What follows belongs to an exercise in optimizing a design on an open flow for small area, a short achievable clock period and few clock cycles per item; a production flow would make more cautious choices. At most, simulation tests tie the RTL to the original design; equivalence was not proved. Not every run is shown, and edits may drop behaviour that the tests do not exercise. No functional check of the RTL was part of runs 1 to 10.

--- flow/design.v: outline only ---
// module sram22_64x32m4w8: 20 lines
// module dot_product: 1626 lines
module dot_product #(
  parameter ADDR_WIDTH = 5,
  parameter WIDTH = 32
) (
  input clk,
  input rst,
  input [ADDR_WIDTH:0] len,
  input [WIDTH-1:0] a_data,
  input a_valid,
  output reg a_ready,
  input [WIDTH-1:0] b_data,
  input b_valid,
  output reg b_ready,
  output [WIDTH-1:0] c_data,
  output reg c_valid,
  input c_ready
);
  // ...
==> flow/run.sh <==
#!/bin/bash
# synth_recipe.tcl (not shown) runs the flow's synth.tcl, then flattens the netlist and writes it again
# the make line also repeats each setting of config.mk as NAME=value (left out here)
make -C /OpenROAD-flow-scripts/flow DESIGN_CONFIG=/design/flow/config.mk WORK_HOME=/design/flow/orfs CLKGATE_MAP_FILE= SYNTH_SCRIPT=/design/flow/synth_recipe.tcl finish
==> flow/config.mk <==
export PLATFORM = sky130hd
export DESIGN_NAME = dot_product
export DESIGN_NICKNAME = dot_product
export VERILOG_FILES = /design/flow/design.v
export SDC_FILE = /design/flow/constraint.sdc
export NUM_CORES = 4
export LEC_CHECK = 0
export CAP_MARGIN = 20
export CORE_MARGIN = 2
export CORE_UTILIZATION = 40
export PLACE_DENSITY = 0.6
export SETUP_SLACK_MARGIN = 5
export SLEW_MARGIN = 20
==> flow/constraint.sdc <==
create_clock -name core_clock -period 10.0 [get_ports {clk}]
set_input_delay 2.0000 -clock core_clock [delete_from_list [all_inputs] [get_ports {clk}]]
set_output_delay 2.0000 -clock core_clock [all_outputs]
set_load 0.01 [all_outputs]
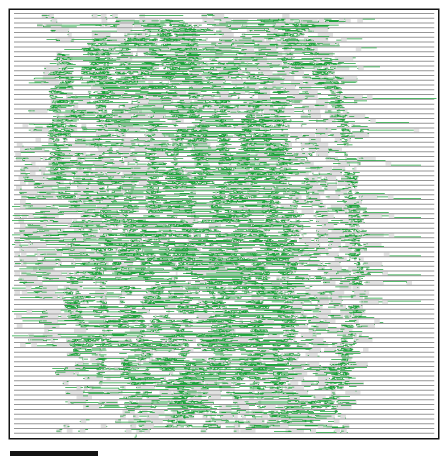
(run_1/met1.png)
Bar = 50 um. Supply wires on this layer in gray. Cells faint in the background.
longest straight run	61.4 um
wire length on this layer	29.6 mm
GR Util met1: 0.307
final wirelength: 70,300 um
via count: 20,200

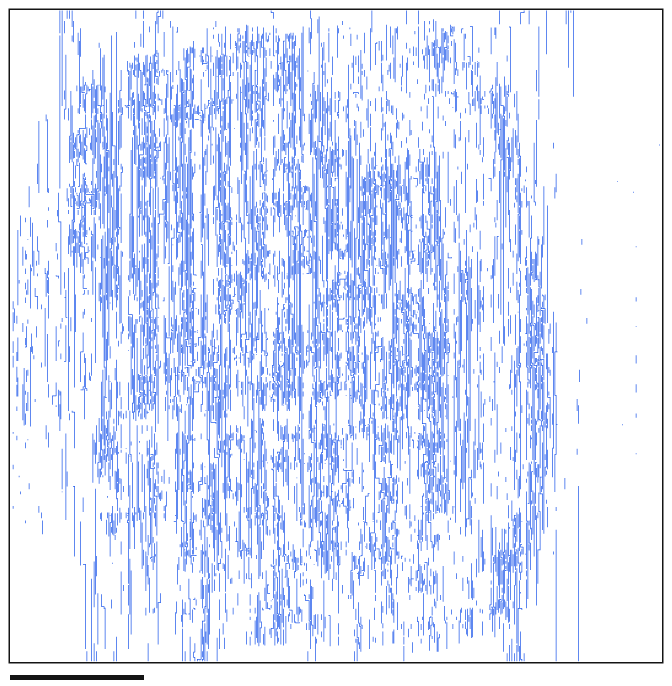
(run_1/met2.png)
Bar = 50 um.
nets with wire on the layer	2,415
wire length on this layer	32.6 mm
Global Route met2 Usage: 0.382

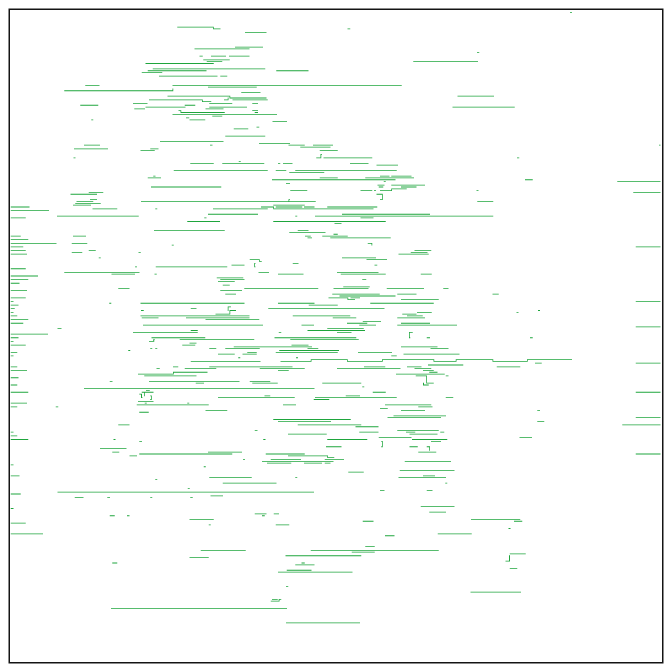
(run_1/met3.png)
nets with wire on the layer	251
main direction	horizontal
wire length on this layer	4,670 um
share of all routed wire	6.6%
global routing usage on met3: 0.0251

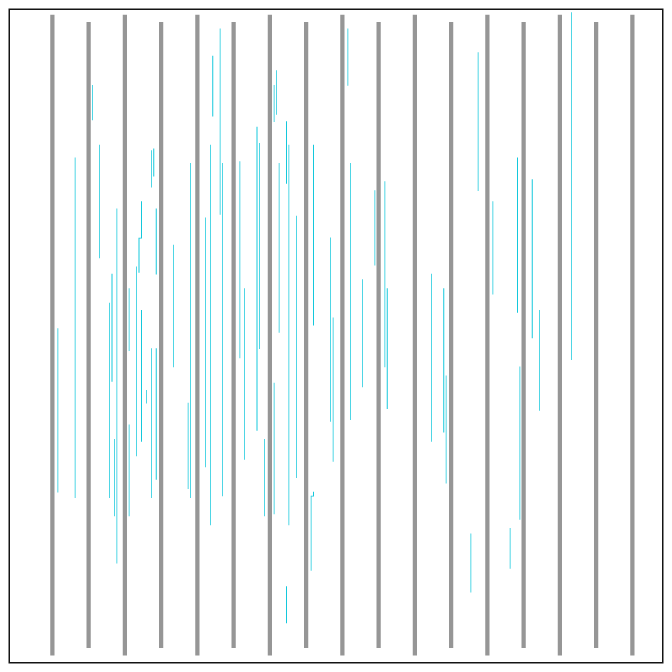
(run_1/met4.png)
Supply wires on this layer in gray.
wire length on this layer	3,450 um
nets with wire on the layer	51

==> results.json, run 1 <==
{
  "maxUsedRoutingLayer": "met4",
  "hold_buffers": 0,
  "skew_ns": 0.0124,
  "rows": 88,
  "post-synth-top-count-cell": "nand2_1",
  "rsz0062_at_grt": "true",
  "fin_nets": 3092,
  "routed_via_density": 5.75,
  "largest_class": "multi-input combinational cells",
  "path_class": "reg -> reg",
  "antennaDiodeCount": 0,
  "seq_cells": 208,
  "area_share_nonclk_buffers": 0.0646,
  "dp_hpwl_um": 49500,
  "layout.cells.most_common": "nand2_1",
  "cts-root-buf": "clkbuf_16",
  "grt_pass1_wl_um": 110000,
  "post_cts_buffers": 1,
  "drt_first_pass_iters": 6,
  "synth-xor-area-share": 0.0441,
  "clock_area_frac": 0.0334,
  "synth.yosys.seq_area_share": 0.222,
  "drt-met1-wl_um": 29600,
  "clk_latency_ns": 0.57,
  "drtIter0Drc": 2215,
  "timing.final.hold_violations": 0,
  "ant_nets": 0,
  "die_w_um": 244,
  "synth_edf_count": 96,
  "die_h_um": 244,
  "tap_cells": 765,
  "finalSetupTns_ns": 0,
  "max_freq_mhz": 210,
  "synth_area_um2": 23100,
  "min_period_ns": 4.76,
  "whs_ns": 0.482,
  "end_kind": "register",
  "drive_above_1_share": 0.0450,
  "crit_chain": "clkbuf_16, and2_1, buf_6, a21oi_1, o22ai_1, a21oi_1, fa_1, fa_1, inv_1, fa_1, fa_1, fa_1, xnor2_1, xnor2_1, xnor2_1, xnor2_1, xnor2_1",
  "async_flop_share": 0,
  "grt_max_degree": 110,
  "fin_area_um2": 25300,
  "cp_data_arrival_time_ns": 5.21,
  "yosysWarnings": 1,
  "synth_area_leaders": "fa_1, edfxtp_1, dfxtp_1, nand2_1, a21oi_1",
  "synth.largest_area_cell": "fa_1",
  "synth_nets": 3214,
  "gp_congestion": 0.890,
  "place_inst": 3463,
  "grt_use_total": 0.232,
  "synth_cells": 2856,
  "placed_area_um2": 24300,
  "busiest_layer": "met2",
  "period_share": 0.476,
  "multi_input_area_um2": 16100,
  "synth_mux_area_frac": 0.00369,
  "instances_no_fill": 3518,
  "fill_cells": 5498,
  "overflow": 0,
  "yosys.area_share.simple": 0.158,
  "inverters": 179,
  "pre_cts_slack_ns": 4.68,
  "layout_common_cells": "nand2_1, a21oi_1, fa_1",
  "ys.flop_type": "dfxtp_1",
  "clk_path_buf_depth": 3,
  "outcome": "timing/DRC/antenna clean",
  "syn_to_final_growth_pct": 9.90,
  "max_stage_delay_ns": 0.56,
  "cts_buffers": 25,
  "wl_met2_um": 32600,
  "grt_pass1_vias": 19300,
  "slew_headroom": 0.427,
  "port_buffers": 109,
  "clkbuf_count": 36,
  "synthDominantCellAreaShare": 0.189,
  "ys_ff_latch": 208,
  "hold_path_depth": 1,
  "crit_buf_inv": 3,
  "synthAdderAreaFrac": 0.268,
  "cpMaxStageDelayCell": "fa_1",
  "comb.multi_input.count": 2153
}
## Run 2: large edit since run 1, in outline
flow/design.v: 1646 -> 1694 lines; modules unchanged: 1
  dot_product: edited, 1626 -> 1674 lines
==> flow/flow/run.sh (new file) <==
#!/bin/bash
# Own layout flow: the standard layout (standard synthesis, floorplan,
# placement, CTS, routing) with the timing repair steps aiming at a setup
# slack margin below the clock period, so that repair keeps shortening the
# critical paths instead of stopping once the 10 ns clock is met.
# The design's clock and I/O constraints are used unchanged.
set -euo pipefail
cd "$(dirname "$0")/.."
MARGIN=$(cat flow/margin.txt)
bash standard.sh SETUP_SLACK_MARGIN="$MARGIN" finish > flow_make.log 2>&1
==> flow/flow/margin.txt (new file) <==
6.6
==> flow/standard.sh (new file) <==
#!/bin/bash
# synth_recipe.tcl (not shown) runs the flow's synth.tcl, then flattens the netlist and writes it again
# the make line also repeats each setting of config.mk as NAME=value (left out here)
make -C /OpenROAD-flow-scripts/flow DESIGN_CONFIG=/design/flow/config.mk WORK_HOME=/design/flow/orfs CLKGATE_MAP_FILE= SYNTH_SCRIPT=/design/flow/synth_recipe.tcl "${@:-finish}"
--- a/flow/config.mk
+++ b/flow/config.mk
@@ -10,4 +10,3 @@
 export CORE_UTILIZATION = 40
 export PLACE_DENSITY = 0.6
-export SETUP_SLACK_MARGIN = 5
 export SLEW_MARGIN = 20
removed: flow/run.sh
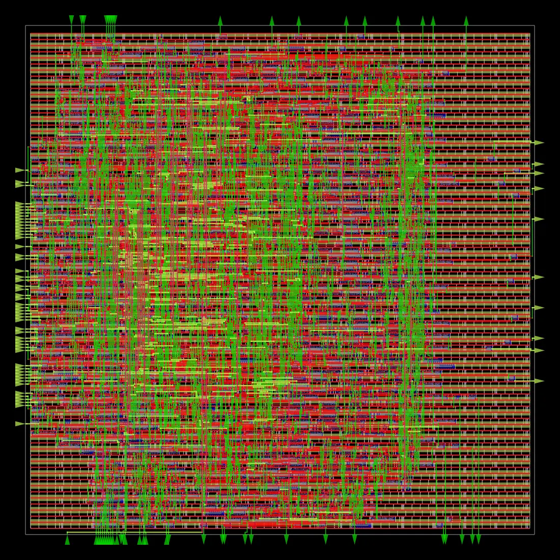
(run_2/final_routing.png)
via count: 14,400
Routed met2 length: 25,900 um
final wirelength: 55,700 um

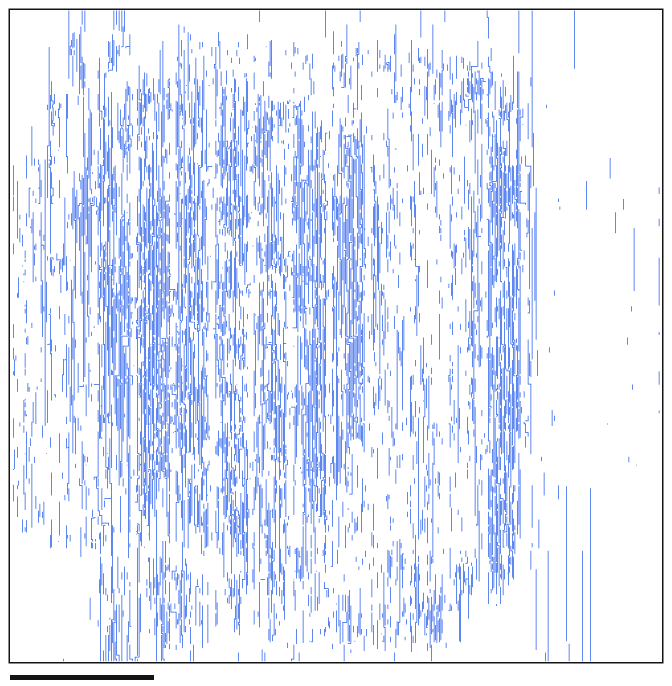
(run_2/met2.png)
Bar = 50 um.
main direction	vertical
nets with wire on the layer	2,003
longest straight run	92.5 um
wire length on this layer	25.9 mm
Global Route met2 Usage: 0.357

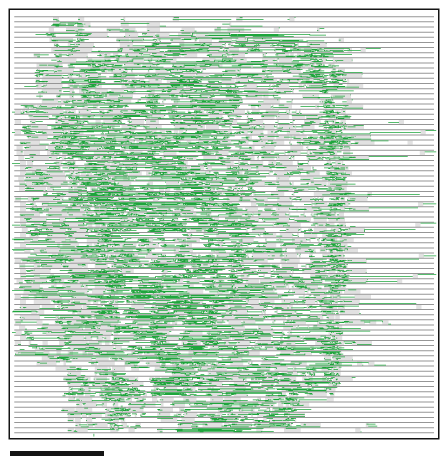
(run_2/met1.png)
Bar = 50 um. Supply wires on this layer in gray. Cells faint in the background.
GR Util met1: 0.288

==> run 2 against run 1 <==
- still clean
- sequential share of layout area increased by 4.9 points
- non-clock buffer count increased by 113
- synthesized cell count decreased by 34%
- register-to-register slack improved by 0.90 ns
- synthesized area decreased by 14%
- largest cell class unchanged
- clock skew increased by 0.026 ns
==> results.json, run 2 <==
{
  "synth.largest_area_cell": "fa_1",
  "drtIter0Drc": 1186,
  "overflow": 0,
  "timing.final.hold_violations": 0,
  "syn_to_final_growth_pct": 23.5,
  "dp_hpwl_um": 38300,
  "path_class": "reg -> reg",
  "cpMaxStageDelayCell": "fa_1",
  "antennaDiodeCount": 0,
  "synth_cells": 1885,
  "layout.cells.most_common": "inv_1",
  "fin_nets": 2418,
  "placed_area_um2": 21800,
  "die_w_um": 227,
  "port_buffers": 109,
  "layout_common_cells": "inv_1, a22oi_1, fa_1",
  "whs_ns": 0.530,
  "outcome": "timing/DRC/antenna clean",
  "pre_cts_slack_ns": 5.88,
  "die_h_um": 227,
  "synth.yosys.seq_area_share": 0.310,
  "synthAdderAreaFrac": 0.262,
  "crit_buf_inv": 2,
  "drt-met1-wl_um": 24100,
  "hold_path_depth": 2,
  "largest_class": "multi-input combinational cells",
  "end_kind": "register",
  "synth_nets": 2244,
  "instances_no_fill": 2747,
  "synth-xor-area-share": 0.159,
  "hold_buffers": 0,
  "cts_buffers": 30,
  "synth_mux_area_frac": 0.00271,
  "yosysWarnings": 1,
  "clk_path_buf_depth": 3,
  "area_share_nonclk_buffers": 0.107,
  "fill_cells": 4376,
  "rows": 81,
  "clkbuf_count": 42,
  "comb.multi_input.count": 1197,
  "max_stage_delay_ns": 0.54,
  "synth_area_leaders": "fa_1, edfxtp_1, dfxtp_1, a22oi_1, xnor2_1",
  "fin_area_um2": 24500,
  "multi_input_area_um2": 12700,
  "grt_pass1_wl_um": 85600,
  "gp_congestion": 0.912,
  "min_period_ns": 3.86,
  "crit_chain": "inv_2, fa_2, fa_1, inv_2, fa_1, ha_4, o21ai_2, a21oi_2, o21a_1, a221o_1, a221oi_4, or4_1, o211ai_1, xnor2_1",
  "slew_headroom": 0.533,
  "synth_edf_count": 112,
  "yosys.area_share.simple": 0.0484,
  "clk_latency_ns": 0.60,
  "grt_use_total": 0.217,
  "grt_max_degree": 50,
  "tap_cells": 664,
  "cp_data_arrival_time_ns": 4.19,
  "seq_cells": 251,
  "synth_area_um2": 19800
}
## Run 3: large edit since run 2, in outline
flow/design.v: 1694 -> 1714 lines; modules unchanged: 1
  dot_product: edited, 1674 -> 1694 lines
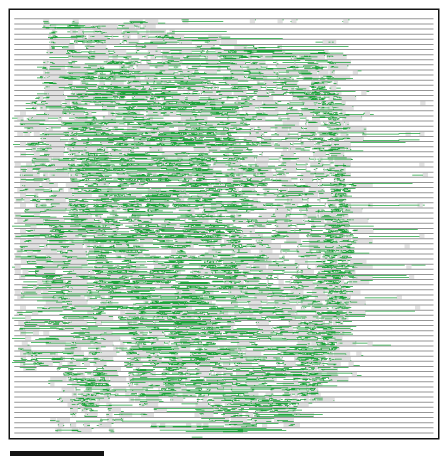
(run_3/met1.png)
Bar = 50 um. Supply wires on this layer in gray. Cells faint in the background.
final wirelength: 55,200 um
GR Util met1: 0.287
via count: 14,100

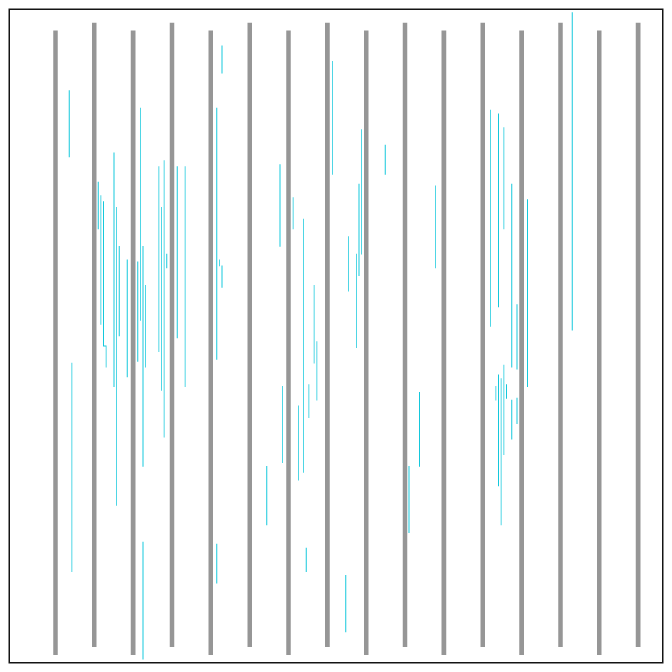
(run_3/met4.png)
Supply wires on this layer in gray.
wire length on this layer	2,350 um
share of all routed wire	4.3%
longest straight run	111 um

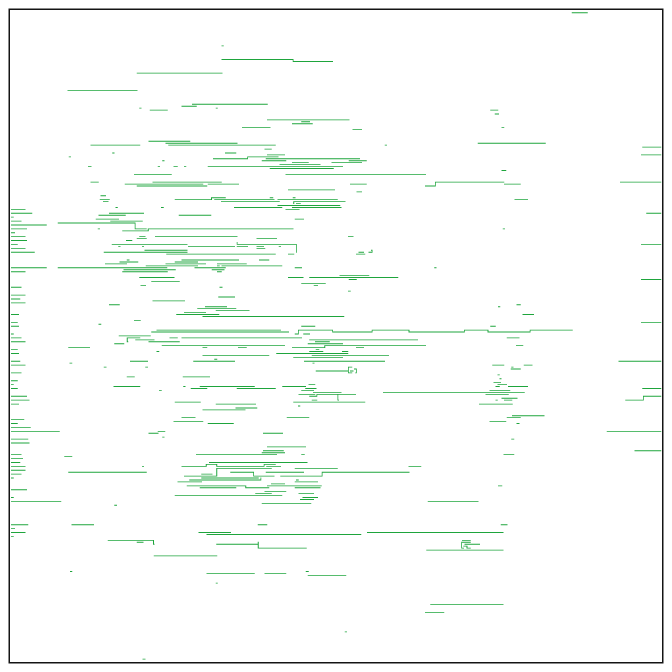
(run_3/met3.png)
share of all routed wire	6.9%
nets with wire on the layer	213
wire length on this layer	3,820 um
global routing usage on met3: 0.0321

==> run 3 against run 2 <==
- global-route usage shrank 0.65 points
- maximum frequency rose by 7.1%
- clock skew is 0.023 ns lower
- routed wire length down 0.87%
- worst hold slack gained 0.014 ns
- sequential share of layout area increased by 1.4 points
- highest routed layer unchanged
==> results.json, run 3 <==
{
  "outcome": "timing/DRC/antenna clean",
  "overflow": 0,
  "crit_path_start_kind": "register",
  "crit_required_ns": 10.35,
  "whs_ns": 0.544,
  "grt_max_degree": 50,
  "die_h_um": 228,
  "layout.cells.most_common": "inv_1",
  "place_inst": 2555,
  "fin_area_um2": 24000,
  "path_class": "reg -> reg",
  "instances_no_fill": 2689,
  "io_pins": 110,
  "routed_via_density": 5.26,
  "clk_path_buf_depth": 3,
  "maxCapViolCount": 0,
  "drtIter0Drc": 1199,
  "multi_input_area_um2": 12700,
  "period_share": 0.360,
  "cpMaxStageDelayCell": "fa_1",
  "synth-xor-area-share": 0.157,
  "hold_path_depth": 3,
  "seq_cells": 261,
  "grt.met2_usage": 0.335,
  "die-area_um2": 51900,
  "final_core_util": 0.487,
  "cp_data_arrival_time_ns": 3.95,
  "drc": 0,
  "synth_nets": 2252,
  "synth.largest_area_cell": "fa_1",
  "rows": 81,
  "gp_congestion": 0.908,
  "synthAdderAreaFrac": 0.260,
  "max_stage_delay_ns": 0.49,
  "drt-met1-wl_um": 24100,
  "wl_per_cell_um": 20.5,
  "tap_cells": 664,
  "setup_ws_ns": 6.40,
  "skew_ns": 0.0150,
  "grt_use_total": 0.210,
  "synth_area_um2": 20000,
  "synth-compound-area-share": 0.131,
  "clk_latency_ns": 0.59,
  "yosysUniqueCellTypes": 64,
  "synth_cells": 1893,
  "die_w_um": 228,
  "cts_buffers": 29,
  "placed_area_um2": 21800,
  "timing.final.hold_violations": 0,
  "min_period_ns": 3.60,
  "antennaDiodeCount": 0,
  "synth_area_leaders": "fa_1, edfxtp_1, dfxtp_1, a22oi_1, xnor2_1",
  "slew_headroom": 0.398,
  "synth_mux_area_frac": 0.00319,
  "tightest_slew_ns": 0.903,
  "rsz0062_at_grt": "true",
  "rrSetupSlack_ns": 6.40,
  "ys.flop_type": "dfxtp_1",
  "clkbuf_count": 36,
  "ff2ff_path_depth": 13,
  "area_share_nonclk_buffers": 0.0856,
  "signal_buffers": 218,
  "syn_to_final_growth_pct": 19.6,
  "layout_common_cells": "inv_1, a22oi_1, fa_1",
  "pre_cts_slack_ns": 5.74,
  "grt_pass1_wl_um": 86500,
  "setup_viol": 0,
  "hold_buffers": 0,
  "cts-root-buf": "clkbuf_16",
  "synth.avg_cell_area_um2": 10.6,
  "yosysWarnings": 1,
  "fill_cells": 4453,
  "cts_tree": "built",
  "wl_met2_um": 24900,
  "multi_input_area_share": 0.530,
  "synth.yosys.seq_area_share": 0.317,
  "dp_hpwl_um": 38100,
  "inverters": 290,
  "fin_nets": 2362,
  "crit_chain": "inv_2, fa_2, fa_1, inv_1, fa_1, ha_4, nand2_2, o21ai_2, a31oi_4, o211ai_4, a31oi_4, o31a_1, xnor2_1",
  "grt_pass1_vias": 14900,
  "ant_nets": 0,
  "crit_buf_inv": 2,
  "port_buffers": 109,
  "comb.multi_input.count": 1203,
  "yosys.area_share.simple": 0.0503,
  "synth_edf_count": 112,
  "end_kind": "register",
  "largest_class": "multi-input combinational cells",
  "async_flop_share": 0
}
==> run 4: too many edits to list; what changed since run 3 <==
flow/design.v: 1714 -> 1826 lines; modules unchanged: 1
  dot_product: edited, 1694 -> 1806 lines
==> flow/flow/run.sh (replaced) <==
#!/bin/bash
# Own layout flow: the standard layout (standard synthesis, floorplan,
# placement, CTS, routing) run through standard.sh, with extra make settings
# read from flow/make_args.txt (one VAR=value per line). They set how hard
# timing repair works (a setup slack margin, so that repair keeps shortening
# the critical paths after the 10 ns clock is met) and which buffer cell
# buffers the ports. The design's clock and I/O constraints are unchanged.
# make's full output goes to flow_make.log here; each ORFS step also keeps
# its own log under orfs/logs/.
set -euo pipefail
cd "$(dirname "$0")/.."
args=()
while IFS= read -r line || [[ -n "$line" ]]; do
  [[ -z "$line" || "$line" == \#* ]] && continue
  args+=("$line")
done < flow/make_args.txt
bash standard.sh "${args[@]}" finish > flow_make.log 2>&1
==> flow/flow/make_args.txt (new file) <==
SETUP_SLACK_MARGIN=7.0
BUFFER_PORTS_ARGS=-buffer_cell sky130_fd_sc_hd__buf_2
removed: flow/flow/margin.txt
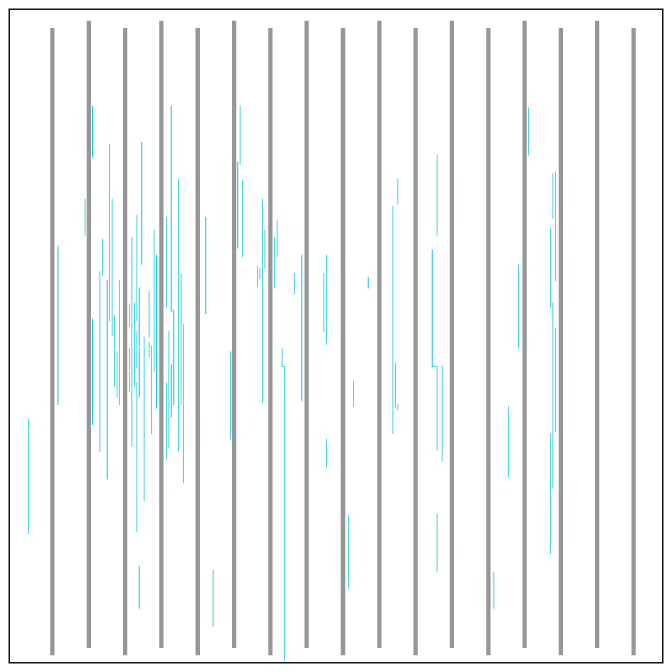
(run_4/met4.png)
Supply wires on this layer in gray.
via count: 15,700
final wirelength: 60,100 um

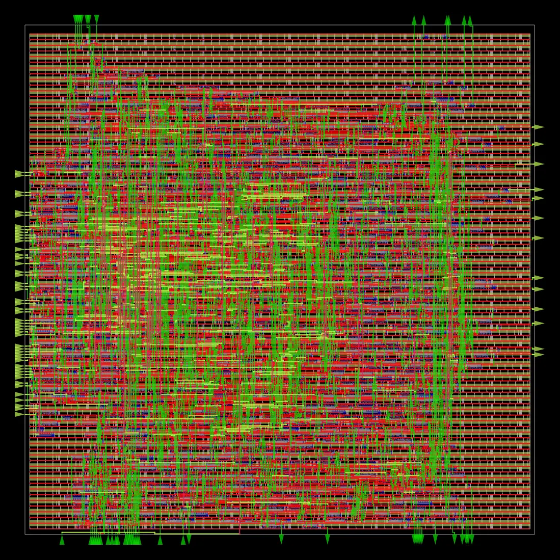
(run_4/final_routing.png)
total global-route track usage: 0.204
routed length on met3: 3930 um

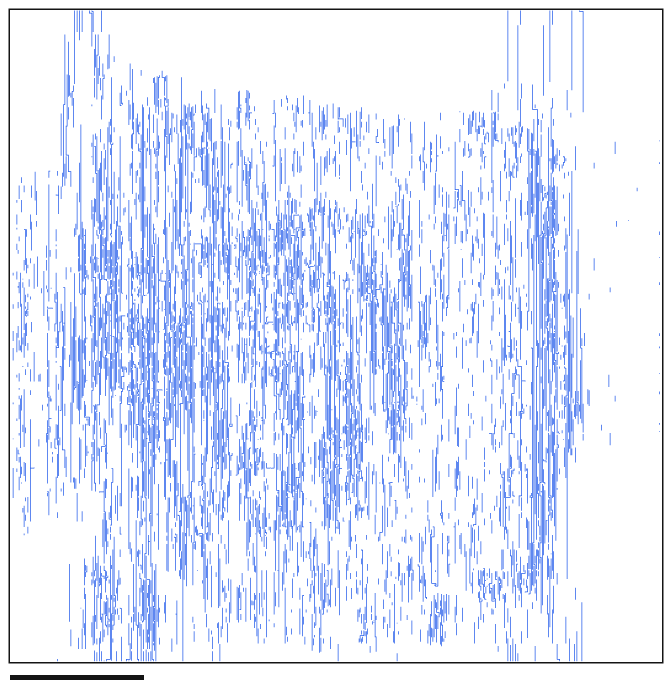
(run_4/met2.png)
Bar = 50 um.
share of all routed wire	46%
main direction	vertical
Global Route met2 Usage: 0.327

==> run 4 against run 3 <==
- still clean
- clock-buffer cell count is 19 higher
- setup slack improved by 0.58 ns
- largest cell class unchanged
==> results.json, run 4 <==
{
  "min_period_ns": 3.02,
  "io_pins": 110,
  "die-area_um2": 59400,
  "end_kind": "register",
  "crit_path_start_kind": "register",
  "crit_path_frequent_cell": "fa_2",
  "clk_path_buf_depth": 3,
  "synthAdderAreaFrac": 0.250,
  "die_h_um": 244,
  "fill_cells": 5139,
  "async_flop_share": 0,
  "maxCapViolCount": 0,
  "instances_no_fill": 3028,
  "drt-met1-wl_um": 25900,
  "clk_latency_ns": 0.56,
  "crit_chain": "buf_12, buf_6, a22oi_2, xnor2_2, fa_2, inv_2, fa_2, fa_2, inv_2, fa_1",
  "skew_ns": 0.0219,
  "antennaDiodeCount": 0,
  "synth_cells": 2088,
  "largest_class": "multi-input combinational cells",
  "wl_met2_um": 27600,
  "synth.largest_area_cell": "fa_1",
  "comb.multi_input.count": 1314,
  "multi_input_area_um2": 13600,
  "synth-xor-area-share": 0.135,
  "rows": 87,
  "whs_ns": 0.409,
  "synth_edf_count": 144,
  "ff2ff_path_depth": 10,
  "drtIter0Drc": 1325,
  "cts_tree": "built",
  "setup_ws_ns": 6.98,
  "drc": 0,
  "crit_required_ns": 10.44,
  "place_inst": 2824,
  "yosysUniqueCellTypes": 81,
  "hold_path_depth": 2,
  "layout_common_cells": "inv_1, fa_1, a22oi_1",
  "synth_nets": 2472,
  "area_share_nonclk_buffers": 0.0862,
  "timing.final.hold_violations": 0,
  "synth_mux_area_frac": 0.00321,
  "gp_congestion": 0.897,
  "outcome": "timing/DRC/antenna clean",
  "synth_area_um2": 23000,
  "fin_area_um2": 27300,
  "signal_buffers": 268,
  "synth_area_leaders": "fa_1, edfxtp_1, dfxtp_1, a22oi_1, xnor2_1",
  "yosys.area_share.simple": 0.0599,
  "synth-compound-area-share": 0.129,
  "placed_area_um2": 24000,
  "final_core_util": 0.482,
  "syn_to_final_growth_pct": 18.8,
  "synthDominantCellAreaShare": 0.217,
  "cp_data_arrival_time_ns": 3.45,
  "rrSetupSlack_ns": 6.98,
  "ant_nets": 0,
  "dp_hpwl_um": 41400,
  "cpMaxStageDelayCell": "fa_2",
  "wl_per_cell_um": 19.9,
  "synth.yosys.seq_area_share": 0.347,
  "overflow": 0,
  "hold_buffers": 0,
  "cts-root-buf": "clkbuf_16",
  "clkbuf_count": 55,
  "tightest_slew_ns": 0.866,
  "synth.avg_cell_area_um2": 11.0,
  "multi_input_area_share": 0.498,
  "tap_cells": 756,
  "seq_cells": 326,
  "path_class": "reg -> reg",
  "ys.flop_type": "dfxtp_1",
  "period_share": 0.302,
  "routed_via_density": 5.20,
  "setup_viol": 0,
  "rsz0062_at_grt": "true",
  "gr-usage-met1": 0.271
}
==> run 5: too many edits to list; what changed since run 4 <==
flow/design.v: 1826 -> 1545 lines; modules unchanged: 1
  dot_product: edited, 1806 -> 1525 lines
==> flow/flow/make_args.txt (replaced) <==
SETUP_SLACK_MARGIN=6.6
BUFFER_PORTS_ARGS=-buffer_cell sky130_fd_sc_hd__buf_2
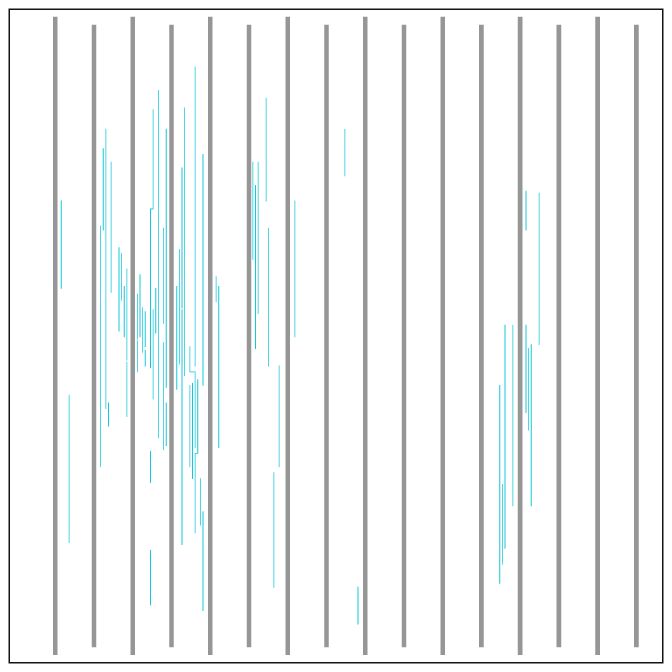
(run_5/met4.png)
Supply wires on this layer in gray.
share of all routed wire	4.6%
longest straight run	122 um
wire length on this layer	2,570 um
main direction	vertical
via count: 16,100
final wirelength: 55,600 um

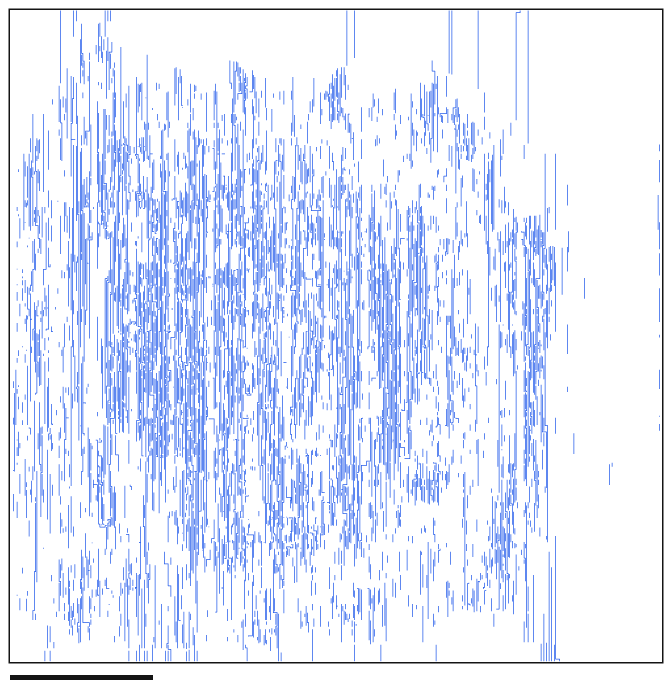
(run_5/met2.png)
Bar = 50 um.
wire length on this layer	26.0 mm
nets with wire on the layer	2,034
longest straight run	72.8 um
main direction	vertical
Global Route met2 Usage: 0.346

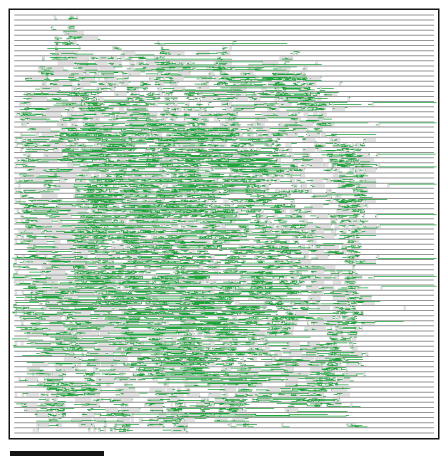
(run_5/met1.png)
Bar = 50 um. Supply wires on this layer in gray. Cells faint in the background.
GR Util met1: 0.266

==> run 5 against run 4 <==
- still clean
- global-route usage grew 0.31 points
- synthesized area is 12% lower
- non-clock buffer count is 12 lower
- sequential share of layout area is 6.6 points lower
- die area shrank 12%
- setup slack got worse by 0.32 ns
- core utilization fell by 1.7 points
- routed wire length shrank 7.5%
- maximum frequency down 9.5%
- critical path type unchanged
- critical endpoint is now m_30_2
==> results.json, run 5 <==
{
  "outcome": "timing/DRC/antenna clean",
  "wl_per_cell_um": 18.8,
  "crit_chain": "buf_12, a22oi_2, xnor2_2, xnor2_2, xnor2_2, mux2_4, maj3_2, ha_4, xor2_2, maj3_1, ha_1",
  "crit_required_ns": 10.44,
  "rrSetupSlack_ns": 6.67,
  "final_core_util": 0.465,
  "wl_met3_um": 3160,
  "routed_via_density": 5.45,
  "rsz0062_at_grt": "true",
  "synth.largest_area_cell": "xnor2_1",
  "period_share": 0.333,
  "whs_ns": 0.508,
  "synth_area_leaders": "xnor2_1, dfxtp_1, edfxtp_1, a22oi_1, maj3_1",
  "placed_area_um2": 21100,
  "drtIter0Drc": 1116,
  "cp_data_arrival_time_ns": 3.77,
  "synth.avg_cell_area_um2": 9.48,
  "async_flop_share": 0,
  "clk_latency_ns": 0.56,
  "hold_buffers": 0,
  "min_period_ns": 3.33,
  "tightest_slew_ns": 0.648,
  "synth_cells": 2125,
  "drc": 0,
  "comb.multi_input.count": 1727,
  "cpMaxStageDelayCell": "edfxtp_1",
  "cts_tree": "built",
  "instances_no_fill": 2951,
  "setup_viol": 0,
  "place_inst": 2794,
  "synth_mux_area_frac": 0.0117,
  "layout_common_cells": "xnor2_1, a22oi_1, dfxtp_1",
  "grt_use_total": 0.207,
  "end_kind": "register",
  "tap_cells": 672,
  "crit_path_start_kind": "register",
  "antennaDiodeCount": 0,
  "io_pins": 110,
  "rows": 82,
  "largest_class": "multi-input combinational cells",
  "synth-compound-area-share": 0.152,
  "ff2ff_path_depth": 11,
  "area_share_nonclk_buffers": 0.0793,
  "synthAdderAreaFrac": 0.132,
  "seq_cells": 223,
  "hold_path_depth": 2,
  "setup_ws_ns": 6.67,
  "yosys.area_share.simple": 0.0845,
  "die_h_um": 228,
  "maxCapViolCount": 0,
  "synth.yosys.seq_area_share": 0.261,
  "fin_area_um2": 23300,
  "die-area_um2": 52200,
  "multi_input_area_um2": 14300,
  "synth_area_um2": 20100,
  "wl_met2_um": 26000,
  "fill_cells": 4722,
  "clkbuf_count": 34,
  "synthDominantCellAreaShare": 0.250,
  "clk_path_buf_depth": 3,
  "gp_congestion": 0.833,
  "crit_path_frequent_cell": "xnor2_2",
  "syn_to_final_growth_pct": 15.4
}
--- run 6: outline of the changes from run 5 ---
flow/design.v: 1545 -> 1582 lines; modules unchanged: 1
  dot_product: edited, 1525 -> 1562 lines
--- a/flow/config.mk
+++ b/flow/config.mk
@@ -6,7 +6,7 @@
 export NUM_CORES = 4
 export LEC_CHECK = 0
-export CAP_MARGIN = 20
+export CAP_MARGIN = 5
 export CORE_MARGIN = 2
 export CORE_UTILIZATION = 40
 export PLACE_DENSITY = 0.6
-export SLEW_MARGIN = 20
+export SLEW_MARGIN = 5
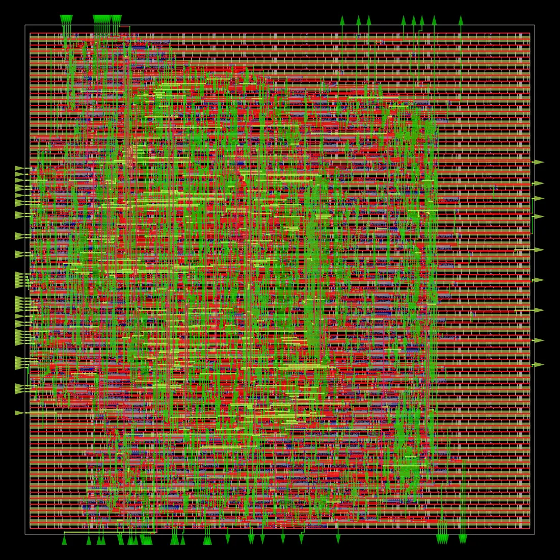
(run_6/final_routing.png)
total global-route track usage: 0.207
DR top layer: met4
final wirelength: 56,000 um
WL met1: 23,500 um
via count: 16,000

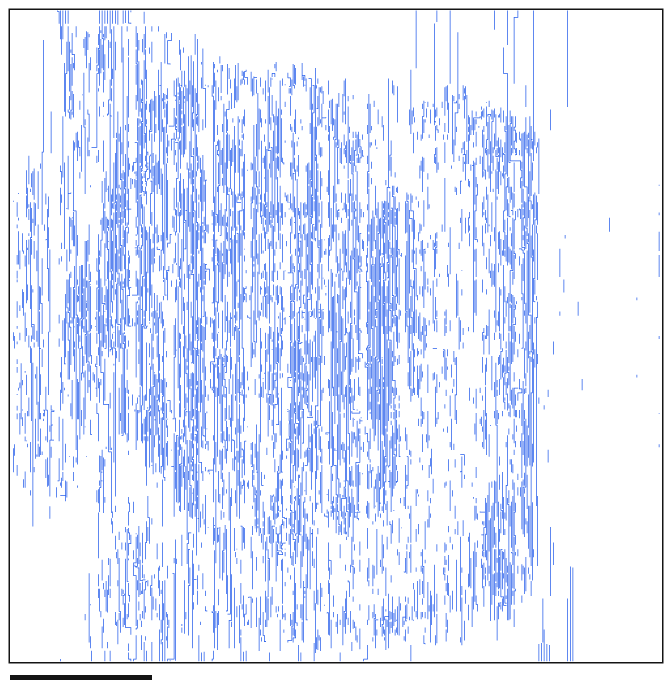
(run_6/met2.png)
Bar = 50 um.
share of all routed wire	49%
longest straight run	78.2 um
nets with wire on the layer	2,103
main direction	vertical
wire length on this layer	27.4 mm
Global Route met2 Usage: 0.361

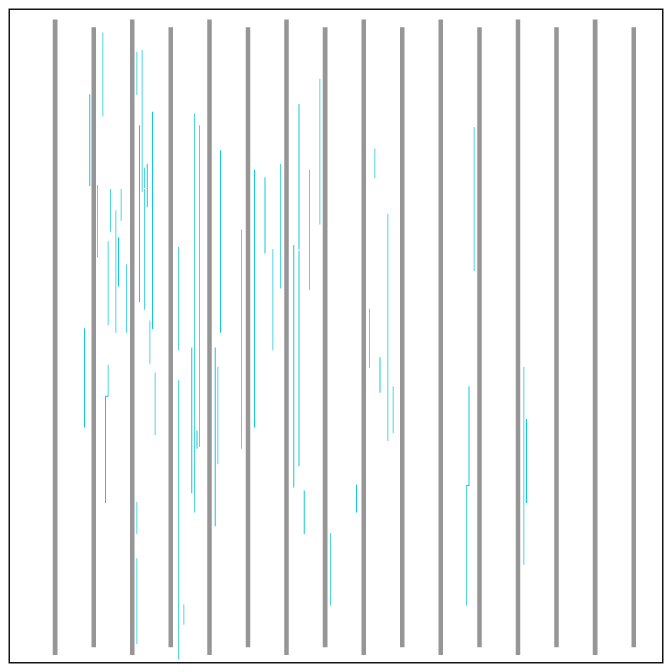
(run_6/met4.png)
Supply wires on this layer in gray.
share of all routed wire	4.0%
nets with wire on the layer	40
main direction	vertical

==> run 6 against run 5 <==
- sequential share of layout area is 0.66 points higher
- routed wire length grew 0.79%
- setup slack worse by 0.29 ns
- highest routed layer unchanged
- global-route usage increased by 0.070 points
- maximum frequency shrank 8.1%
- die area up 0.85%
- register-to-register slack worse by 0.29 ns
- design area is 2.1% higher
==> results.json, run 6 <==
{
  "synth_area_um2": 20300,
  "io_pins": 110,
  "outcome": "timing/DRC/antenna clean",
  "async_flop_share": 0,
  "synth.largest_area_cell": "xnor2_1",
  "die_h_um": 229,
  "final_core_util": 0.473,
  "comb.multi_input.count": 1671,
  "rsz0062_at_grt": "true",
  "setup_ws_ns": 6.37,
  "wl_met2_um": 27400,
  "synth_area_leaders": "xnor2_1, dfxtp_1, edfxtp_1, a22oi_1, maj3_1",
  "whs_ns": 0.508,
  "drc": 0,
  "gp_congestion": 0.865,
  "synth-compound-area-share": 0.148,
  "seq_cells": 236,
  "layout_common_cells": "xnor2_1, a22oi_1, dfxtp_1",
  "cpMaxStageDelayCell": "fa_1",
  "die-area_um2": 52600,
  "maxCapViolCount": 0,
  "hold_buffers": 0,
  "synthAdderAreaFrac": 0.143,
  "min_period_ns": 3.63,
  "rows": 82,
  "synth.yosys.seq_area_share": 0.272,
  "period_share": 0.363,
  "wl_met3_um": 2820,
  "gr-usage-met1": 0.261,
  "rrSetupSlack_ns": 6.37,
  "clk_path_buf_depth": 3,
  "yosys.area_share.simple": 0.0785,
  "multi_input_area_um2": 14100,
  "clk_latency_ns": 0.57,
  "cp_data_arrival_time_ns": 4.07,
  "instances_no_fill": 2978,
  "syn_to_final_growth_pct": 16.8,
  "area_share_nonclk_buffers": 0.0809,
  "tightest_slew_ns": 1.03,
  "placed_area_um2": 21300,
  "routed_via_density": 5.38
}
## Run 7: large edit since run 6, in outline
flow/design.v: 1582 -> 1564 lines; modules unchanged: 1
  dot_product: edited, 1562 -> 1544 lines
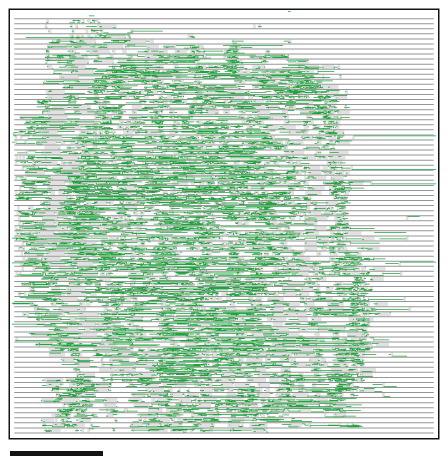
(run_7/met1.png)
Bar = 50 um. Supply wires on this layer in gray. Cells faint in the background.
main direction	horizontal
longest straight run	46.0 um
GR Util met1: 0.255
via count: 16,200
final wirelength: 55,100 um

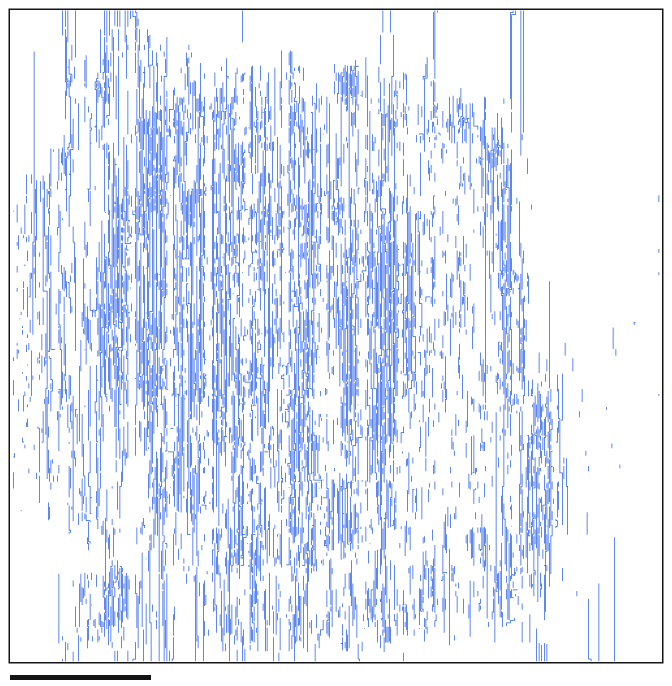
(run_7/met2.png)
Bar = 50 um.
nets with wire on the layer	2,109
longest straight run	94.2 um
wire length on this layer	26.8 mm
share of all routed wire	49%
main direction	vertical
Global Route met2 Usage: 0.349

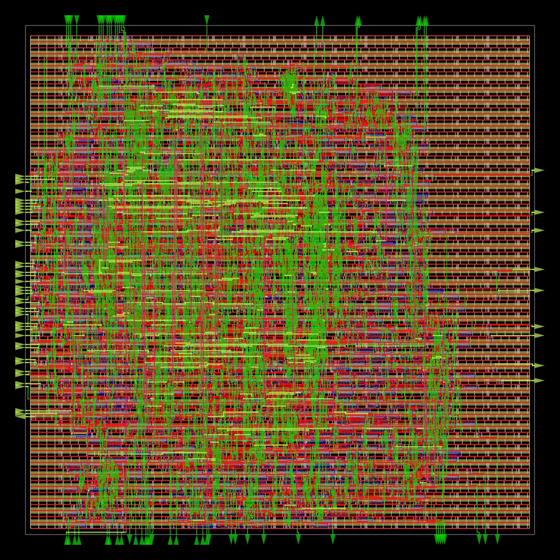
(run_7/final_routing.png)
WL met1: 23,500 um
Avg WL per Cell: 18.3 um
Routed met2 length: 26,800 um
total global-route track usage: 0.202
routed length on met3: 2910 um

==> run 7 against run 6 <==
- still clean
- first-iteration DRC count shrank 12%
- sequential share of layout area shrank 0.070 points
- global-route usage shrank 0.57 points
- setup slack lost 0.12 ns
- final cell count grew 0.94%
- synthesized area grew 0.95%
- clock skew shrank 0.0040 ns
- clock-buffer cell count shrank 5
- via count grew 0.99%
- critical endpoint is now acc[29]
==> results.json, run 7 <==
{
  "maxCapViolCount": 0,
  "start_util": 0.407,
  "clk_pin_slew_ns": 0.06,
  "ys.flop_type": "dfxtp_1",
  "layout.cells.most_common": "xnor2_1",
  "end_kind": "register",
  "routed_via_density": 5.38,
  "core_um2": 50400,
  "final_core_util": 0.473,
  "synth_area_leaders": "xnor2_1, dfxtp_1, edfxtp_1, a22oi_1, xor2_1",
  "clkbuf_count": 31,
  "synth_area_um2": 20500,
  "instances_no_fill": 3006,
  "die_w_um": 230,
  "grt_max_degree": 49,
  "setup_ws_ns": 6.25,
  "multi_input_area_um2": 14800,
  "die-area_um2": 53100,
  "setup_viol": 0,
  "yosys.area_share.simple": 0.0785,
  "layout_common_cells": "xnor2_1, a22oi_1, dfxtp_1",
  "whs_ns": 0.535,
  "async_flop_share": 0,
  "h-tree-depth": 1,
  "ff2ff_path_depth": 16,
  "die_h_um": 230,
  "cp.depth": 16,
  "rsz0062_at_grt": "true",
  "io_pins": 110,
  "max_freq_mhz": 267,
  "crit_path_frequent_cell": "a21o_1",
  "crit_required_ns": 10.44,
  "synth.largest_area_cell": "xnor2_1",
  "clk_path_buf_depth": 3,
  "synth_mux_area_frac": 0.0101,
  "crit_buf_inv": 0,
  "min_period_ns": 3.75,
  "hold_buffers": 0,
  "cp_data_arrival_time_ns": 4.19,
  "fin_area_um2": 23800,
  "tightest_slew_ns": 1.08,
  "synth_nets": 2362,
  "syn_to_final_growth_pct": 16.3,
  "rrSetupSlack_ns": 6.25,
  "drc": 0,
  "maxUsedRoutingLayer": "met4",
  "period_share": 0.375,
  "synth.yosys.seq_area_share": 0.269,
  "yosysWarnings": 1,
  "synth_commonest_cells": "xnor2_1, a22oi_1, dfxtp_1, nor2_1, xor2_1",
  "placed_area_um2": 21500,
  "dp_hpwl_um": 38800,
  "hp-class": "reg -> reg",
  "port_buffers": 109,
  "outcome": "timing/DRC/antenna clean",
  "area_share_nonclk_buffers": 0.0651,
  "hold_path_depth": 2,
  "seq_cells": 236,
  "synthAdderAreaFrac": 0.115,
  "crit_path_start_kind": "register",
  "cts_buffers": 28,
  "synth_edf_count": 80,
  "gp_congestion": 0.842,
  "clk_latency_ns": 0.57,
  "overflow": 0,
  "ys_ff_latch": 236,
  "clock_area_frac": 0.0386,
  "largest_class": "multi-input combinational cells",
  "comb.multi_input.count": 1770,
  "yosysUniqueCellTypes": 64,
  "synth_cells": 2203,
  "slew_headroom": 0.281,
  "rows": 82,
  "fin_nets": 2471,
  "signal_buffers": 223,
  "grt_pass1_vias": 16100,
  "synth-compound-area-share": 0.157,
  "cpMaxStageDelayCell": "a311o_1"
}
## Run 8: large edit since run 7, in outline
flow/design.v: 1564 -> 1523 lines; modules unchanged: 1
  dot_product: edited, 1544 -> 1503 lines
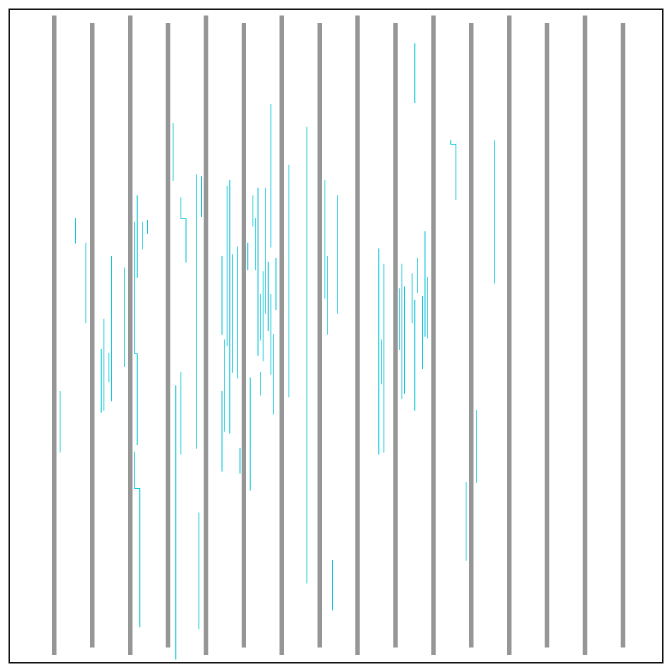
(run_8/met4.png)
Supply wires on this layer in gray.
share of all routed wire	4.0%
longest straight run	163 um
wire length on this layer	2,400 um
main direction	vertical
nets with wire on the layer	52
final wirelength: 59,400 um
via count: 17,300

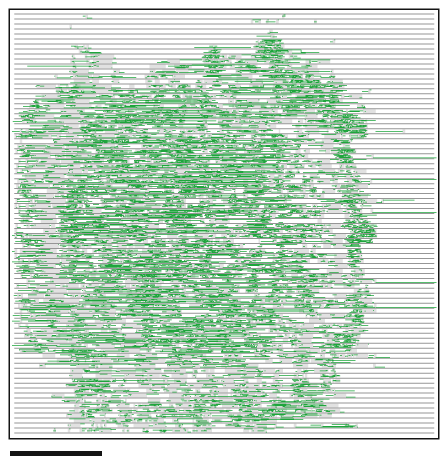
(run_8/met1.png)
Bar = 50 um. Supply wires on this layer in gray. Cells faint in the background.
wire length on this layer	24.6 mm
main direction	horizontal
nets with wire on the layer	2,335
longest straight run	49.2 um
GR Util met1: 0.262

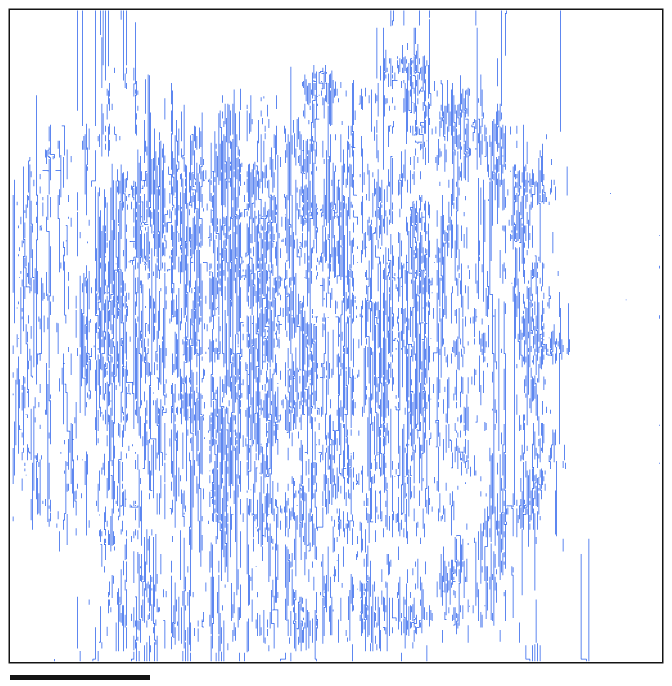
(run_8/met2.png)
Bar = 50 um.
Global Route met2 Usage: 0.368

==> run 8 against run 7 <==
- still clean
- synthesized cell count rose by 3.0%
- highest routed layer unchanged
- register-to-register slack improved by 0.37 ns
==> results.json, run 8 <==
{
  "largest_class": "multi-input combinational cells",
  "synth_area_leaders": "xnor2_1, dfxtp_1, edfxtp_1, a22oi_1, maj3_1",
  "rrSetupSlack_ns": 6.62,
  "outcome": "timing/DRC/antenna clean",
  "wl_met2_um": 29000,
  "cpMaxStageDelayCell": "dfxtp_4",
  "signal_buffers": 269,
  "tightest_slew_ns": 0.738,
  "ff2ff_path_depth": 14,
  "layout_common_cells": "xnor2_1, a22oi_1, dfxtp_1",
  "wl_met3_um": 3340,
  "die_h_um": 233,
  "h-tree-depth": 1,
  "whs_ns": 0.527,
  "area_share_nonclk_buffers": 0.0849,
  "grt_use_total": 0.210,
  "maxUsedRoutingLayer": "met4",
  "ys.flop_type": "dfxtp_1",
  "gp_congestion": 0.868,
  "slew_headroom": 0.504,
  "setup_viol": 0,
  "synth.yosys.seq_area_share": 0.250,
  "clock_area_frac": 0.0369,
  "die_w_um": 233,
  "drt-met1-wl_um": 24600,
  "final_core_util": 0.469,
  "layout.cells.most_common": "xnor2_1",
  "grt_pass1_vias": 16800,
  "fin_nets": 2524,
  "cp_data_arrival_time_ns": 3.85,
  "synth_edf_count": 80,
  "async_flop_share": 0,
  "hold_path_depth": 2,
  "synth_cells": 2269,
  "synthAdderAreaFrac": 0.0925,
  "yosys.area_share.simple": 0.0940,
  "hold_buffers": 0,
  "die-area_um2": 54500,
  "instances_no_fill": 3121,
  "cts_buffers": 27,
  "start_util": 0.402,
  "syn_to_final_growth_pct": 16.6,
  "grt_max_degree": 49,
  "max_freq_mhz": 296,
  "clkbuf_count": 35,
  "port_buffers": 109
}
## Run 9: large edit since run 8, in outline
flow/design.v: 1523 -> 1538 lines; modules unchanged: 1
  dot_product: edited, 1503 -> 1518 lines
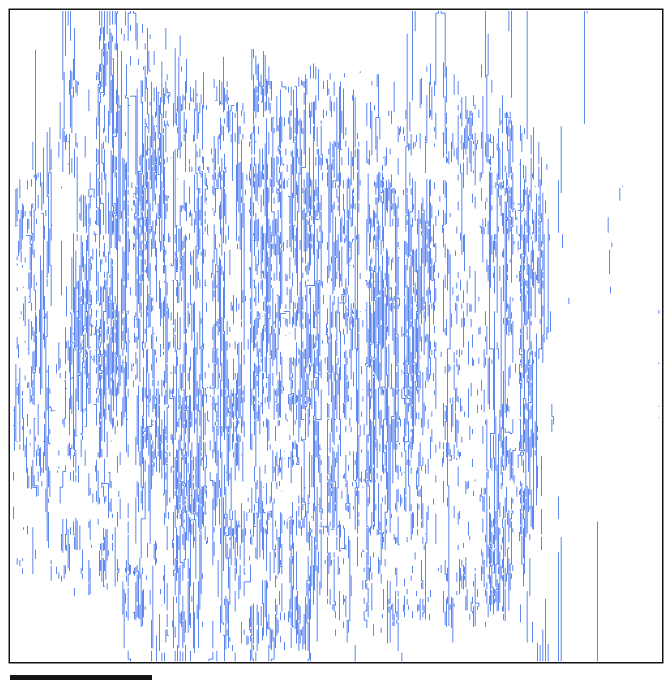
(run_9/met2.png)
Bar = 50 um.
share of all routed wire	50%
main direction	vertical
wire length on this layer	27.9 mm
Global Route met2 Usage: 0.366
via count: 16,200
final wirelength: 56,300 um

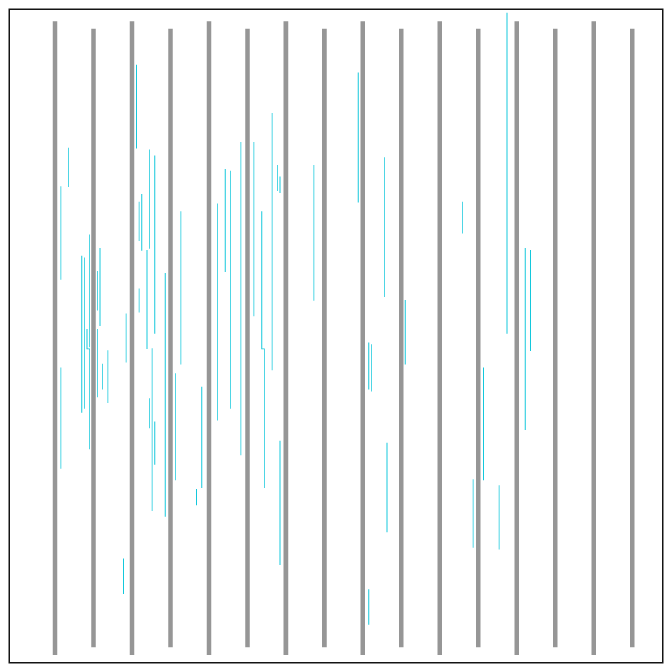
(run_9/met4.png)
Supply wires on this layer in gray.
nets with wire on the layer	42
share of all routed wire	3.7%
longest straight run	113 um

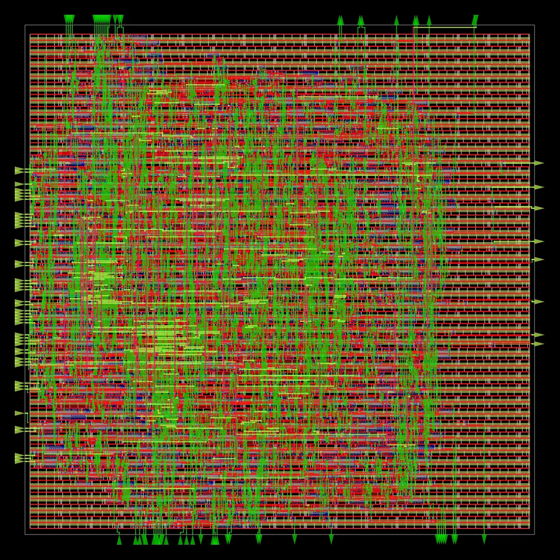
(run_9/final_routing.png)
WL met1: 23,700 um
Routed met2 length: 27,900 um

==> run 9 against run 8 <==
- first-iteration DRC count is 25% lower
- global-route usage is 0.40 points lower
- design area is 0.84% lower
- non-clock buffer count is 27 higher
- routed wire length is 5.2% lower
- die area is 3.0% lower
- maximum frequency is 3.2% lower
- synthesized area is 3.0% lower
- via count is 6.3% lower
- flip-flop and latch count stayed put
==> results.json, run 9 <==
{
  "instances_no_fill": 3055,
  "gr-usage-met1": 0.252,
  "cp_data_arrival_time_ns": 3.96,
  "rsz0062_at_grt": "true",
  "period_share": 0.349,
  "start_util": 0.406,
  "rrSetupSlack_ns": 6.51,
  "synth_area_leaders": "xnor2_1, dfxtp_1, edfxtp_1, a22oi_1, xor2_1",
  "synth-xor-area-share": 0.333,
  "die_h_um": 230,
  "final_core_util": 0.484,
  "die_w_um": 230,
  "outcome": "timing/DRC/antenna clean",
  "slew_headroom": 0.264,
  "ys_ff_latch": 223,
  "crit_chain": "fa_2, ha_4, ha_4, inv_2, o21bai_1, a21oi_2, o21bai_1, a21oi_2, o31a_1, buf_4, o21a_4, o31a_1, or3_4, a21oi_2",
  "hold_path_depth": 2,
  "busiest_layer": "met2",
  "async_flop_share": 0,
  "synthAdderAreaFrac": 0.119,
  "port_buffers": 109,
  "setup_viol": 0,
  "grt_use_total": 0.206,
  "ys.flop_type": "dfxtp_1",
  "synth_edf_count": 80,
  "ff2ff_path_depth": 14,
  "max_freq_mhz": 286,
  "gp_congestion": 0.870,
  "grt_pass1_vias": 16000,
  "placed_area_um2": 21300,
  "wl_met3_um": 2640,
  "layout.cells.most_common": "xnor2_1",
  "whs_ns": 0.515,
  "synth_cells": 2182,
  "die-area_um2": 52900,
  "crit_required_ns": 10.47,
  "grt_max_degree": 49,
  "clkbuf_count": 31,
  "synth.yosys.seq_area_share": 0.258,
  "largest_class": "multi-input combinational cells",
  "fill_cells": 4677,
  "h-tree-depth": 1,
  "layout_common_cells": "xnor2_1, a22oi_1, buf_4",
  "tightest_slew_ns": 1.10,
  "maxUsedRoutingLayer": "met4",
  "hold_buffers": 0,
  "synth.avg_cell_area_um2": 9.36,
  "clock_area_frac": 0.0360,
  "cts_buffers": 26,
  "cpMaxStageDelayCell": "fa_2",
  "regArea_um2": 5270,
  "seq_cells": 223,
  "syn_to_final_growth_pct": 19.3,
  "post_cts_buffers": 85,
  "ant_nets": 0,
  "fin_nets": 2526,
  "signal_buffers": 296,
  "yosys.area_share.simple": 0.0806,
  "area_share_nonclk_buffers": 0.0911
}
==> run 10: too many edits to list; what changed since run 9 <==
flow/design.v: 1538 -> 1640 lines; modules unchanged: 1
  dot_product: edited, 1518 -> 1620 lines
==> flow/flow/run.sh (replaced) <==
#!/bin/bash
# Own layout flow: the standard layout (standard synthesis, floorplan,
# placement, CTS, routing) with the timing repair steps aiming at a setup
# slack margin below the clock period, so that repair keeps shortening the
# critical paths instead of stopping once the 10 ns clock is met.
# The design's clock and I/O constraints are used unchanged.
set -euo pipefail
cd "$(dirname "$0")/.."
MARGIN=$(cat flow/margin.txt)
bash standard.sh SETUP_SLACK_MARGIN="$MARGIN" finish > flow_make.log 2>&1
==> flow/flow/margin.txt (new file) <==
6.6
--- a/flow/config.mk
+++ b/flow/config.mk
@@ -6,7 +6,7 @@
 export NUM_CORES = 4
 export LEC_CHECK = 0
-export CAP_MARGIN = 5
+export CAP_MARGIN = 20
 export CORE_MARGIN = 2
 export CORE_UTILIZATION = 40
 export PLACE_DENSITY = 0.6
-export SLEW_MARGIN = 5
+export SLEW_MARGIN = 20
removed: flow/flow/make_args.txt
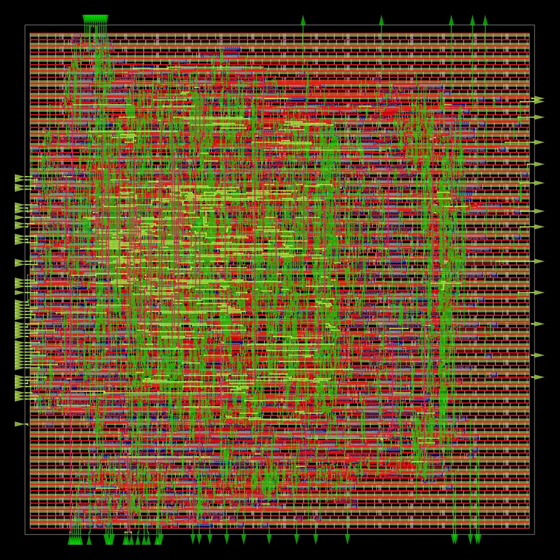
(run_10/final_routing.png)
total global-route track usage: 0.212
Avg WL per Cell: 21.0 um
routed length on met3: 3510 um
via count: 14,100

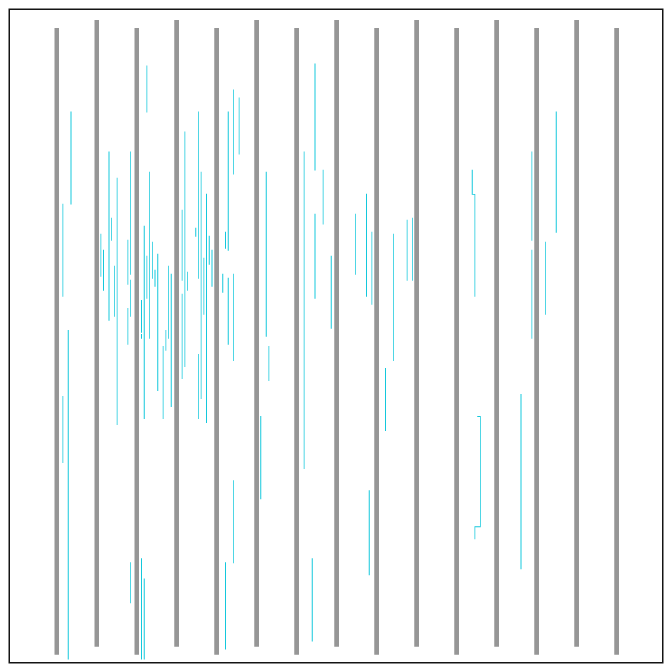
(run_10/met4.png)
Supply wires on this layer in gray.
share of all routed wire	4.3%
main direction	vertical
final wirelength: 54,100 um

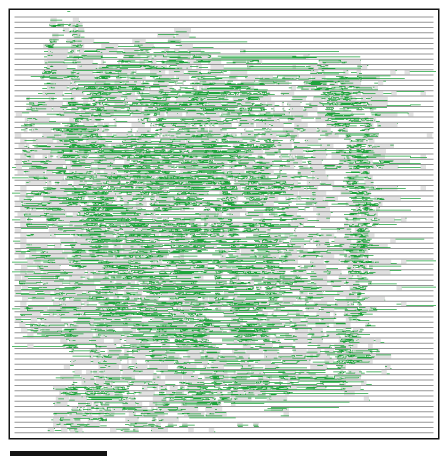
(run_10/met1.png)
Bar = 50 um. Supply wires on this layer in gray. Cells faint in the background.
nets with wire on the layer	2,103
main direction	horizontal
longest straight run	81.4 um
GR Util met1: 0.284

==> run 10 against run 9 <==
- first-iteration DRC count grew 22%
- critical path type unchanged
- design area shrank 2.0%
- worst hold slack lost 0.053 ns
- critical path depth grew 1
- register-to-register slack lost 0.15 ns
- routed wire length shrank 4.0%
- synthesized cell count shrank 20%
- global-route usage grew 0.60 points
- clock skew shrank 0.013 ns
- still clean
- core utilization grew 2.8 points
- final cell count shrank 16%
==> results.json, run 10 <==
{
  "outcome": "timing/DRC/antenna clean",
  "h-tree-depth": 1,
  "placed_area_um2": 20500,
  "seq_cells": 224,
  "rrSetupSlack_ns": 6.35,
  "async_flop_share": 0,
  "hold_buffers": 0,
  "hp-class": "reg -> reg",
  "synth.yosys.seq_area_share": 0.297,
  "rsz0062_at_grt": "true",
  "regArea_um2": 5610,
  "synth_commonest_cells": "a22oi_1, fa_1, xnor2_1, inv_1, xor2_1",
  "inverters": 179,
  "crit_chain": "buf_12, a22oi_2, xor2_1, fa_1, inv_2, fa_1, fa_2, inv_2, fa_2, xnor2_2, xnor2_1, xnor2_1, xnor2_1, xnor2_1, xnor2_1",
  "hold_path_depth": 1,
  "antennaDiodeCount": 0,
  "area_share_nonclk_buffers": 0.125,
  "clkbuf_count": 36,
  "synth-xor-area-share": 0.165,
  "ff2ff_path_depth": 15,
  "whs_ns": 0.462,
  "drt-met1-wl_um": 22900,
  "synthDominantCellAreaShare": 0.231,
  "fin_area_um2": 23900,
  "overflow": 0,
  "synth_nets": 2113,
  "crit_path_start_kind": "register",
  "crit_buf_inv": 3,
  "multi_input_area_um2": 12900,
  "synthAdderAreaFrac": 0.274,
  "port_buffers": 109,
  "crit_path_max_fanout": 5,
  "path_class": "reg -> reg",
  "wl_met2_um": 25300,
  "grt_pass1_vias": 14400,
  "place_inst": 2354,
  "grt_max_degree": 49,
  "clock_area_frac": 0.0376,
  "fin_nets": 2306,
  "synth-compound-area-share": 0.144,
  "synth_cells": 1756,
  "end_kind": "register",
  "die-area_um2": 49000,
  "grt_use_met3": 0.0259,
  "layout.cells.most_common": "a22oi_1",
  "tightest_slew_ns": 0.622,
  "clk_latency_ns": 0.57,
  "min_period_ns": 3.65,
  "signal_buffers": 307,
  "crit_family": "adder cells",
  "tap_cells": 607,
  "synth.avg_cell_area_um2": 10.8,
  "max_freq_mhz": 274,
  "cts_buffers": 27,
  "syn_to_final_growth_pct": 26.3,
  "synth.largest_area_cell": "fa_1",
  "post_cts_buffers": 117,
  "gp_congestion": 0.889,
  "ys_ff_latch": 224,
  "instances_no_fill": 2576,
  "routed_via_density": 5.49,
  "io_pins": 110,
  "slew_headroom": 0.585,
  "maxCapViolCount": 0,
  "grt.met2_usage": 0.344,
  "maxUsedRoutingLayer": "met4",
  "setup_ws_ns": 6.35,
  "die_w_um": 221,
  "pre_cts_slack_ns": 5.49,
  "largest_class": "multi-input combinational cells",
  "ant_nets": 0,
  "cp_data_arrival_time_ns": 4.11,
  "yosysUniqueCellTypes": 58,
  "cts_tree": "built",
  "crit_required_ns": 10.46,
  "fill_cells": 4065,
  "drc": 0,
  "busiest_layer": "met2",
  "final_core_util": 0.512,
  "skew_ns": 0.0130,
  "timing.final.hold_violations": 0,
  "synth_edf_count": 112,
  "grt_pass1_wl_um": 82200,
  "yosys.area_share.simple": 0.0520,
  "period_share": 0.365,
  "die_h_um": 221,
  "cp.depth": 15,
  "comb.multi_input.count": 1210,
  "drive_above_1_share": 0.220,
  "setup_viol": 0,
  "layout_common_cells": "a22oi_1, xnor2_1, fa_1",
  "synth_area_leaders": "fa_1, edfxtp_1, dfxtp_1, a22oi_1, xnor2_1",
  "cpMaxStageDelayCell": "fa_1",
  "ys.flop_type": "edfxtp_1",
  "start_util": 0.406,
  "max_stage_delay_ns": 0.57
}
==> run 11: too many edits to list; what changed since run 10 <==
flow/design.v: 1640 -> 1664 lines; modules unchanged: 1
  dot_product: edited, 1620 -> 1644 lines
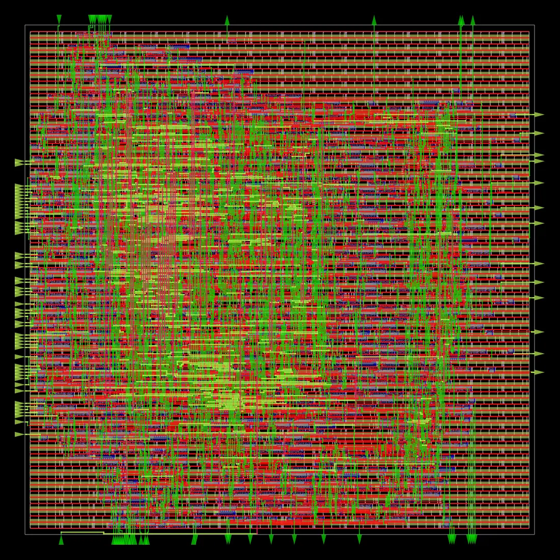
(run_11/final_routing.png)
Avg WL per Cell: 21.5 um
final wirelength: 56,900 um
total global-route track usage: 0.229
routed length on met3: 4520 um
WL met1: 23,800 um

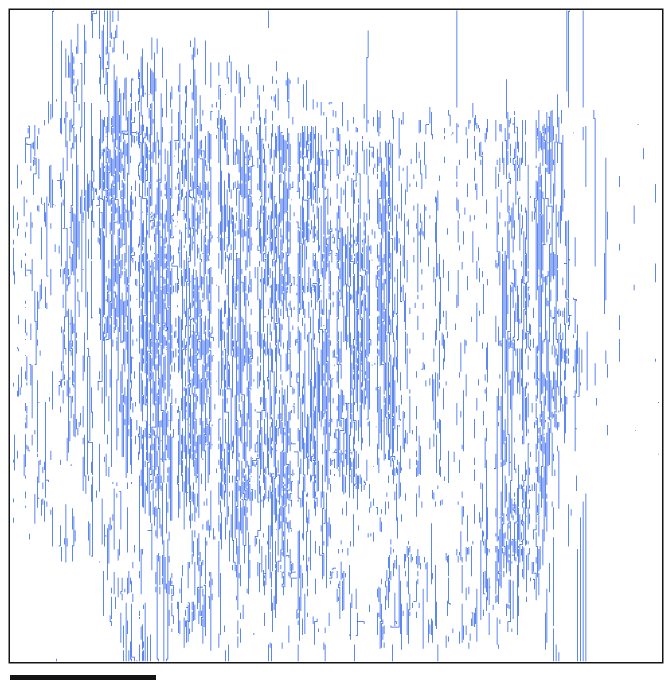
(run_11/met2.png)
Bar = 50 um.
share of all routed wire	45%
nets with wire on the layer	2,020
longest straight run	89.4 um
wire length on this layer	25.7 mm
main direction	vertical
via count: 14,600
Global Route met2 Usage: 0.369

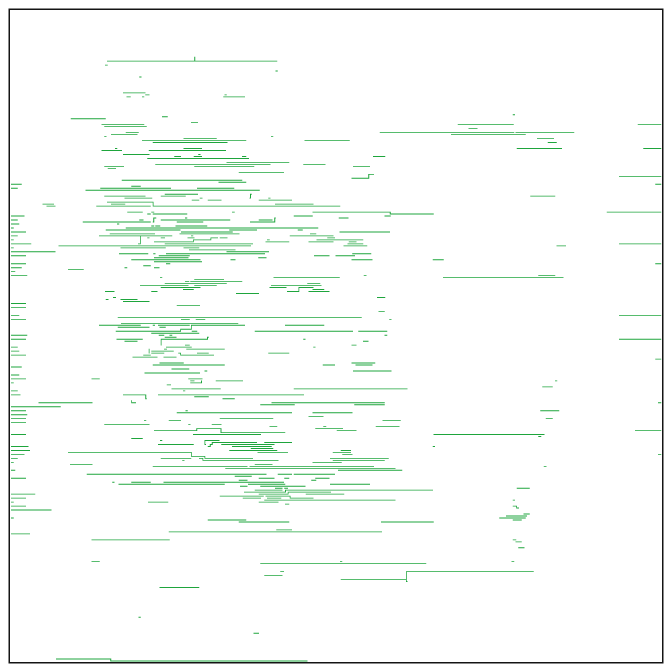
(run_11/met3.png)
nets with wire on the layer	267
main direction	horizontal
global routing usage on met3: 0.0429

==> run 11 against run 10 <==
- synthesized area rose by 1.8%
- synthesized cell count grew 1.9%
- still clean
- final cell count grew 2.9%
- non-clock buffer count up 30
- routed wire length is 5.3% higher
- register-to-register slack better by 0.15 ns
==> results.json, run 11 <==
{
  "skew_ns": 0.0204,
  "setup_ws_ns": 6.50,
  "hold_path_depth": 2,
  "fin_area_um2": 24400,
  "max_stage_delay_ns": 0.54,
  "max_freq_mhz": 286,
  "comb.multi_input.count": 1226,
  "crit_required_ns": 10.44,
  "synth_area_leaders": "fa_1, edfxtp_1, dfxtp_1, a22oi_1, xnor2_1",
  "pre_cts_slack_ns": 5.72,
  "crit_path_max_fanout": 3,
  "rsz0062_at_grt": "true",
  "cts_buffers": 27,
  "clock_area_frac": 0.0377,
  "synth_nets": 2147,
  "yosysUniqueCellTypes": 58,
  "tap_cells": 615,
  "post_cts_buffers": 164,
  "cp_data_arrival_time_ns": 3.94,
  "min_period_ns": 3.50,
  "setup_viol": 0,
  "path_class": "reg -> reg",
  "ant_nets": 0,
  "busiest_layer": "met2",
  "drive_above_1_share": 0.223,
  "die_h_um": 223,
  "area_share_nonclk_buffers": 0.133,
  "maxUsedRoutingLayer": "met4",
  "seq_cells": 236,
  "synth-compound-area-share": 0.143,
  "synthDominantCellAreaShare": 0.227,
  "crit_chain": "buf_4, buf_6, a22oi_2, xnor2_2, fa_2, fa_1, inv_2, fa_2, fa_2, inv_2, fa_1",
  "fin_nets": 2372,
  "crit_family": "adder cells",
  "h-tree-depth": 1,
  "layout_common_cells": "a22oi_1, xnor2_1, inv_1",
  "cp.depth": 11,
  "overflow": 0,
  "synthAdderAreaFrac": 0.269,
  "ff2ff_path_depth": 11,
  "outcome": "timing/DRC/antenna clean",
  "grt_pass1_vias": 15100,
  "slew_headroom": 0.382,
  "port_buffers": 109,
  "drc": 0,
  "clk_latency_ns": 0.58,
  "hold_buffers": 0,
  "syn_to_final_growth_pct": 27.0,
  "die_w_um": 223,
  "cpMaxStageDelayCell": "fa_1",
  "routed_via_density": 5.49,
  "rrSetupSlack_ns": 6.50,
  "fill_cells": 4094,
  "timing.final.hold_violations": 0,
  "clkbuf_count": 40,
  "synth.largest_area_cell": "fa_1",
  "antennaDiodeCount": 1,
  "synth_edf_count": 112,
  "grt_max_degree": 49,
  "placed_area_um2": 20800,
  "synth_commonest_cells": "a22oi_1, fa_1, xnor2_1, inv_1, xor2_1",
  "grt_pass1_wl_um": 88500,
  "gr-usage-met1": 0.302,
  "cts_tree": "built",
  "synth_cells": 1790
}
Testbench counts for the RTL of run 11, summed over its fixed seeds: cycles 10,109, items 512.
==> run 12: changes to the inputs <==
==> flow/flow/margin.txt (replaced) <==
7.0
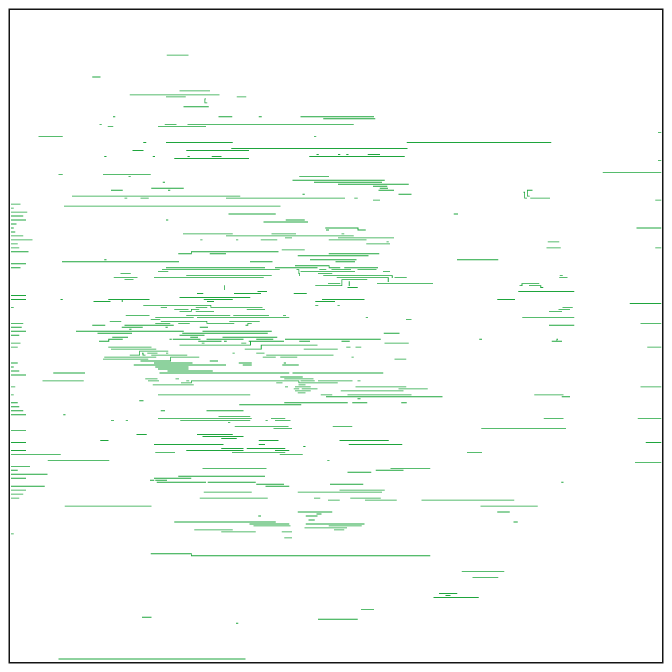
(run_12/met3.png)
global routing usage on met3: 0.0336
final wirelength: 59,000 um
via count: 14,800

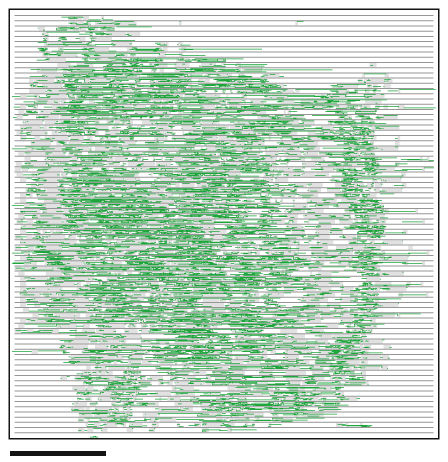
(run_12/met1.png)
Bar = 50 um. Supply wires on this layer in gray. Cells faint in the background.
GR Util met1: 0.311

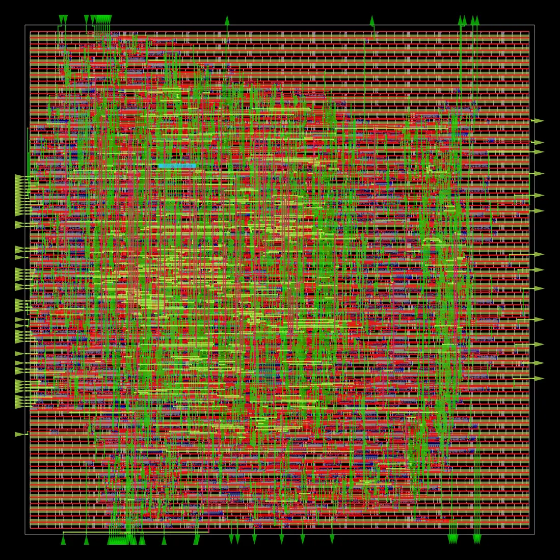
(run_12/final_routing.png)
DR top layer: met5
routed length on met3: 4220 um
Routed met2 length: 27,700 um

==> run 12 against run 11 <==
- clock skew is 0.0019 ns higher
- highest routed layer is now met5
- synthesized area unchanged
- critical endpoint is now acc[28]
- still clean on timing, DRC and antenna
- worst hold slack improved by 0.0093 ns
- maximum frequency increased by 0.13%
- synthesized cell count unchanged
- clock-buffer cell count shrank 8
==> results.json, run 12 <==
{
  "hold_buffers": 0,
  "syn_to_final_growth_pct": 33.8,
  "grt_use_total": 0.234,
  "yosysUniqueCellTypes": 58,
  "comb.multi_input.count": 1226,
  "drt-met1-wl_um": 24000,
  "crit_required_ns": 10.32,
  "layout_common_cells": "xnor2_1, buf_4, a22oi_1",
  "timing.final.hold_violations": 0,
  "setup_ws_ns": 6.51,
  "drive_above_1_share": 0.333,
  "crit_path_max_fanout": 4,
  "multi_input_area_share": 0.527,
  "fin_nets": 2416,
  "cpMaxStageDelayCell": "fa_2",
  "final_core_util": 0.541,
  "clk_latency_ns": 0.58,
  "die_w_um": 223,
  "pre_cts_slack_ns": 5.85,
  "crit_family": "adder cells",
  "synth_nets": 2147,
  "clock_area_frac": 0.0365,
  "min_period_ns": 3.49,
  "antennaDiodeCount": 0,
  "crit_chain": "fa_2, fa_1, ha_4, nand3_4, buf_4, or4_4, nand3_4, o41ai_4, o31ai_4, a21oi_2, xnor2_1",
  "tap_cells": 615,
  "max_stage_delay_ns": 0.59,
  "grt_pass1_wl_um": 89600,
  "drtIter0Drc": 1348,
  "period_share": 0.349,
  "grt_max_degree": 49,
  "grt.met2_usage": 0.380,
  "seq_cells": 236,
  "slew_headroom": 0.534,
  "synthAdderAreaFrac": 0.269,
  "post_cts_buffers": 210,
  "rsz0062_at_grt": "true",
  "synth_commonest_cells": "a22oi_1, fa_1, xnor2_1, inv_1, xor2_1",
  "die_h_um": 223,
  "synth_area_leaders": "fa_1, edfxtp_1, dfxtp_1, a22oi_1, xnor2_1",
  "hold_path_depth": 2,
  "setup_viol": 0,
  "path_class": "reg -> reg",
  "synth-compound-area-share": 0.143,
  "synth.largest_area_cell": "fa_1",
  "synthDominantCellAreaShare": 0.227,
  "fill_cells": 3994,
  "skew_ns": 0.0223,
  "grt_pass1_vias": 15200,
  "synth_edf_count": 112,
  "cp.depth": 11,
  "overflow": 0,
  "cp_data_arrival_time_ns": 3.81,
  "drc": 0,
  "placed_area_um2": 21100,
  "clkbuf_count": 32,
  "area_share_nonclk_buffers": 0.151,
  "rrSetupSlack_ns": 6.51,
  "outcome": "timing/DRC/antenna clean",
  "ff2ff_path_depth": 11,
  "max_freq_mhz": 286,
  "synth_cells": 1790,
  "h-tree-depth": 1,
  "tightest_slew_ns": 0.697,
  "port_buffers": 109,
  "fin_area_um2": 25700
}
==> run 13: changes to the inputs <==
--- a/flow/config.mk
+++ b/flow/config.mk
@@ -8,5 +8,7 @@
 export CAP_MARGIN = 20
 export CORE_MARGIN = 2
 export CORE_UTILIZATION = 40
+export CTS_CLUSTER_DIAMETER = 100
+export CTS_CLUSTER_SIZE = 30
 export PLACE_DENSITY = 0.6
 export SLEW_MARGIN = 20
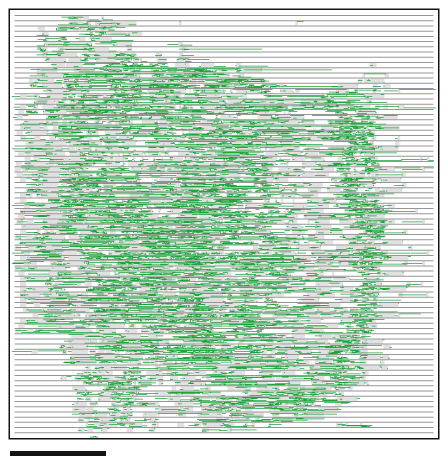
(run_13/met1.png)
Bar = 50 um. Supply wires on this layer in gray. Cells faint in the background.
wire length on this layer	24.0 mm
share of all routed wire	41%
GR Util met1: 0.312
final wirelength: 59,000 um
via count: 14,700

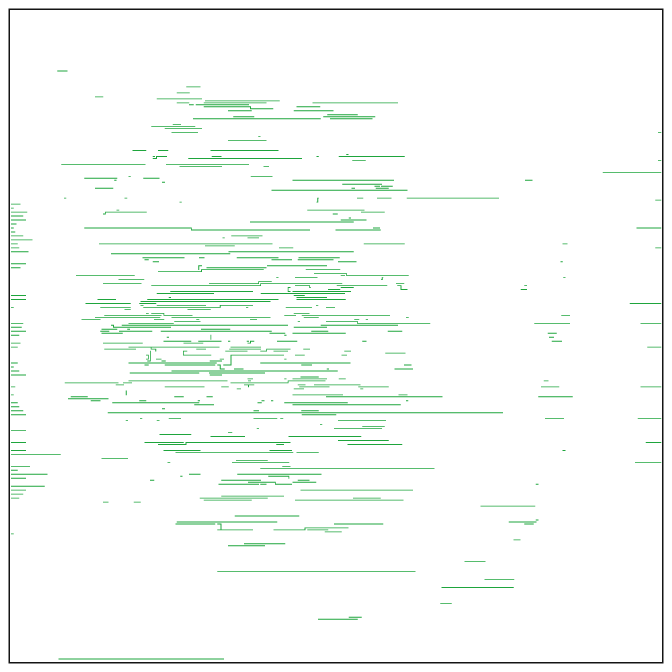
(run_13/met3.png)
main direction	horizontal
nets with wire on the layer	267
longest straight run	135 um
share of all routed wire	7.5%
wire length on this layer	4,420 um
global routing usage on met3: 0.0323

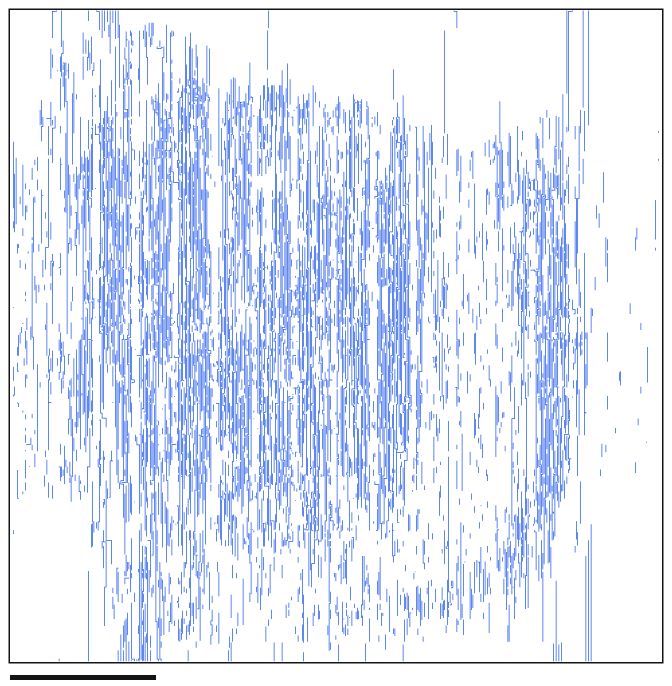
(run_13/met2.png)
Bar = 50 um.
share of all routed wire	47%
main direction	vertical
nets with wire on the layer	2,059
wire length on this layer	27.6 mm
longest straight run	79.6 um
Global Route met2 Usage: 0.386

==> run 13 against run 12 <==
- still clean on timing, DRC and antenna
- core utilization shrank 0.91 points
- setup slack gained 0.023 ns
- worst hold slack improved by 0.0083 ns
- design area decreased by 1.7%
- first-iteration DRC count down 9.1%
- flip-flop and latch count is the same
- synthesized cell count did not move
- final cell count fell by 1.0%
==> results.json, run 13 <==
{
  "cts_resized": 397,
  "synth_nets": 2147,
  "synth.largest_area_cell": "fa_1",
  "tap_cells": 615,
  "yosys.area_share.simple": 0.0549,
  "seq_cells": 236,
  "maxUsedRoutingLayer": "met5",
  "io_pins": 110,
  "min_period_ns": 3.47,
  "wl_met3_um": 4420,
  "grt_use_total": 0.234,
  "synth_cells": 1790,
  "max_freq_mhz": 288,
  "area_share_nonclk_buffers": 0.157,
  "sh_seq_area": 0.232,
  "cp.depth": 11,
  "multi_input_area_share": 0.536,
  "clkbuf_count": 16,
  "pre_cts_slack_ns": 5.85,
  "setup_ws_ns": 6.53,
  "synthDominantCellAreaShare": 0.227,
  "syn_to_final_growth_pct": 31.5,
  "final_core_util": 0.532,
  "clock_area_frac": 0.0169,
  "clk_path_buf_depth": 3,
  "drc": 0,
  "crit_chain": "fa_1, fa_1, ha_4, a21oi_2, and2b_2, nor3_2, a221o_2, o31ai_4, buf_6, a2111oi_4, a311o_1",
  "synth_edf_count": 112,
  "synthAdderAreaFrac": 0.269,
  "slew_headroom": 0.535,
  "fill_cells": 4026,
  "setup_viol": 0,
  "yosysUniqueCellTypes": 58,
  "whs_ns": 0.536,
  "synth_commonest_cells": "a22oi_1, fa_1, xnor2_1, inv_1, xor2_1",
  "cp_data_arrival_time_ns": 3.74,
  "drive_above_1_share": 0.325,
  "tightest_slew_ns": 0.696,
  "drt-met1-wl_um": 24000,
  "synth-xor-area-share": 0.162,
  "maxCapViolCount": 0,
  "synth_area_leaders": "fa_1, edfxtp_1, dfxtp_1, a22oi_1, xnor2_1",
  "cpMaxStageDelayCell": "fa_1",
  "finalSetupTns_ns": 0,
  "die_w_um": 223,
  "path_class": "reg -> reg",
  "ff2ff_path_depth": 11,
  "antennaDiodeCount": 0,
  "cts_tree": "built",
  "timing.final.hold_violations": 0,
  "outcome": "timing/DRC/antenna clean",
  "hold_path_depth": 2,
  "fin_area_um2": 25300,
  "port_buffers": 109,
  "hold_buffers": 0,
  "layout_common_cells": "xnor2_1, a22oi_1, buf_4",
  "drtIter0Drc": 1225,
  "async_flop_share": 0,
  "overflow": 0,
  "cts_sinks": 236,
  "ys_ff_latch": 236,
  "rrSetupSlack_ns": 6.53,
  "fin_nets": 2403,
  "yosysWarnings": 1,
  "comb.multi_input.count": 1226,
  "grt_pass1_wl_um": 89700,
  "slew_viol_final": 0,
  "start_util": 0.404,
  "placed_area_um2": 21100,
  "routed_via_density": 5.53,
  "signal_buffers": 382,
  "h-tree-depth": 1,
  "synth_top_family_by_area": "adder cells",
  "period_share": 0.347,
  "grt_pass1_vias": 15200,
  "synth_mux_area_frac": 0.00286,
  "rsz0062_at_grt": "true",
  "die_h_um": 223,
  "grt_max_degree": 49,
  "skew_ns": 0.0297,
  "cts-root-buf": "clkbuf_16",
  "clk_latency_ns": 0.52,
  "crit_family": "adder cells",
  "wl_met2_um": 27600,
  "post_cts_buffers": 210,
  "gp_congestion": 0.871,
  "crit_required_ns": 10.26,
  "crit_path_max_fanout": 4,
  "synth-compound-area-share": 0.143,
  "clk_pin_slew_ns": 0.12,
  "max_stage_delay_ns": 0.56
}
==> run 14: changes to the inputs <==
==> flow/flow/run.sh (replaced) <==
#!/bin/bash
# Own layout flow: the standard layout (standard synthesis, floorplan,
# placement, CTS, routing) run through standard.sh, with extra make settings
# read from flow/make_args.txt (one VAR=value per line). They set how hard
# timing repair works (a setup slack margin, so that repair keeps shortening
# the critical paths after the 10 ns clock is met) and which buffer cell
# buffers the ports. The design's clock and I/O constraints are unchanged.
# make's full output goes to flow_make.log here; each ORFS step also keeps
# its own log under orfs/logs/.
set -euo pipefail
cd "$(dirname "$0")/.."
args=()
while IFS= read -r line || [[ -n "$line" ]]; do
  [[ -z "$line" || "$line" == \#* ]] && continue
  args+=("$line")
done < flow/make_args.txt
bash standard.sh "${args[@]}" finish > flow_make.log 2>&1
==> flow/flow/make_args.txt (new file) <==
SETUP_SLACK_MARGIN=6.8
BUFFER_PORTS_ARGS=-buffer_cell sky130_fd_sc_hd__buf_2
--- a/flow/config.mk
+++ b/flow/config.mk
@@ -8,7 +8,5 @@
 export CAP_MARGIN = 20
 export CORE_MARGIN = 2
 export CORE_UTILIZATION = 40
-export CTS_CLUSTER_DIAMETER = 100
-export CTS_CLUSTER_SIZE = 30
 export PLACE_DENSITY = 0.6
 export SLEW_MARGIN = 20
removed: flow/flow/margin.txt
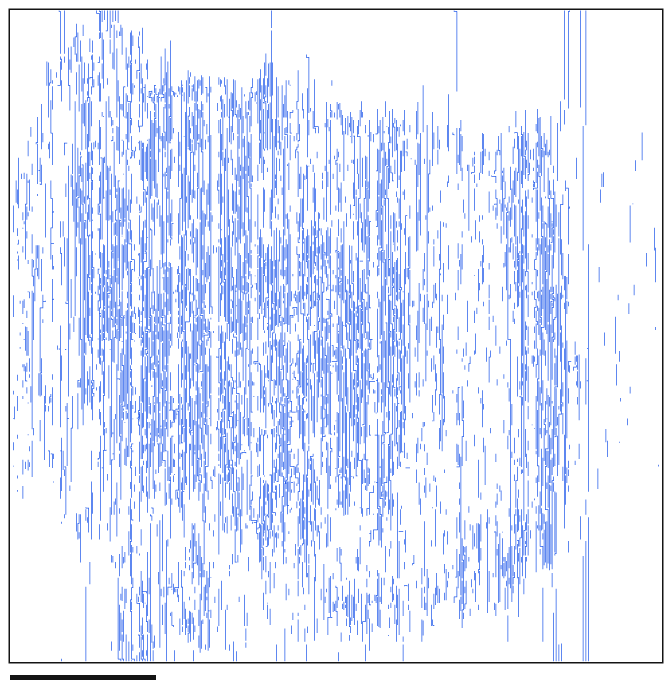
(run_14/met2.png)
Bar = 50 um.
share of all routed wire	46%
longest straight run	86.0 um
final wirelength: 57,900 um
Global Route met2 Usage: 0.367
via count: 14,500

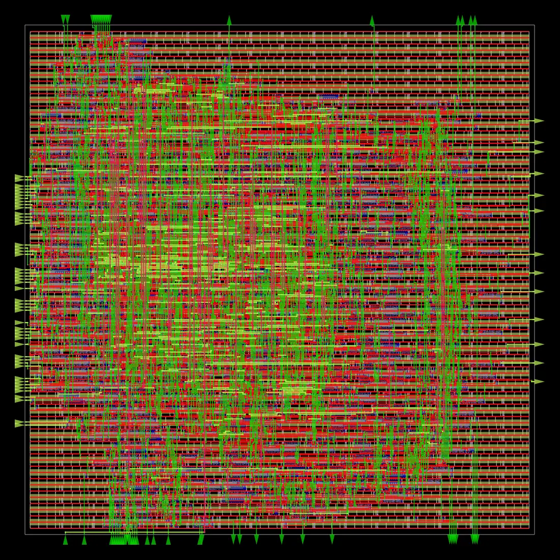
(run_14/final_routing.png)
Avg WL per Cell: 21.8 um
total global-route track usage: 0.230
Routed met2 length: 26,800 um
WL met1: 23,900 um

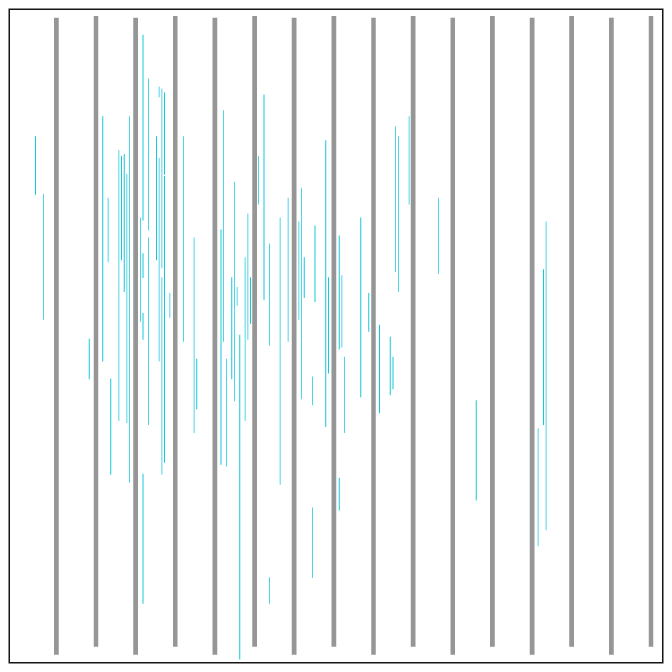
(run_14/met4.png)
Supply wires on this layer in gray.

==> run 14 against run 13 <==
- maximum frequency is 0.23% lower
- die area unchanged
- non-clock buffer count decreased by 46
- clock skew fell by 0.015 ns
- first-iteration DRC count decreased by 4.1%
- synthesized cell count stayed put
- worst hold slack got worse by 0.013 ns
- via count decreased by 1.9%
==> results.json, run 14 <==
{
  "cts_tree": "built",
  "hold_buffers": 0,
  "grt_use_met3": 0.0382,
  "routed_via_density": 5.45,
  "setup_viol": 0,
  "gp_congestion": 0.886,
  "area_share_nonclk_buffers": 0.119,
  "fin_nets": 2372,
  "rsz0062_at_grt": "true",
  "grt_max_degree": 49,
  "crit_chain": "fa_2, fa_2, ha_4, nand3_4, nor2_4, o31ai_2, a221o_2, buf_4, a311oi_4, nor3_4, xnor2_1",
  "hold_path_depth": 2,
  "grt_pass1_wl_um": 88800,
  "ys_ff_latch": 236,
  "die_h_um": 223,
  "cts-root-buf": "clkbuf_16",
  "synth_area_leaders": "fa_1, edfxtp_1, dfxtp_1, a22oi_1, xnor2_1",
  "clock_area_frac": 0.0390,
  "pre_cts_slack_ns": 5.96,
  "multi_input_area_share": 0.544,
  "maxUsedRoutingLayer": "met4",
  "cts_sinks": 236,
  "port_buffers": 109,
  "tightest_slew_ns": 0.901,
  "setup_ws_ns": 6.52,
  "sh_seq_area": 0.238,
  "placed_area_um2": 20400,
  "comb.multi_input.count": 1226,
  "synth.largest_area_cell": "fa_1",
  "synthAdderAreaFrac": 0.269,
  "yosysWarnings": 1,
  "max_freq_mhz": 287,
  "synth-xor-area-share": 0.162,
  "h-tree-depth": 1,
  "synth_edf_count": 112,
  "clk_path_buf_depth": 3,
  "path_class": "reg -> reg",
  "synth_top_family_by_area": "adder cells",
  "max_stage_delay_ns": 0.61,
  "yosysUniqueCellTypes": 58,
  "cpMaxStageDelayCell": "fa_2",
  "outcome": "timing/DRC/antenna clean",
  "overflow": 0,
  "synthDominantCellAreaShare": 0.227,
  "whs_ns": 0.523,
  "crit_required_ns": 10.31
}
==> run 15: changes to the inputs <==
==> flow/flow/make_args.txt (replaced) <==
SETUP_SLACK_MARGIN=6.3
BUFFER_PORTS_ARGS=-buffer_cell sky130_fd_sc_hd__buf_2
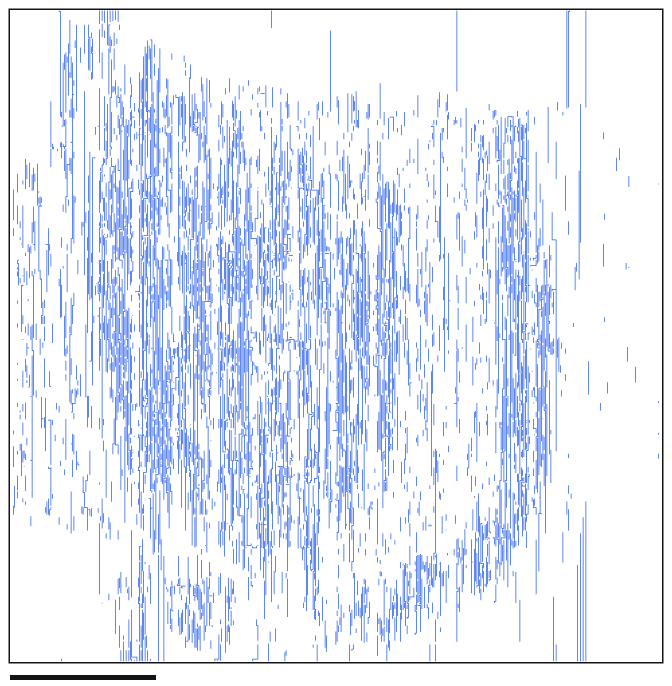
(run_15/met2.png)
Bar = 50 um.
final wirelength: 53,200 um
via count: 13,900
Global Route met2 Usage: 0.326

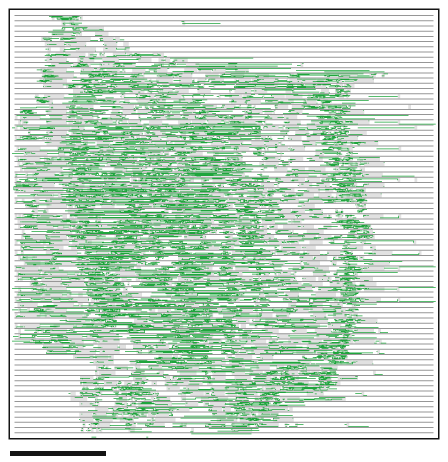
(run_15/met1.png)
Bar = 50 um. Supply wires on this layer in gray. Cells faint in the background.
GR Util met1: 0.291

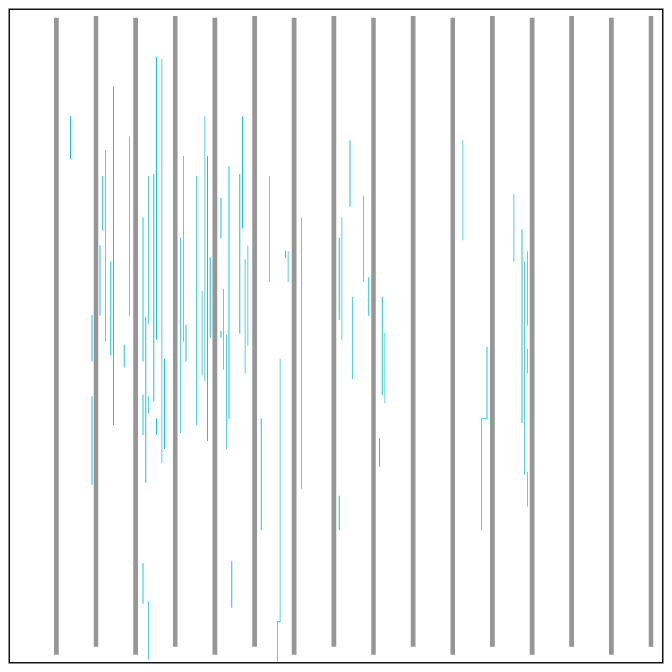
(run_15/met4.png)
Supply wires on this layer in gray.
wire length on this layer	2,590 um
longest straight run	138 um
main direction	vertical

==> run 15 against run 14 <==
- critical path depth unchanged
- first-iteration DRC count down 6.4%
- design area down 9.8%
- via count down 3.7%
- global-route usage down 2.0 points
- non-clock buffer count down 99
- core utilization down 5.1 points
- die area unchanged
==> results.json, run 15 <==
{
  "regArea_um2": 5850,
  "ff2ff_path_depth": 11,
  "tightest_slew_ns": 0.855,
  "sh_seq_area": 0.264,
  "outcome": "timing/DRC/antenna clean",
  "max_stage_delay_ns": 0.61,
  "ys_ff_latch": 236,
  "multi_input_area_um2": 12300,
  "yosysUniqueCellTypes": 58,
  "skew_ns": 0.0145,
  "area_share_nonclk_buffers": 0.0739,
  "layout.cells.most_common": "a22oi_1",
  "max_freq_mhz": 272,
  "grt_pass1_vias": 14200,
  "fin_nets": 2272,
  "min_period_ns": 3.67,
  "cts_resized": 11,
  "yosys.area_share.simple": 0.0549,
  "start_util": 0.404,
  "die_h_um": 223,
  "placed_area_um2": 20200,
  "overflow": 0,
  "path_class": "reg -> reg",
  "synth.largest_area_cell": "fa_1",
  "drc": 0,
  "setup_viol": 0,
  "synth-xor-area-share": 0.162,
  "synth_area_um2": 19200,
  "pre_cts_slack_ns": 5.65,
  "place_inst": 2403,
  "clock_area_frac": 0.0406,
  "h-tree-depth": 1,
  "grt_use_met3": 0.0312,
  "synthDominantCellAreaShare": 0.227,
  "yosysWarnings": 1,
  "gp_congestion": 0.906,
  "drt-met1-wl_um": 23400,
  "grt_pass1_wl_um": 82100,
  "setup_ws_ns": 6.33,
  "die-area_um2": 49800,
  "cts_sinks": 236,
  "synthAdderAreaFrac": 0.269,
  "synth_edf_count": 112,
  "clk_latency_ns": 0.57,
  "grt_max_degree": 49,
  "synth_top_family_by_area": "adder cells",
  "die_w_um": 223,
  "synth-compound-area-share": 0.143,
  "synth_area_leaders": "fa_1, edfxtp_1, dfxtp_1, a22oi_1, xnor2_1",
  "hold_buffers": 0,
  "syn_to_final_growth_pct": 15.4,
  "routed_via_density": 5.46,
  "cpMaxStageDelayCell": "fa_1",
  "rows": 80,
  "maxUsedRoutingLayer": "met4",
  "ant_nets": 0,
  "rsz0062_at_grt": "true",
  "crit_path_start_kind": "register",
  "wl_per_cell_um": 20.9,
  "grt_use_total": 0.210,
  "crit_required_ns": 10.40,
  "comb.multi_input.count": 1226,
  "synth_mux_area_frac": 0.00286,
  "drive_above_1_share": 0.169,
  "wl_met2_um": 23600,
  "cts_tree": "built",
  "largest_class": "multi-input combinational cells",
  "multi_input_area_share": 0.555,
  "synth.avg_cell_area_um2": 10.7,
  "clk_path_buf_depth": 3,
  "period_share": 0.367,
  "whs_ns": 0.507,
  "cts-root-buf": "clkbuf_16",
  "fin_area_um2": 22200,
  "wl_met3_um": 3610,
  "hold_path_depth": 2,
  "cts_buffers": 27,
  "hp-class": "reg -> reg",
  "synth_nets": 2147,
  "port_buffers": 109,
  "crit_chain": "fa_1, fa_1, ha_4, a21o_1, a21o_2, nor3_1, a221o_2, buf_4, a21oi_1, or4_1, o211ai_1"
}
==> run 16: changes to the inputs <==
==> flow/flow/make_args.txt (replaced) <==
SETUP_SLACK_MARGIN=6.0
BUFFER_PORTS_ARGS=-buffer_cell sky130_fd_sc_hd__buf_2
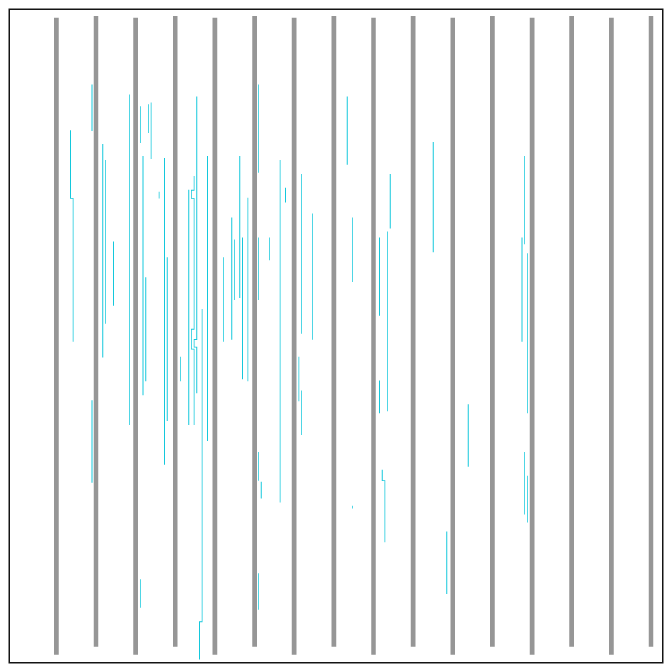
(run_16/met4.png)
Supply wires on this layer in gray.
longest straight run	117 um
share of all routed wire	4.3%
wire length on this layer	2,220 um
main direction	vertical
nets with wire on the layer	40
final wirelength: 51,700 um
via count: 13,700

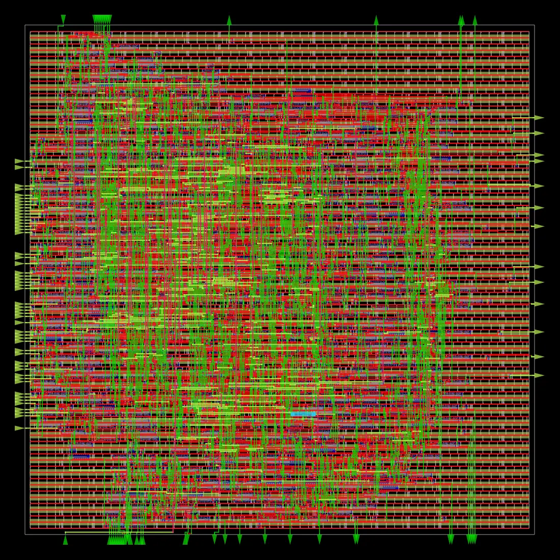
(run_16/final_routing.png)
Routed met2 length: 23,700 um
routed length on met3: 3580 um
Avg WL per Cell: 20.6 um
WL met1: 22,100 um

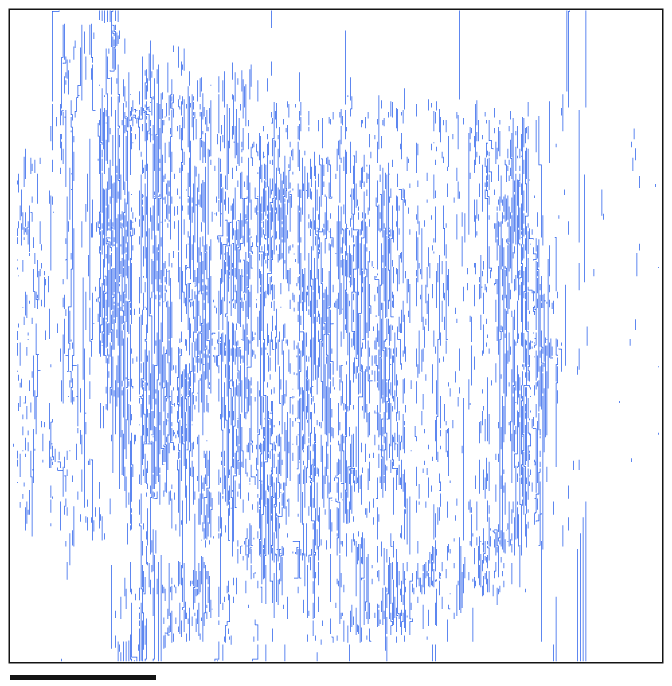
(run_16/met2.png)
Bar = 50 um.
Global Route met2 Usage: 0.334

==> run 16 against run 15 <==
- non-clock buffer count down 48
- maximum frequency decreased by 4.2%
- routed wire length decreased by 2.9%
- setup slack got worse by 0.16 ns
- synthesized cell count stayed put
- global-route usage decreased by 0.22 points
- die area unchanged
- design area fell by 2.2%
==> results.json, run 16 <==
{
  "hold_buffers": 0,
  "drc": 0,
  "grt_pass1_wl_um": 81400,
  "skew_ns": 0.0268,
  "synth.avg_cell_area_um2": 10.7,
  "synthAdderAreaFrac": 0.269,
  "port_buffers": 109,
  "whs_ns": 0.515,
  "setup_ws_ns": 6.17,
  "outcome": "timing/DRC/antenna clean",
  "hp-class": "reg -> reg",
  "die_w_um": 223,
  "placed_area_um2": 20200,
  "gr-usage-met1": 0.283,
  "cpMaxStageDelayCell": "edfxtp_1",
  "ys_ff_latch": 236,
  "grt_use_total": 0.208,
  "start_util": 0.404,
  "comb.multi_input.count": 1226,
  "synth-compound-area-share": 0.143,
  "synth_edf_count": 112,
  "ff2ff_path_depth": 9,
  "path_class": "reg -> reg",
  "max_stage_delay_ns": 0.78,
  "synth.largest_area_cell": "fa_1",
  "period_share": 0.383,
  "layout.cells.most_common": "a22oi_1",
  "synth_mux_area_frac": 0.00286,
  "overflow": 0,
  "place_inst": 2402,
  "maxUsedRoutingLayer": "met5",
  "cts_resized": 2,
  "rows": 80,
  "min_period_ns": 3.83,
  "die-area_um2": 49800,
  "setup_viol": 0,
  "area_share_nonclk_buffers": 0.0562,
  "cts-root-buf": "clkbuf_16",
  "clk_path_buf_depth": 3,
  "regArea_um2": 5850,
  "largest_class": "multi-input combinational cells",
  "cts_buffers": 27,
  "grt_use_met3": 0.0287,
  "cts_sinks": 236,
  "clk_latency_ns": 0.58,
  "synth-xor-area-share": 0.162,
  "drive_above_1_share": 0.135,
  "die_h_um": 223,
  "crit_required_ns": 10.45,
  "yosysUniqueCellTypes": 58,
  "routed_via_density": 5.46,
  "syn_to_final_growth_pct": 12.9,
  "synth_nets": 2147,
  "grt_max_degree": 49,
  "multi_input_area_um2": 12200,
  "multi_input_area_share": 0.561,
  "pre_cts_slack_ns": 5.64
}
==> run 17: changes to the inputs <==
==> flow/flow/make_args.txt (replaced) <==
SETUP_SLACK_MARGIN=6.6
BUFFER_PORTS_ARGS=-buffer_cell sky130_fd_sc_hd__buf_2
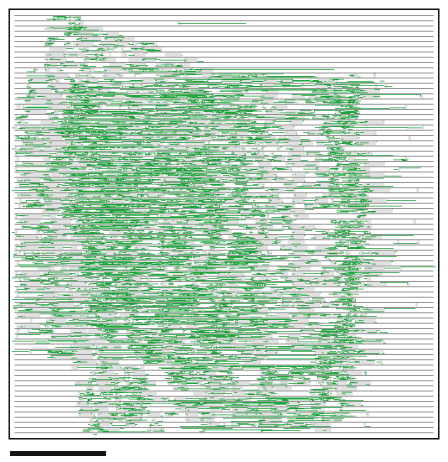
(run_17/met1.png)
Bar = 50 um. Supply wires on this layer in gray. Cells faint in the background.
wire length on this layer	23.7 mm
share of all routed wire	43%
main direction	horizontal
nets with wire on the layer	2,136
final wirelength: 55,700 um
via count: 14,400
GR Util met1: 0.305

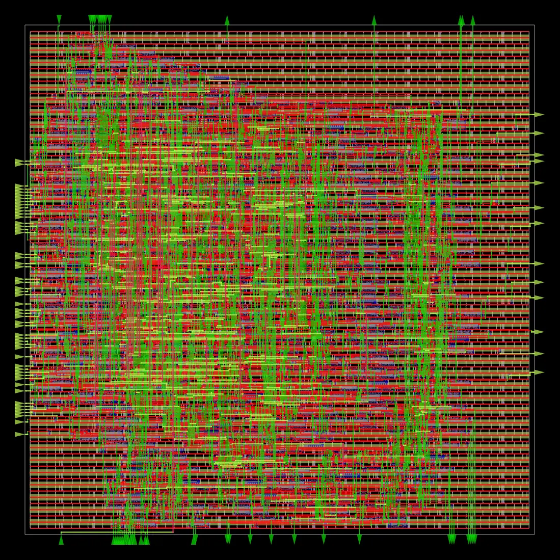
(run_17/final_routing.png)
total global-route track usage: 0.223
WL met1: 23,700 um
Routed met2 length: 25,500 um
DR top layer: met4
Avg WL per Cell: 21.2 um

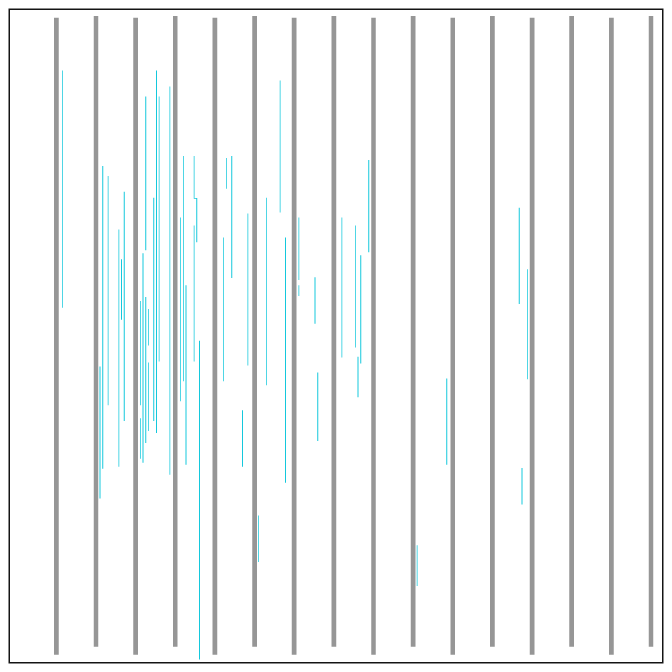
(run_17/met4.png)
Supply wires on this layer in gray.

==> run 17 against run 16 <==
- flip-flop and latch count is the same
- setup slack improved by 0.30 ns
- non-clock buffer count rose by 129
- critical path type unchanged
- design area rose by 8.1%
- global-route usage rose by 1.5 points
- sequential share of layout area shrank 2.0 points
- register-to-register slack improved by 0.30 ns
- via count is 5.6% higher
==> results.json, run 17 <==
{
  "outcome": "timing/DRC/antenna clean",
  "period_share": 0.353,
  "die_h_um": 223,
  "synth_mux_area_frac": 0.00286,
  "multi_input_area_um2": 12800,
  "synth_nets": 2147,
  "finalSetupTns_ns": 0,
  "synth_top_family_by_area": "adder cells",
  "synthDominantCellAreaShare": 0.227,
  "ys.flop_type": "dfxtp_1",
  "rows": 80,
  "die_w_um": 223,
  "comb.multi_input.count": 1226,
  "grt.met2_usage": 0.355,
  "place_inst": 2399,
  "grt_use_met3": 0.0344,
  "crit_family": "adder cells",
  "cpMaxStageDelayCell": "fa_2",
  "clk_path_buf_depth": 3,
  "ys_ff_latch": 236,
  "cp_data_arrival_time_ns": 3.85,
  "synth-compound-area-share": 0.143,
  "port_buffers": 109,
  "inverters": 187,
  "regArea_um2": 5850,
  "skew_ns": 0.0367,
  "fin_area_um2": 23500,
  "layout.cells.most_common": "a22oi_1",
  "setup_viol": 0,
  "area_share_nonclk_buffers": 0.106,
  "whs_ns": 0.519,
  "yosysUniqueCellTypes": 58,
  "wl_met3_um": 4180,
  "cts_buffers": 26,
  "clk_latency_ns": 0.58,
  "die-area_um2": 49800,
  "crit_required_ns": 10.32,
  "rrSetupSlack_ns": 6.47,
  "start_util": 0.404,
  "end_kind": "register",
  "crit_path_max_fanout": 7,
  "min_period_ns": 3.53,
  "placed_area_um2": 20200,
  "drc": 0,
  "cp.depth": 10,
  "max_freq_mhz": 283,
  "seq_cells": 236,
  "path_class": "reg -> reg",
  "cts_sinks": 236,
  "core_um2": 47500,
  "hold_path_depth": 2,
  "synth_area_um2": 19200,
  "pre_cts_slack_ns": 5.75,
  "drive_above_1_share": 0.261,
  "slew_headroom": 0.325,
  "clk_pin_slew_ns": 0.07,
  "synth.avg_cell_area_um2": 10.7,
  "syn_to_final_growth_pct": 22.0,
  "cts-root-buf": "clkbuf_16",
  "synth.largest_area_cell": "fa_1",
  "setup_ws_ns": 6.47,
  "multi_input_area_share": 0.545,
  "synthAdderAreaFrac": 0.269,
  "synth_edf_count": 112,
  "grt_pass1_wl_um": 86400,
  "cts_tree": "built",
  "max_stage_delay_ns": 0.60,
  "cts_resized": 92,
  "synth-xor-area-share": 0.162,
  "busiest_layer": "met2",
  "grt_max_degree": 49,
  "largest_class": "multi-input combinational cells",
  "ff2ff_path_depth": 10,
  "overflow": 0,
  "hp-class": "reg -> reg",
  "tap_cells": 615,
  "hold_buffers": 0,
  "synth.yosys.seq_area_share": 0.304,
  "routed_via_density": 5.48,
  "tightest_slew_ns": 0.987,
  "ant_nets": 0
}

## what the ideal ports hide
How much do the figures lean on ideal ports? The routed layouts below were timed once more, with nothing changed but the port constraints.
Step 1 assumes that a clkbuf_16 drives the clock port and a buf_2 every other input.
Step 2 adds t to the input delays and takes it off the output delays; t is the mean of the earliest and latest rising clock arrival at the registers after step 1. Input paths then give back, and output paths get back, about the clock's delay inside the block.
a / b / c = ideal ports / drivers / drivers and shift; a / b = the first two.
run	t, ns	slack for setup (ns)	latest minus earliest clock arrival (ns)
run 1	0.625	5.244 / 5.244 / 5.244	0.013 / 0.013
run 2	0.638	6.142 / 6.142 / 6.142	0.039 / 0.038
run 3	0.639	6.398 / 6.398 / 6.398	0.016 / 0.016
run 4	0.609	6.983 / 6.952 / 6.983	0.024 / 0.024
run 5	0.615	6.667 / 6.667 / 6.481	0.016 / 0.015
run 6	0.611	6.373 / 6.373 / 6.373	0.016 / 0.016
run 7	0.621	6.254 / 6.254 / 6.254	0.012 / 0.012
run 8	0.623	6.620 / 6.617 / 6.519	0.026 / 0.025
run 9	0.615	6.507 / 6.507 / 6.507	0.030 / 0.030
run 10	0.621	6.355 / 6.355 / 6.355	0.016 / 0.015
run 11	0.625	6.501 / 6.501 / 6.501	0.021 / 0.021
run 12	0.619	6.506 / 6.506 / 6.506	0.025 / 0.024
run 13	0.554	6.528 / 6.528 / 6.528	0.032 / 0.032
run 14	0.617	6.520 / 6.520 / 6.520	0.015 / 0.015
run 15	0.609	6.326 / 6.326 / 6.326	0.015 / 0.015
run 16	0.621	6.167 / 6.167 / 6.167	0.027 / 0.027
run 17	0.621	6.466 / 6.466 / 6.466	0.037 / 0.037
After both steps setup and hold are still met in every run listed. For run 5, which loses most, drivers alone change the setup slack by 0.000 ns; drivers and shift together by -0.186 ns.
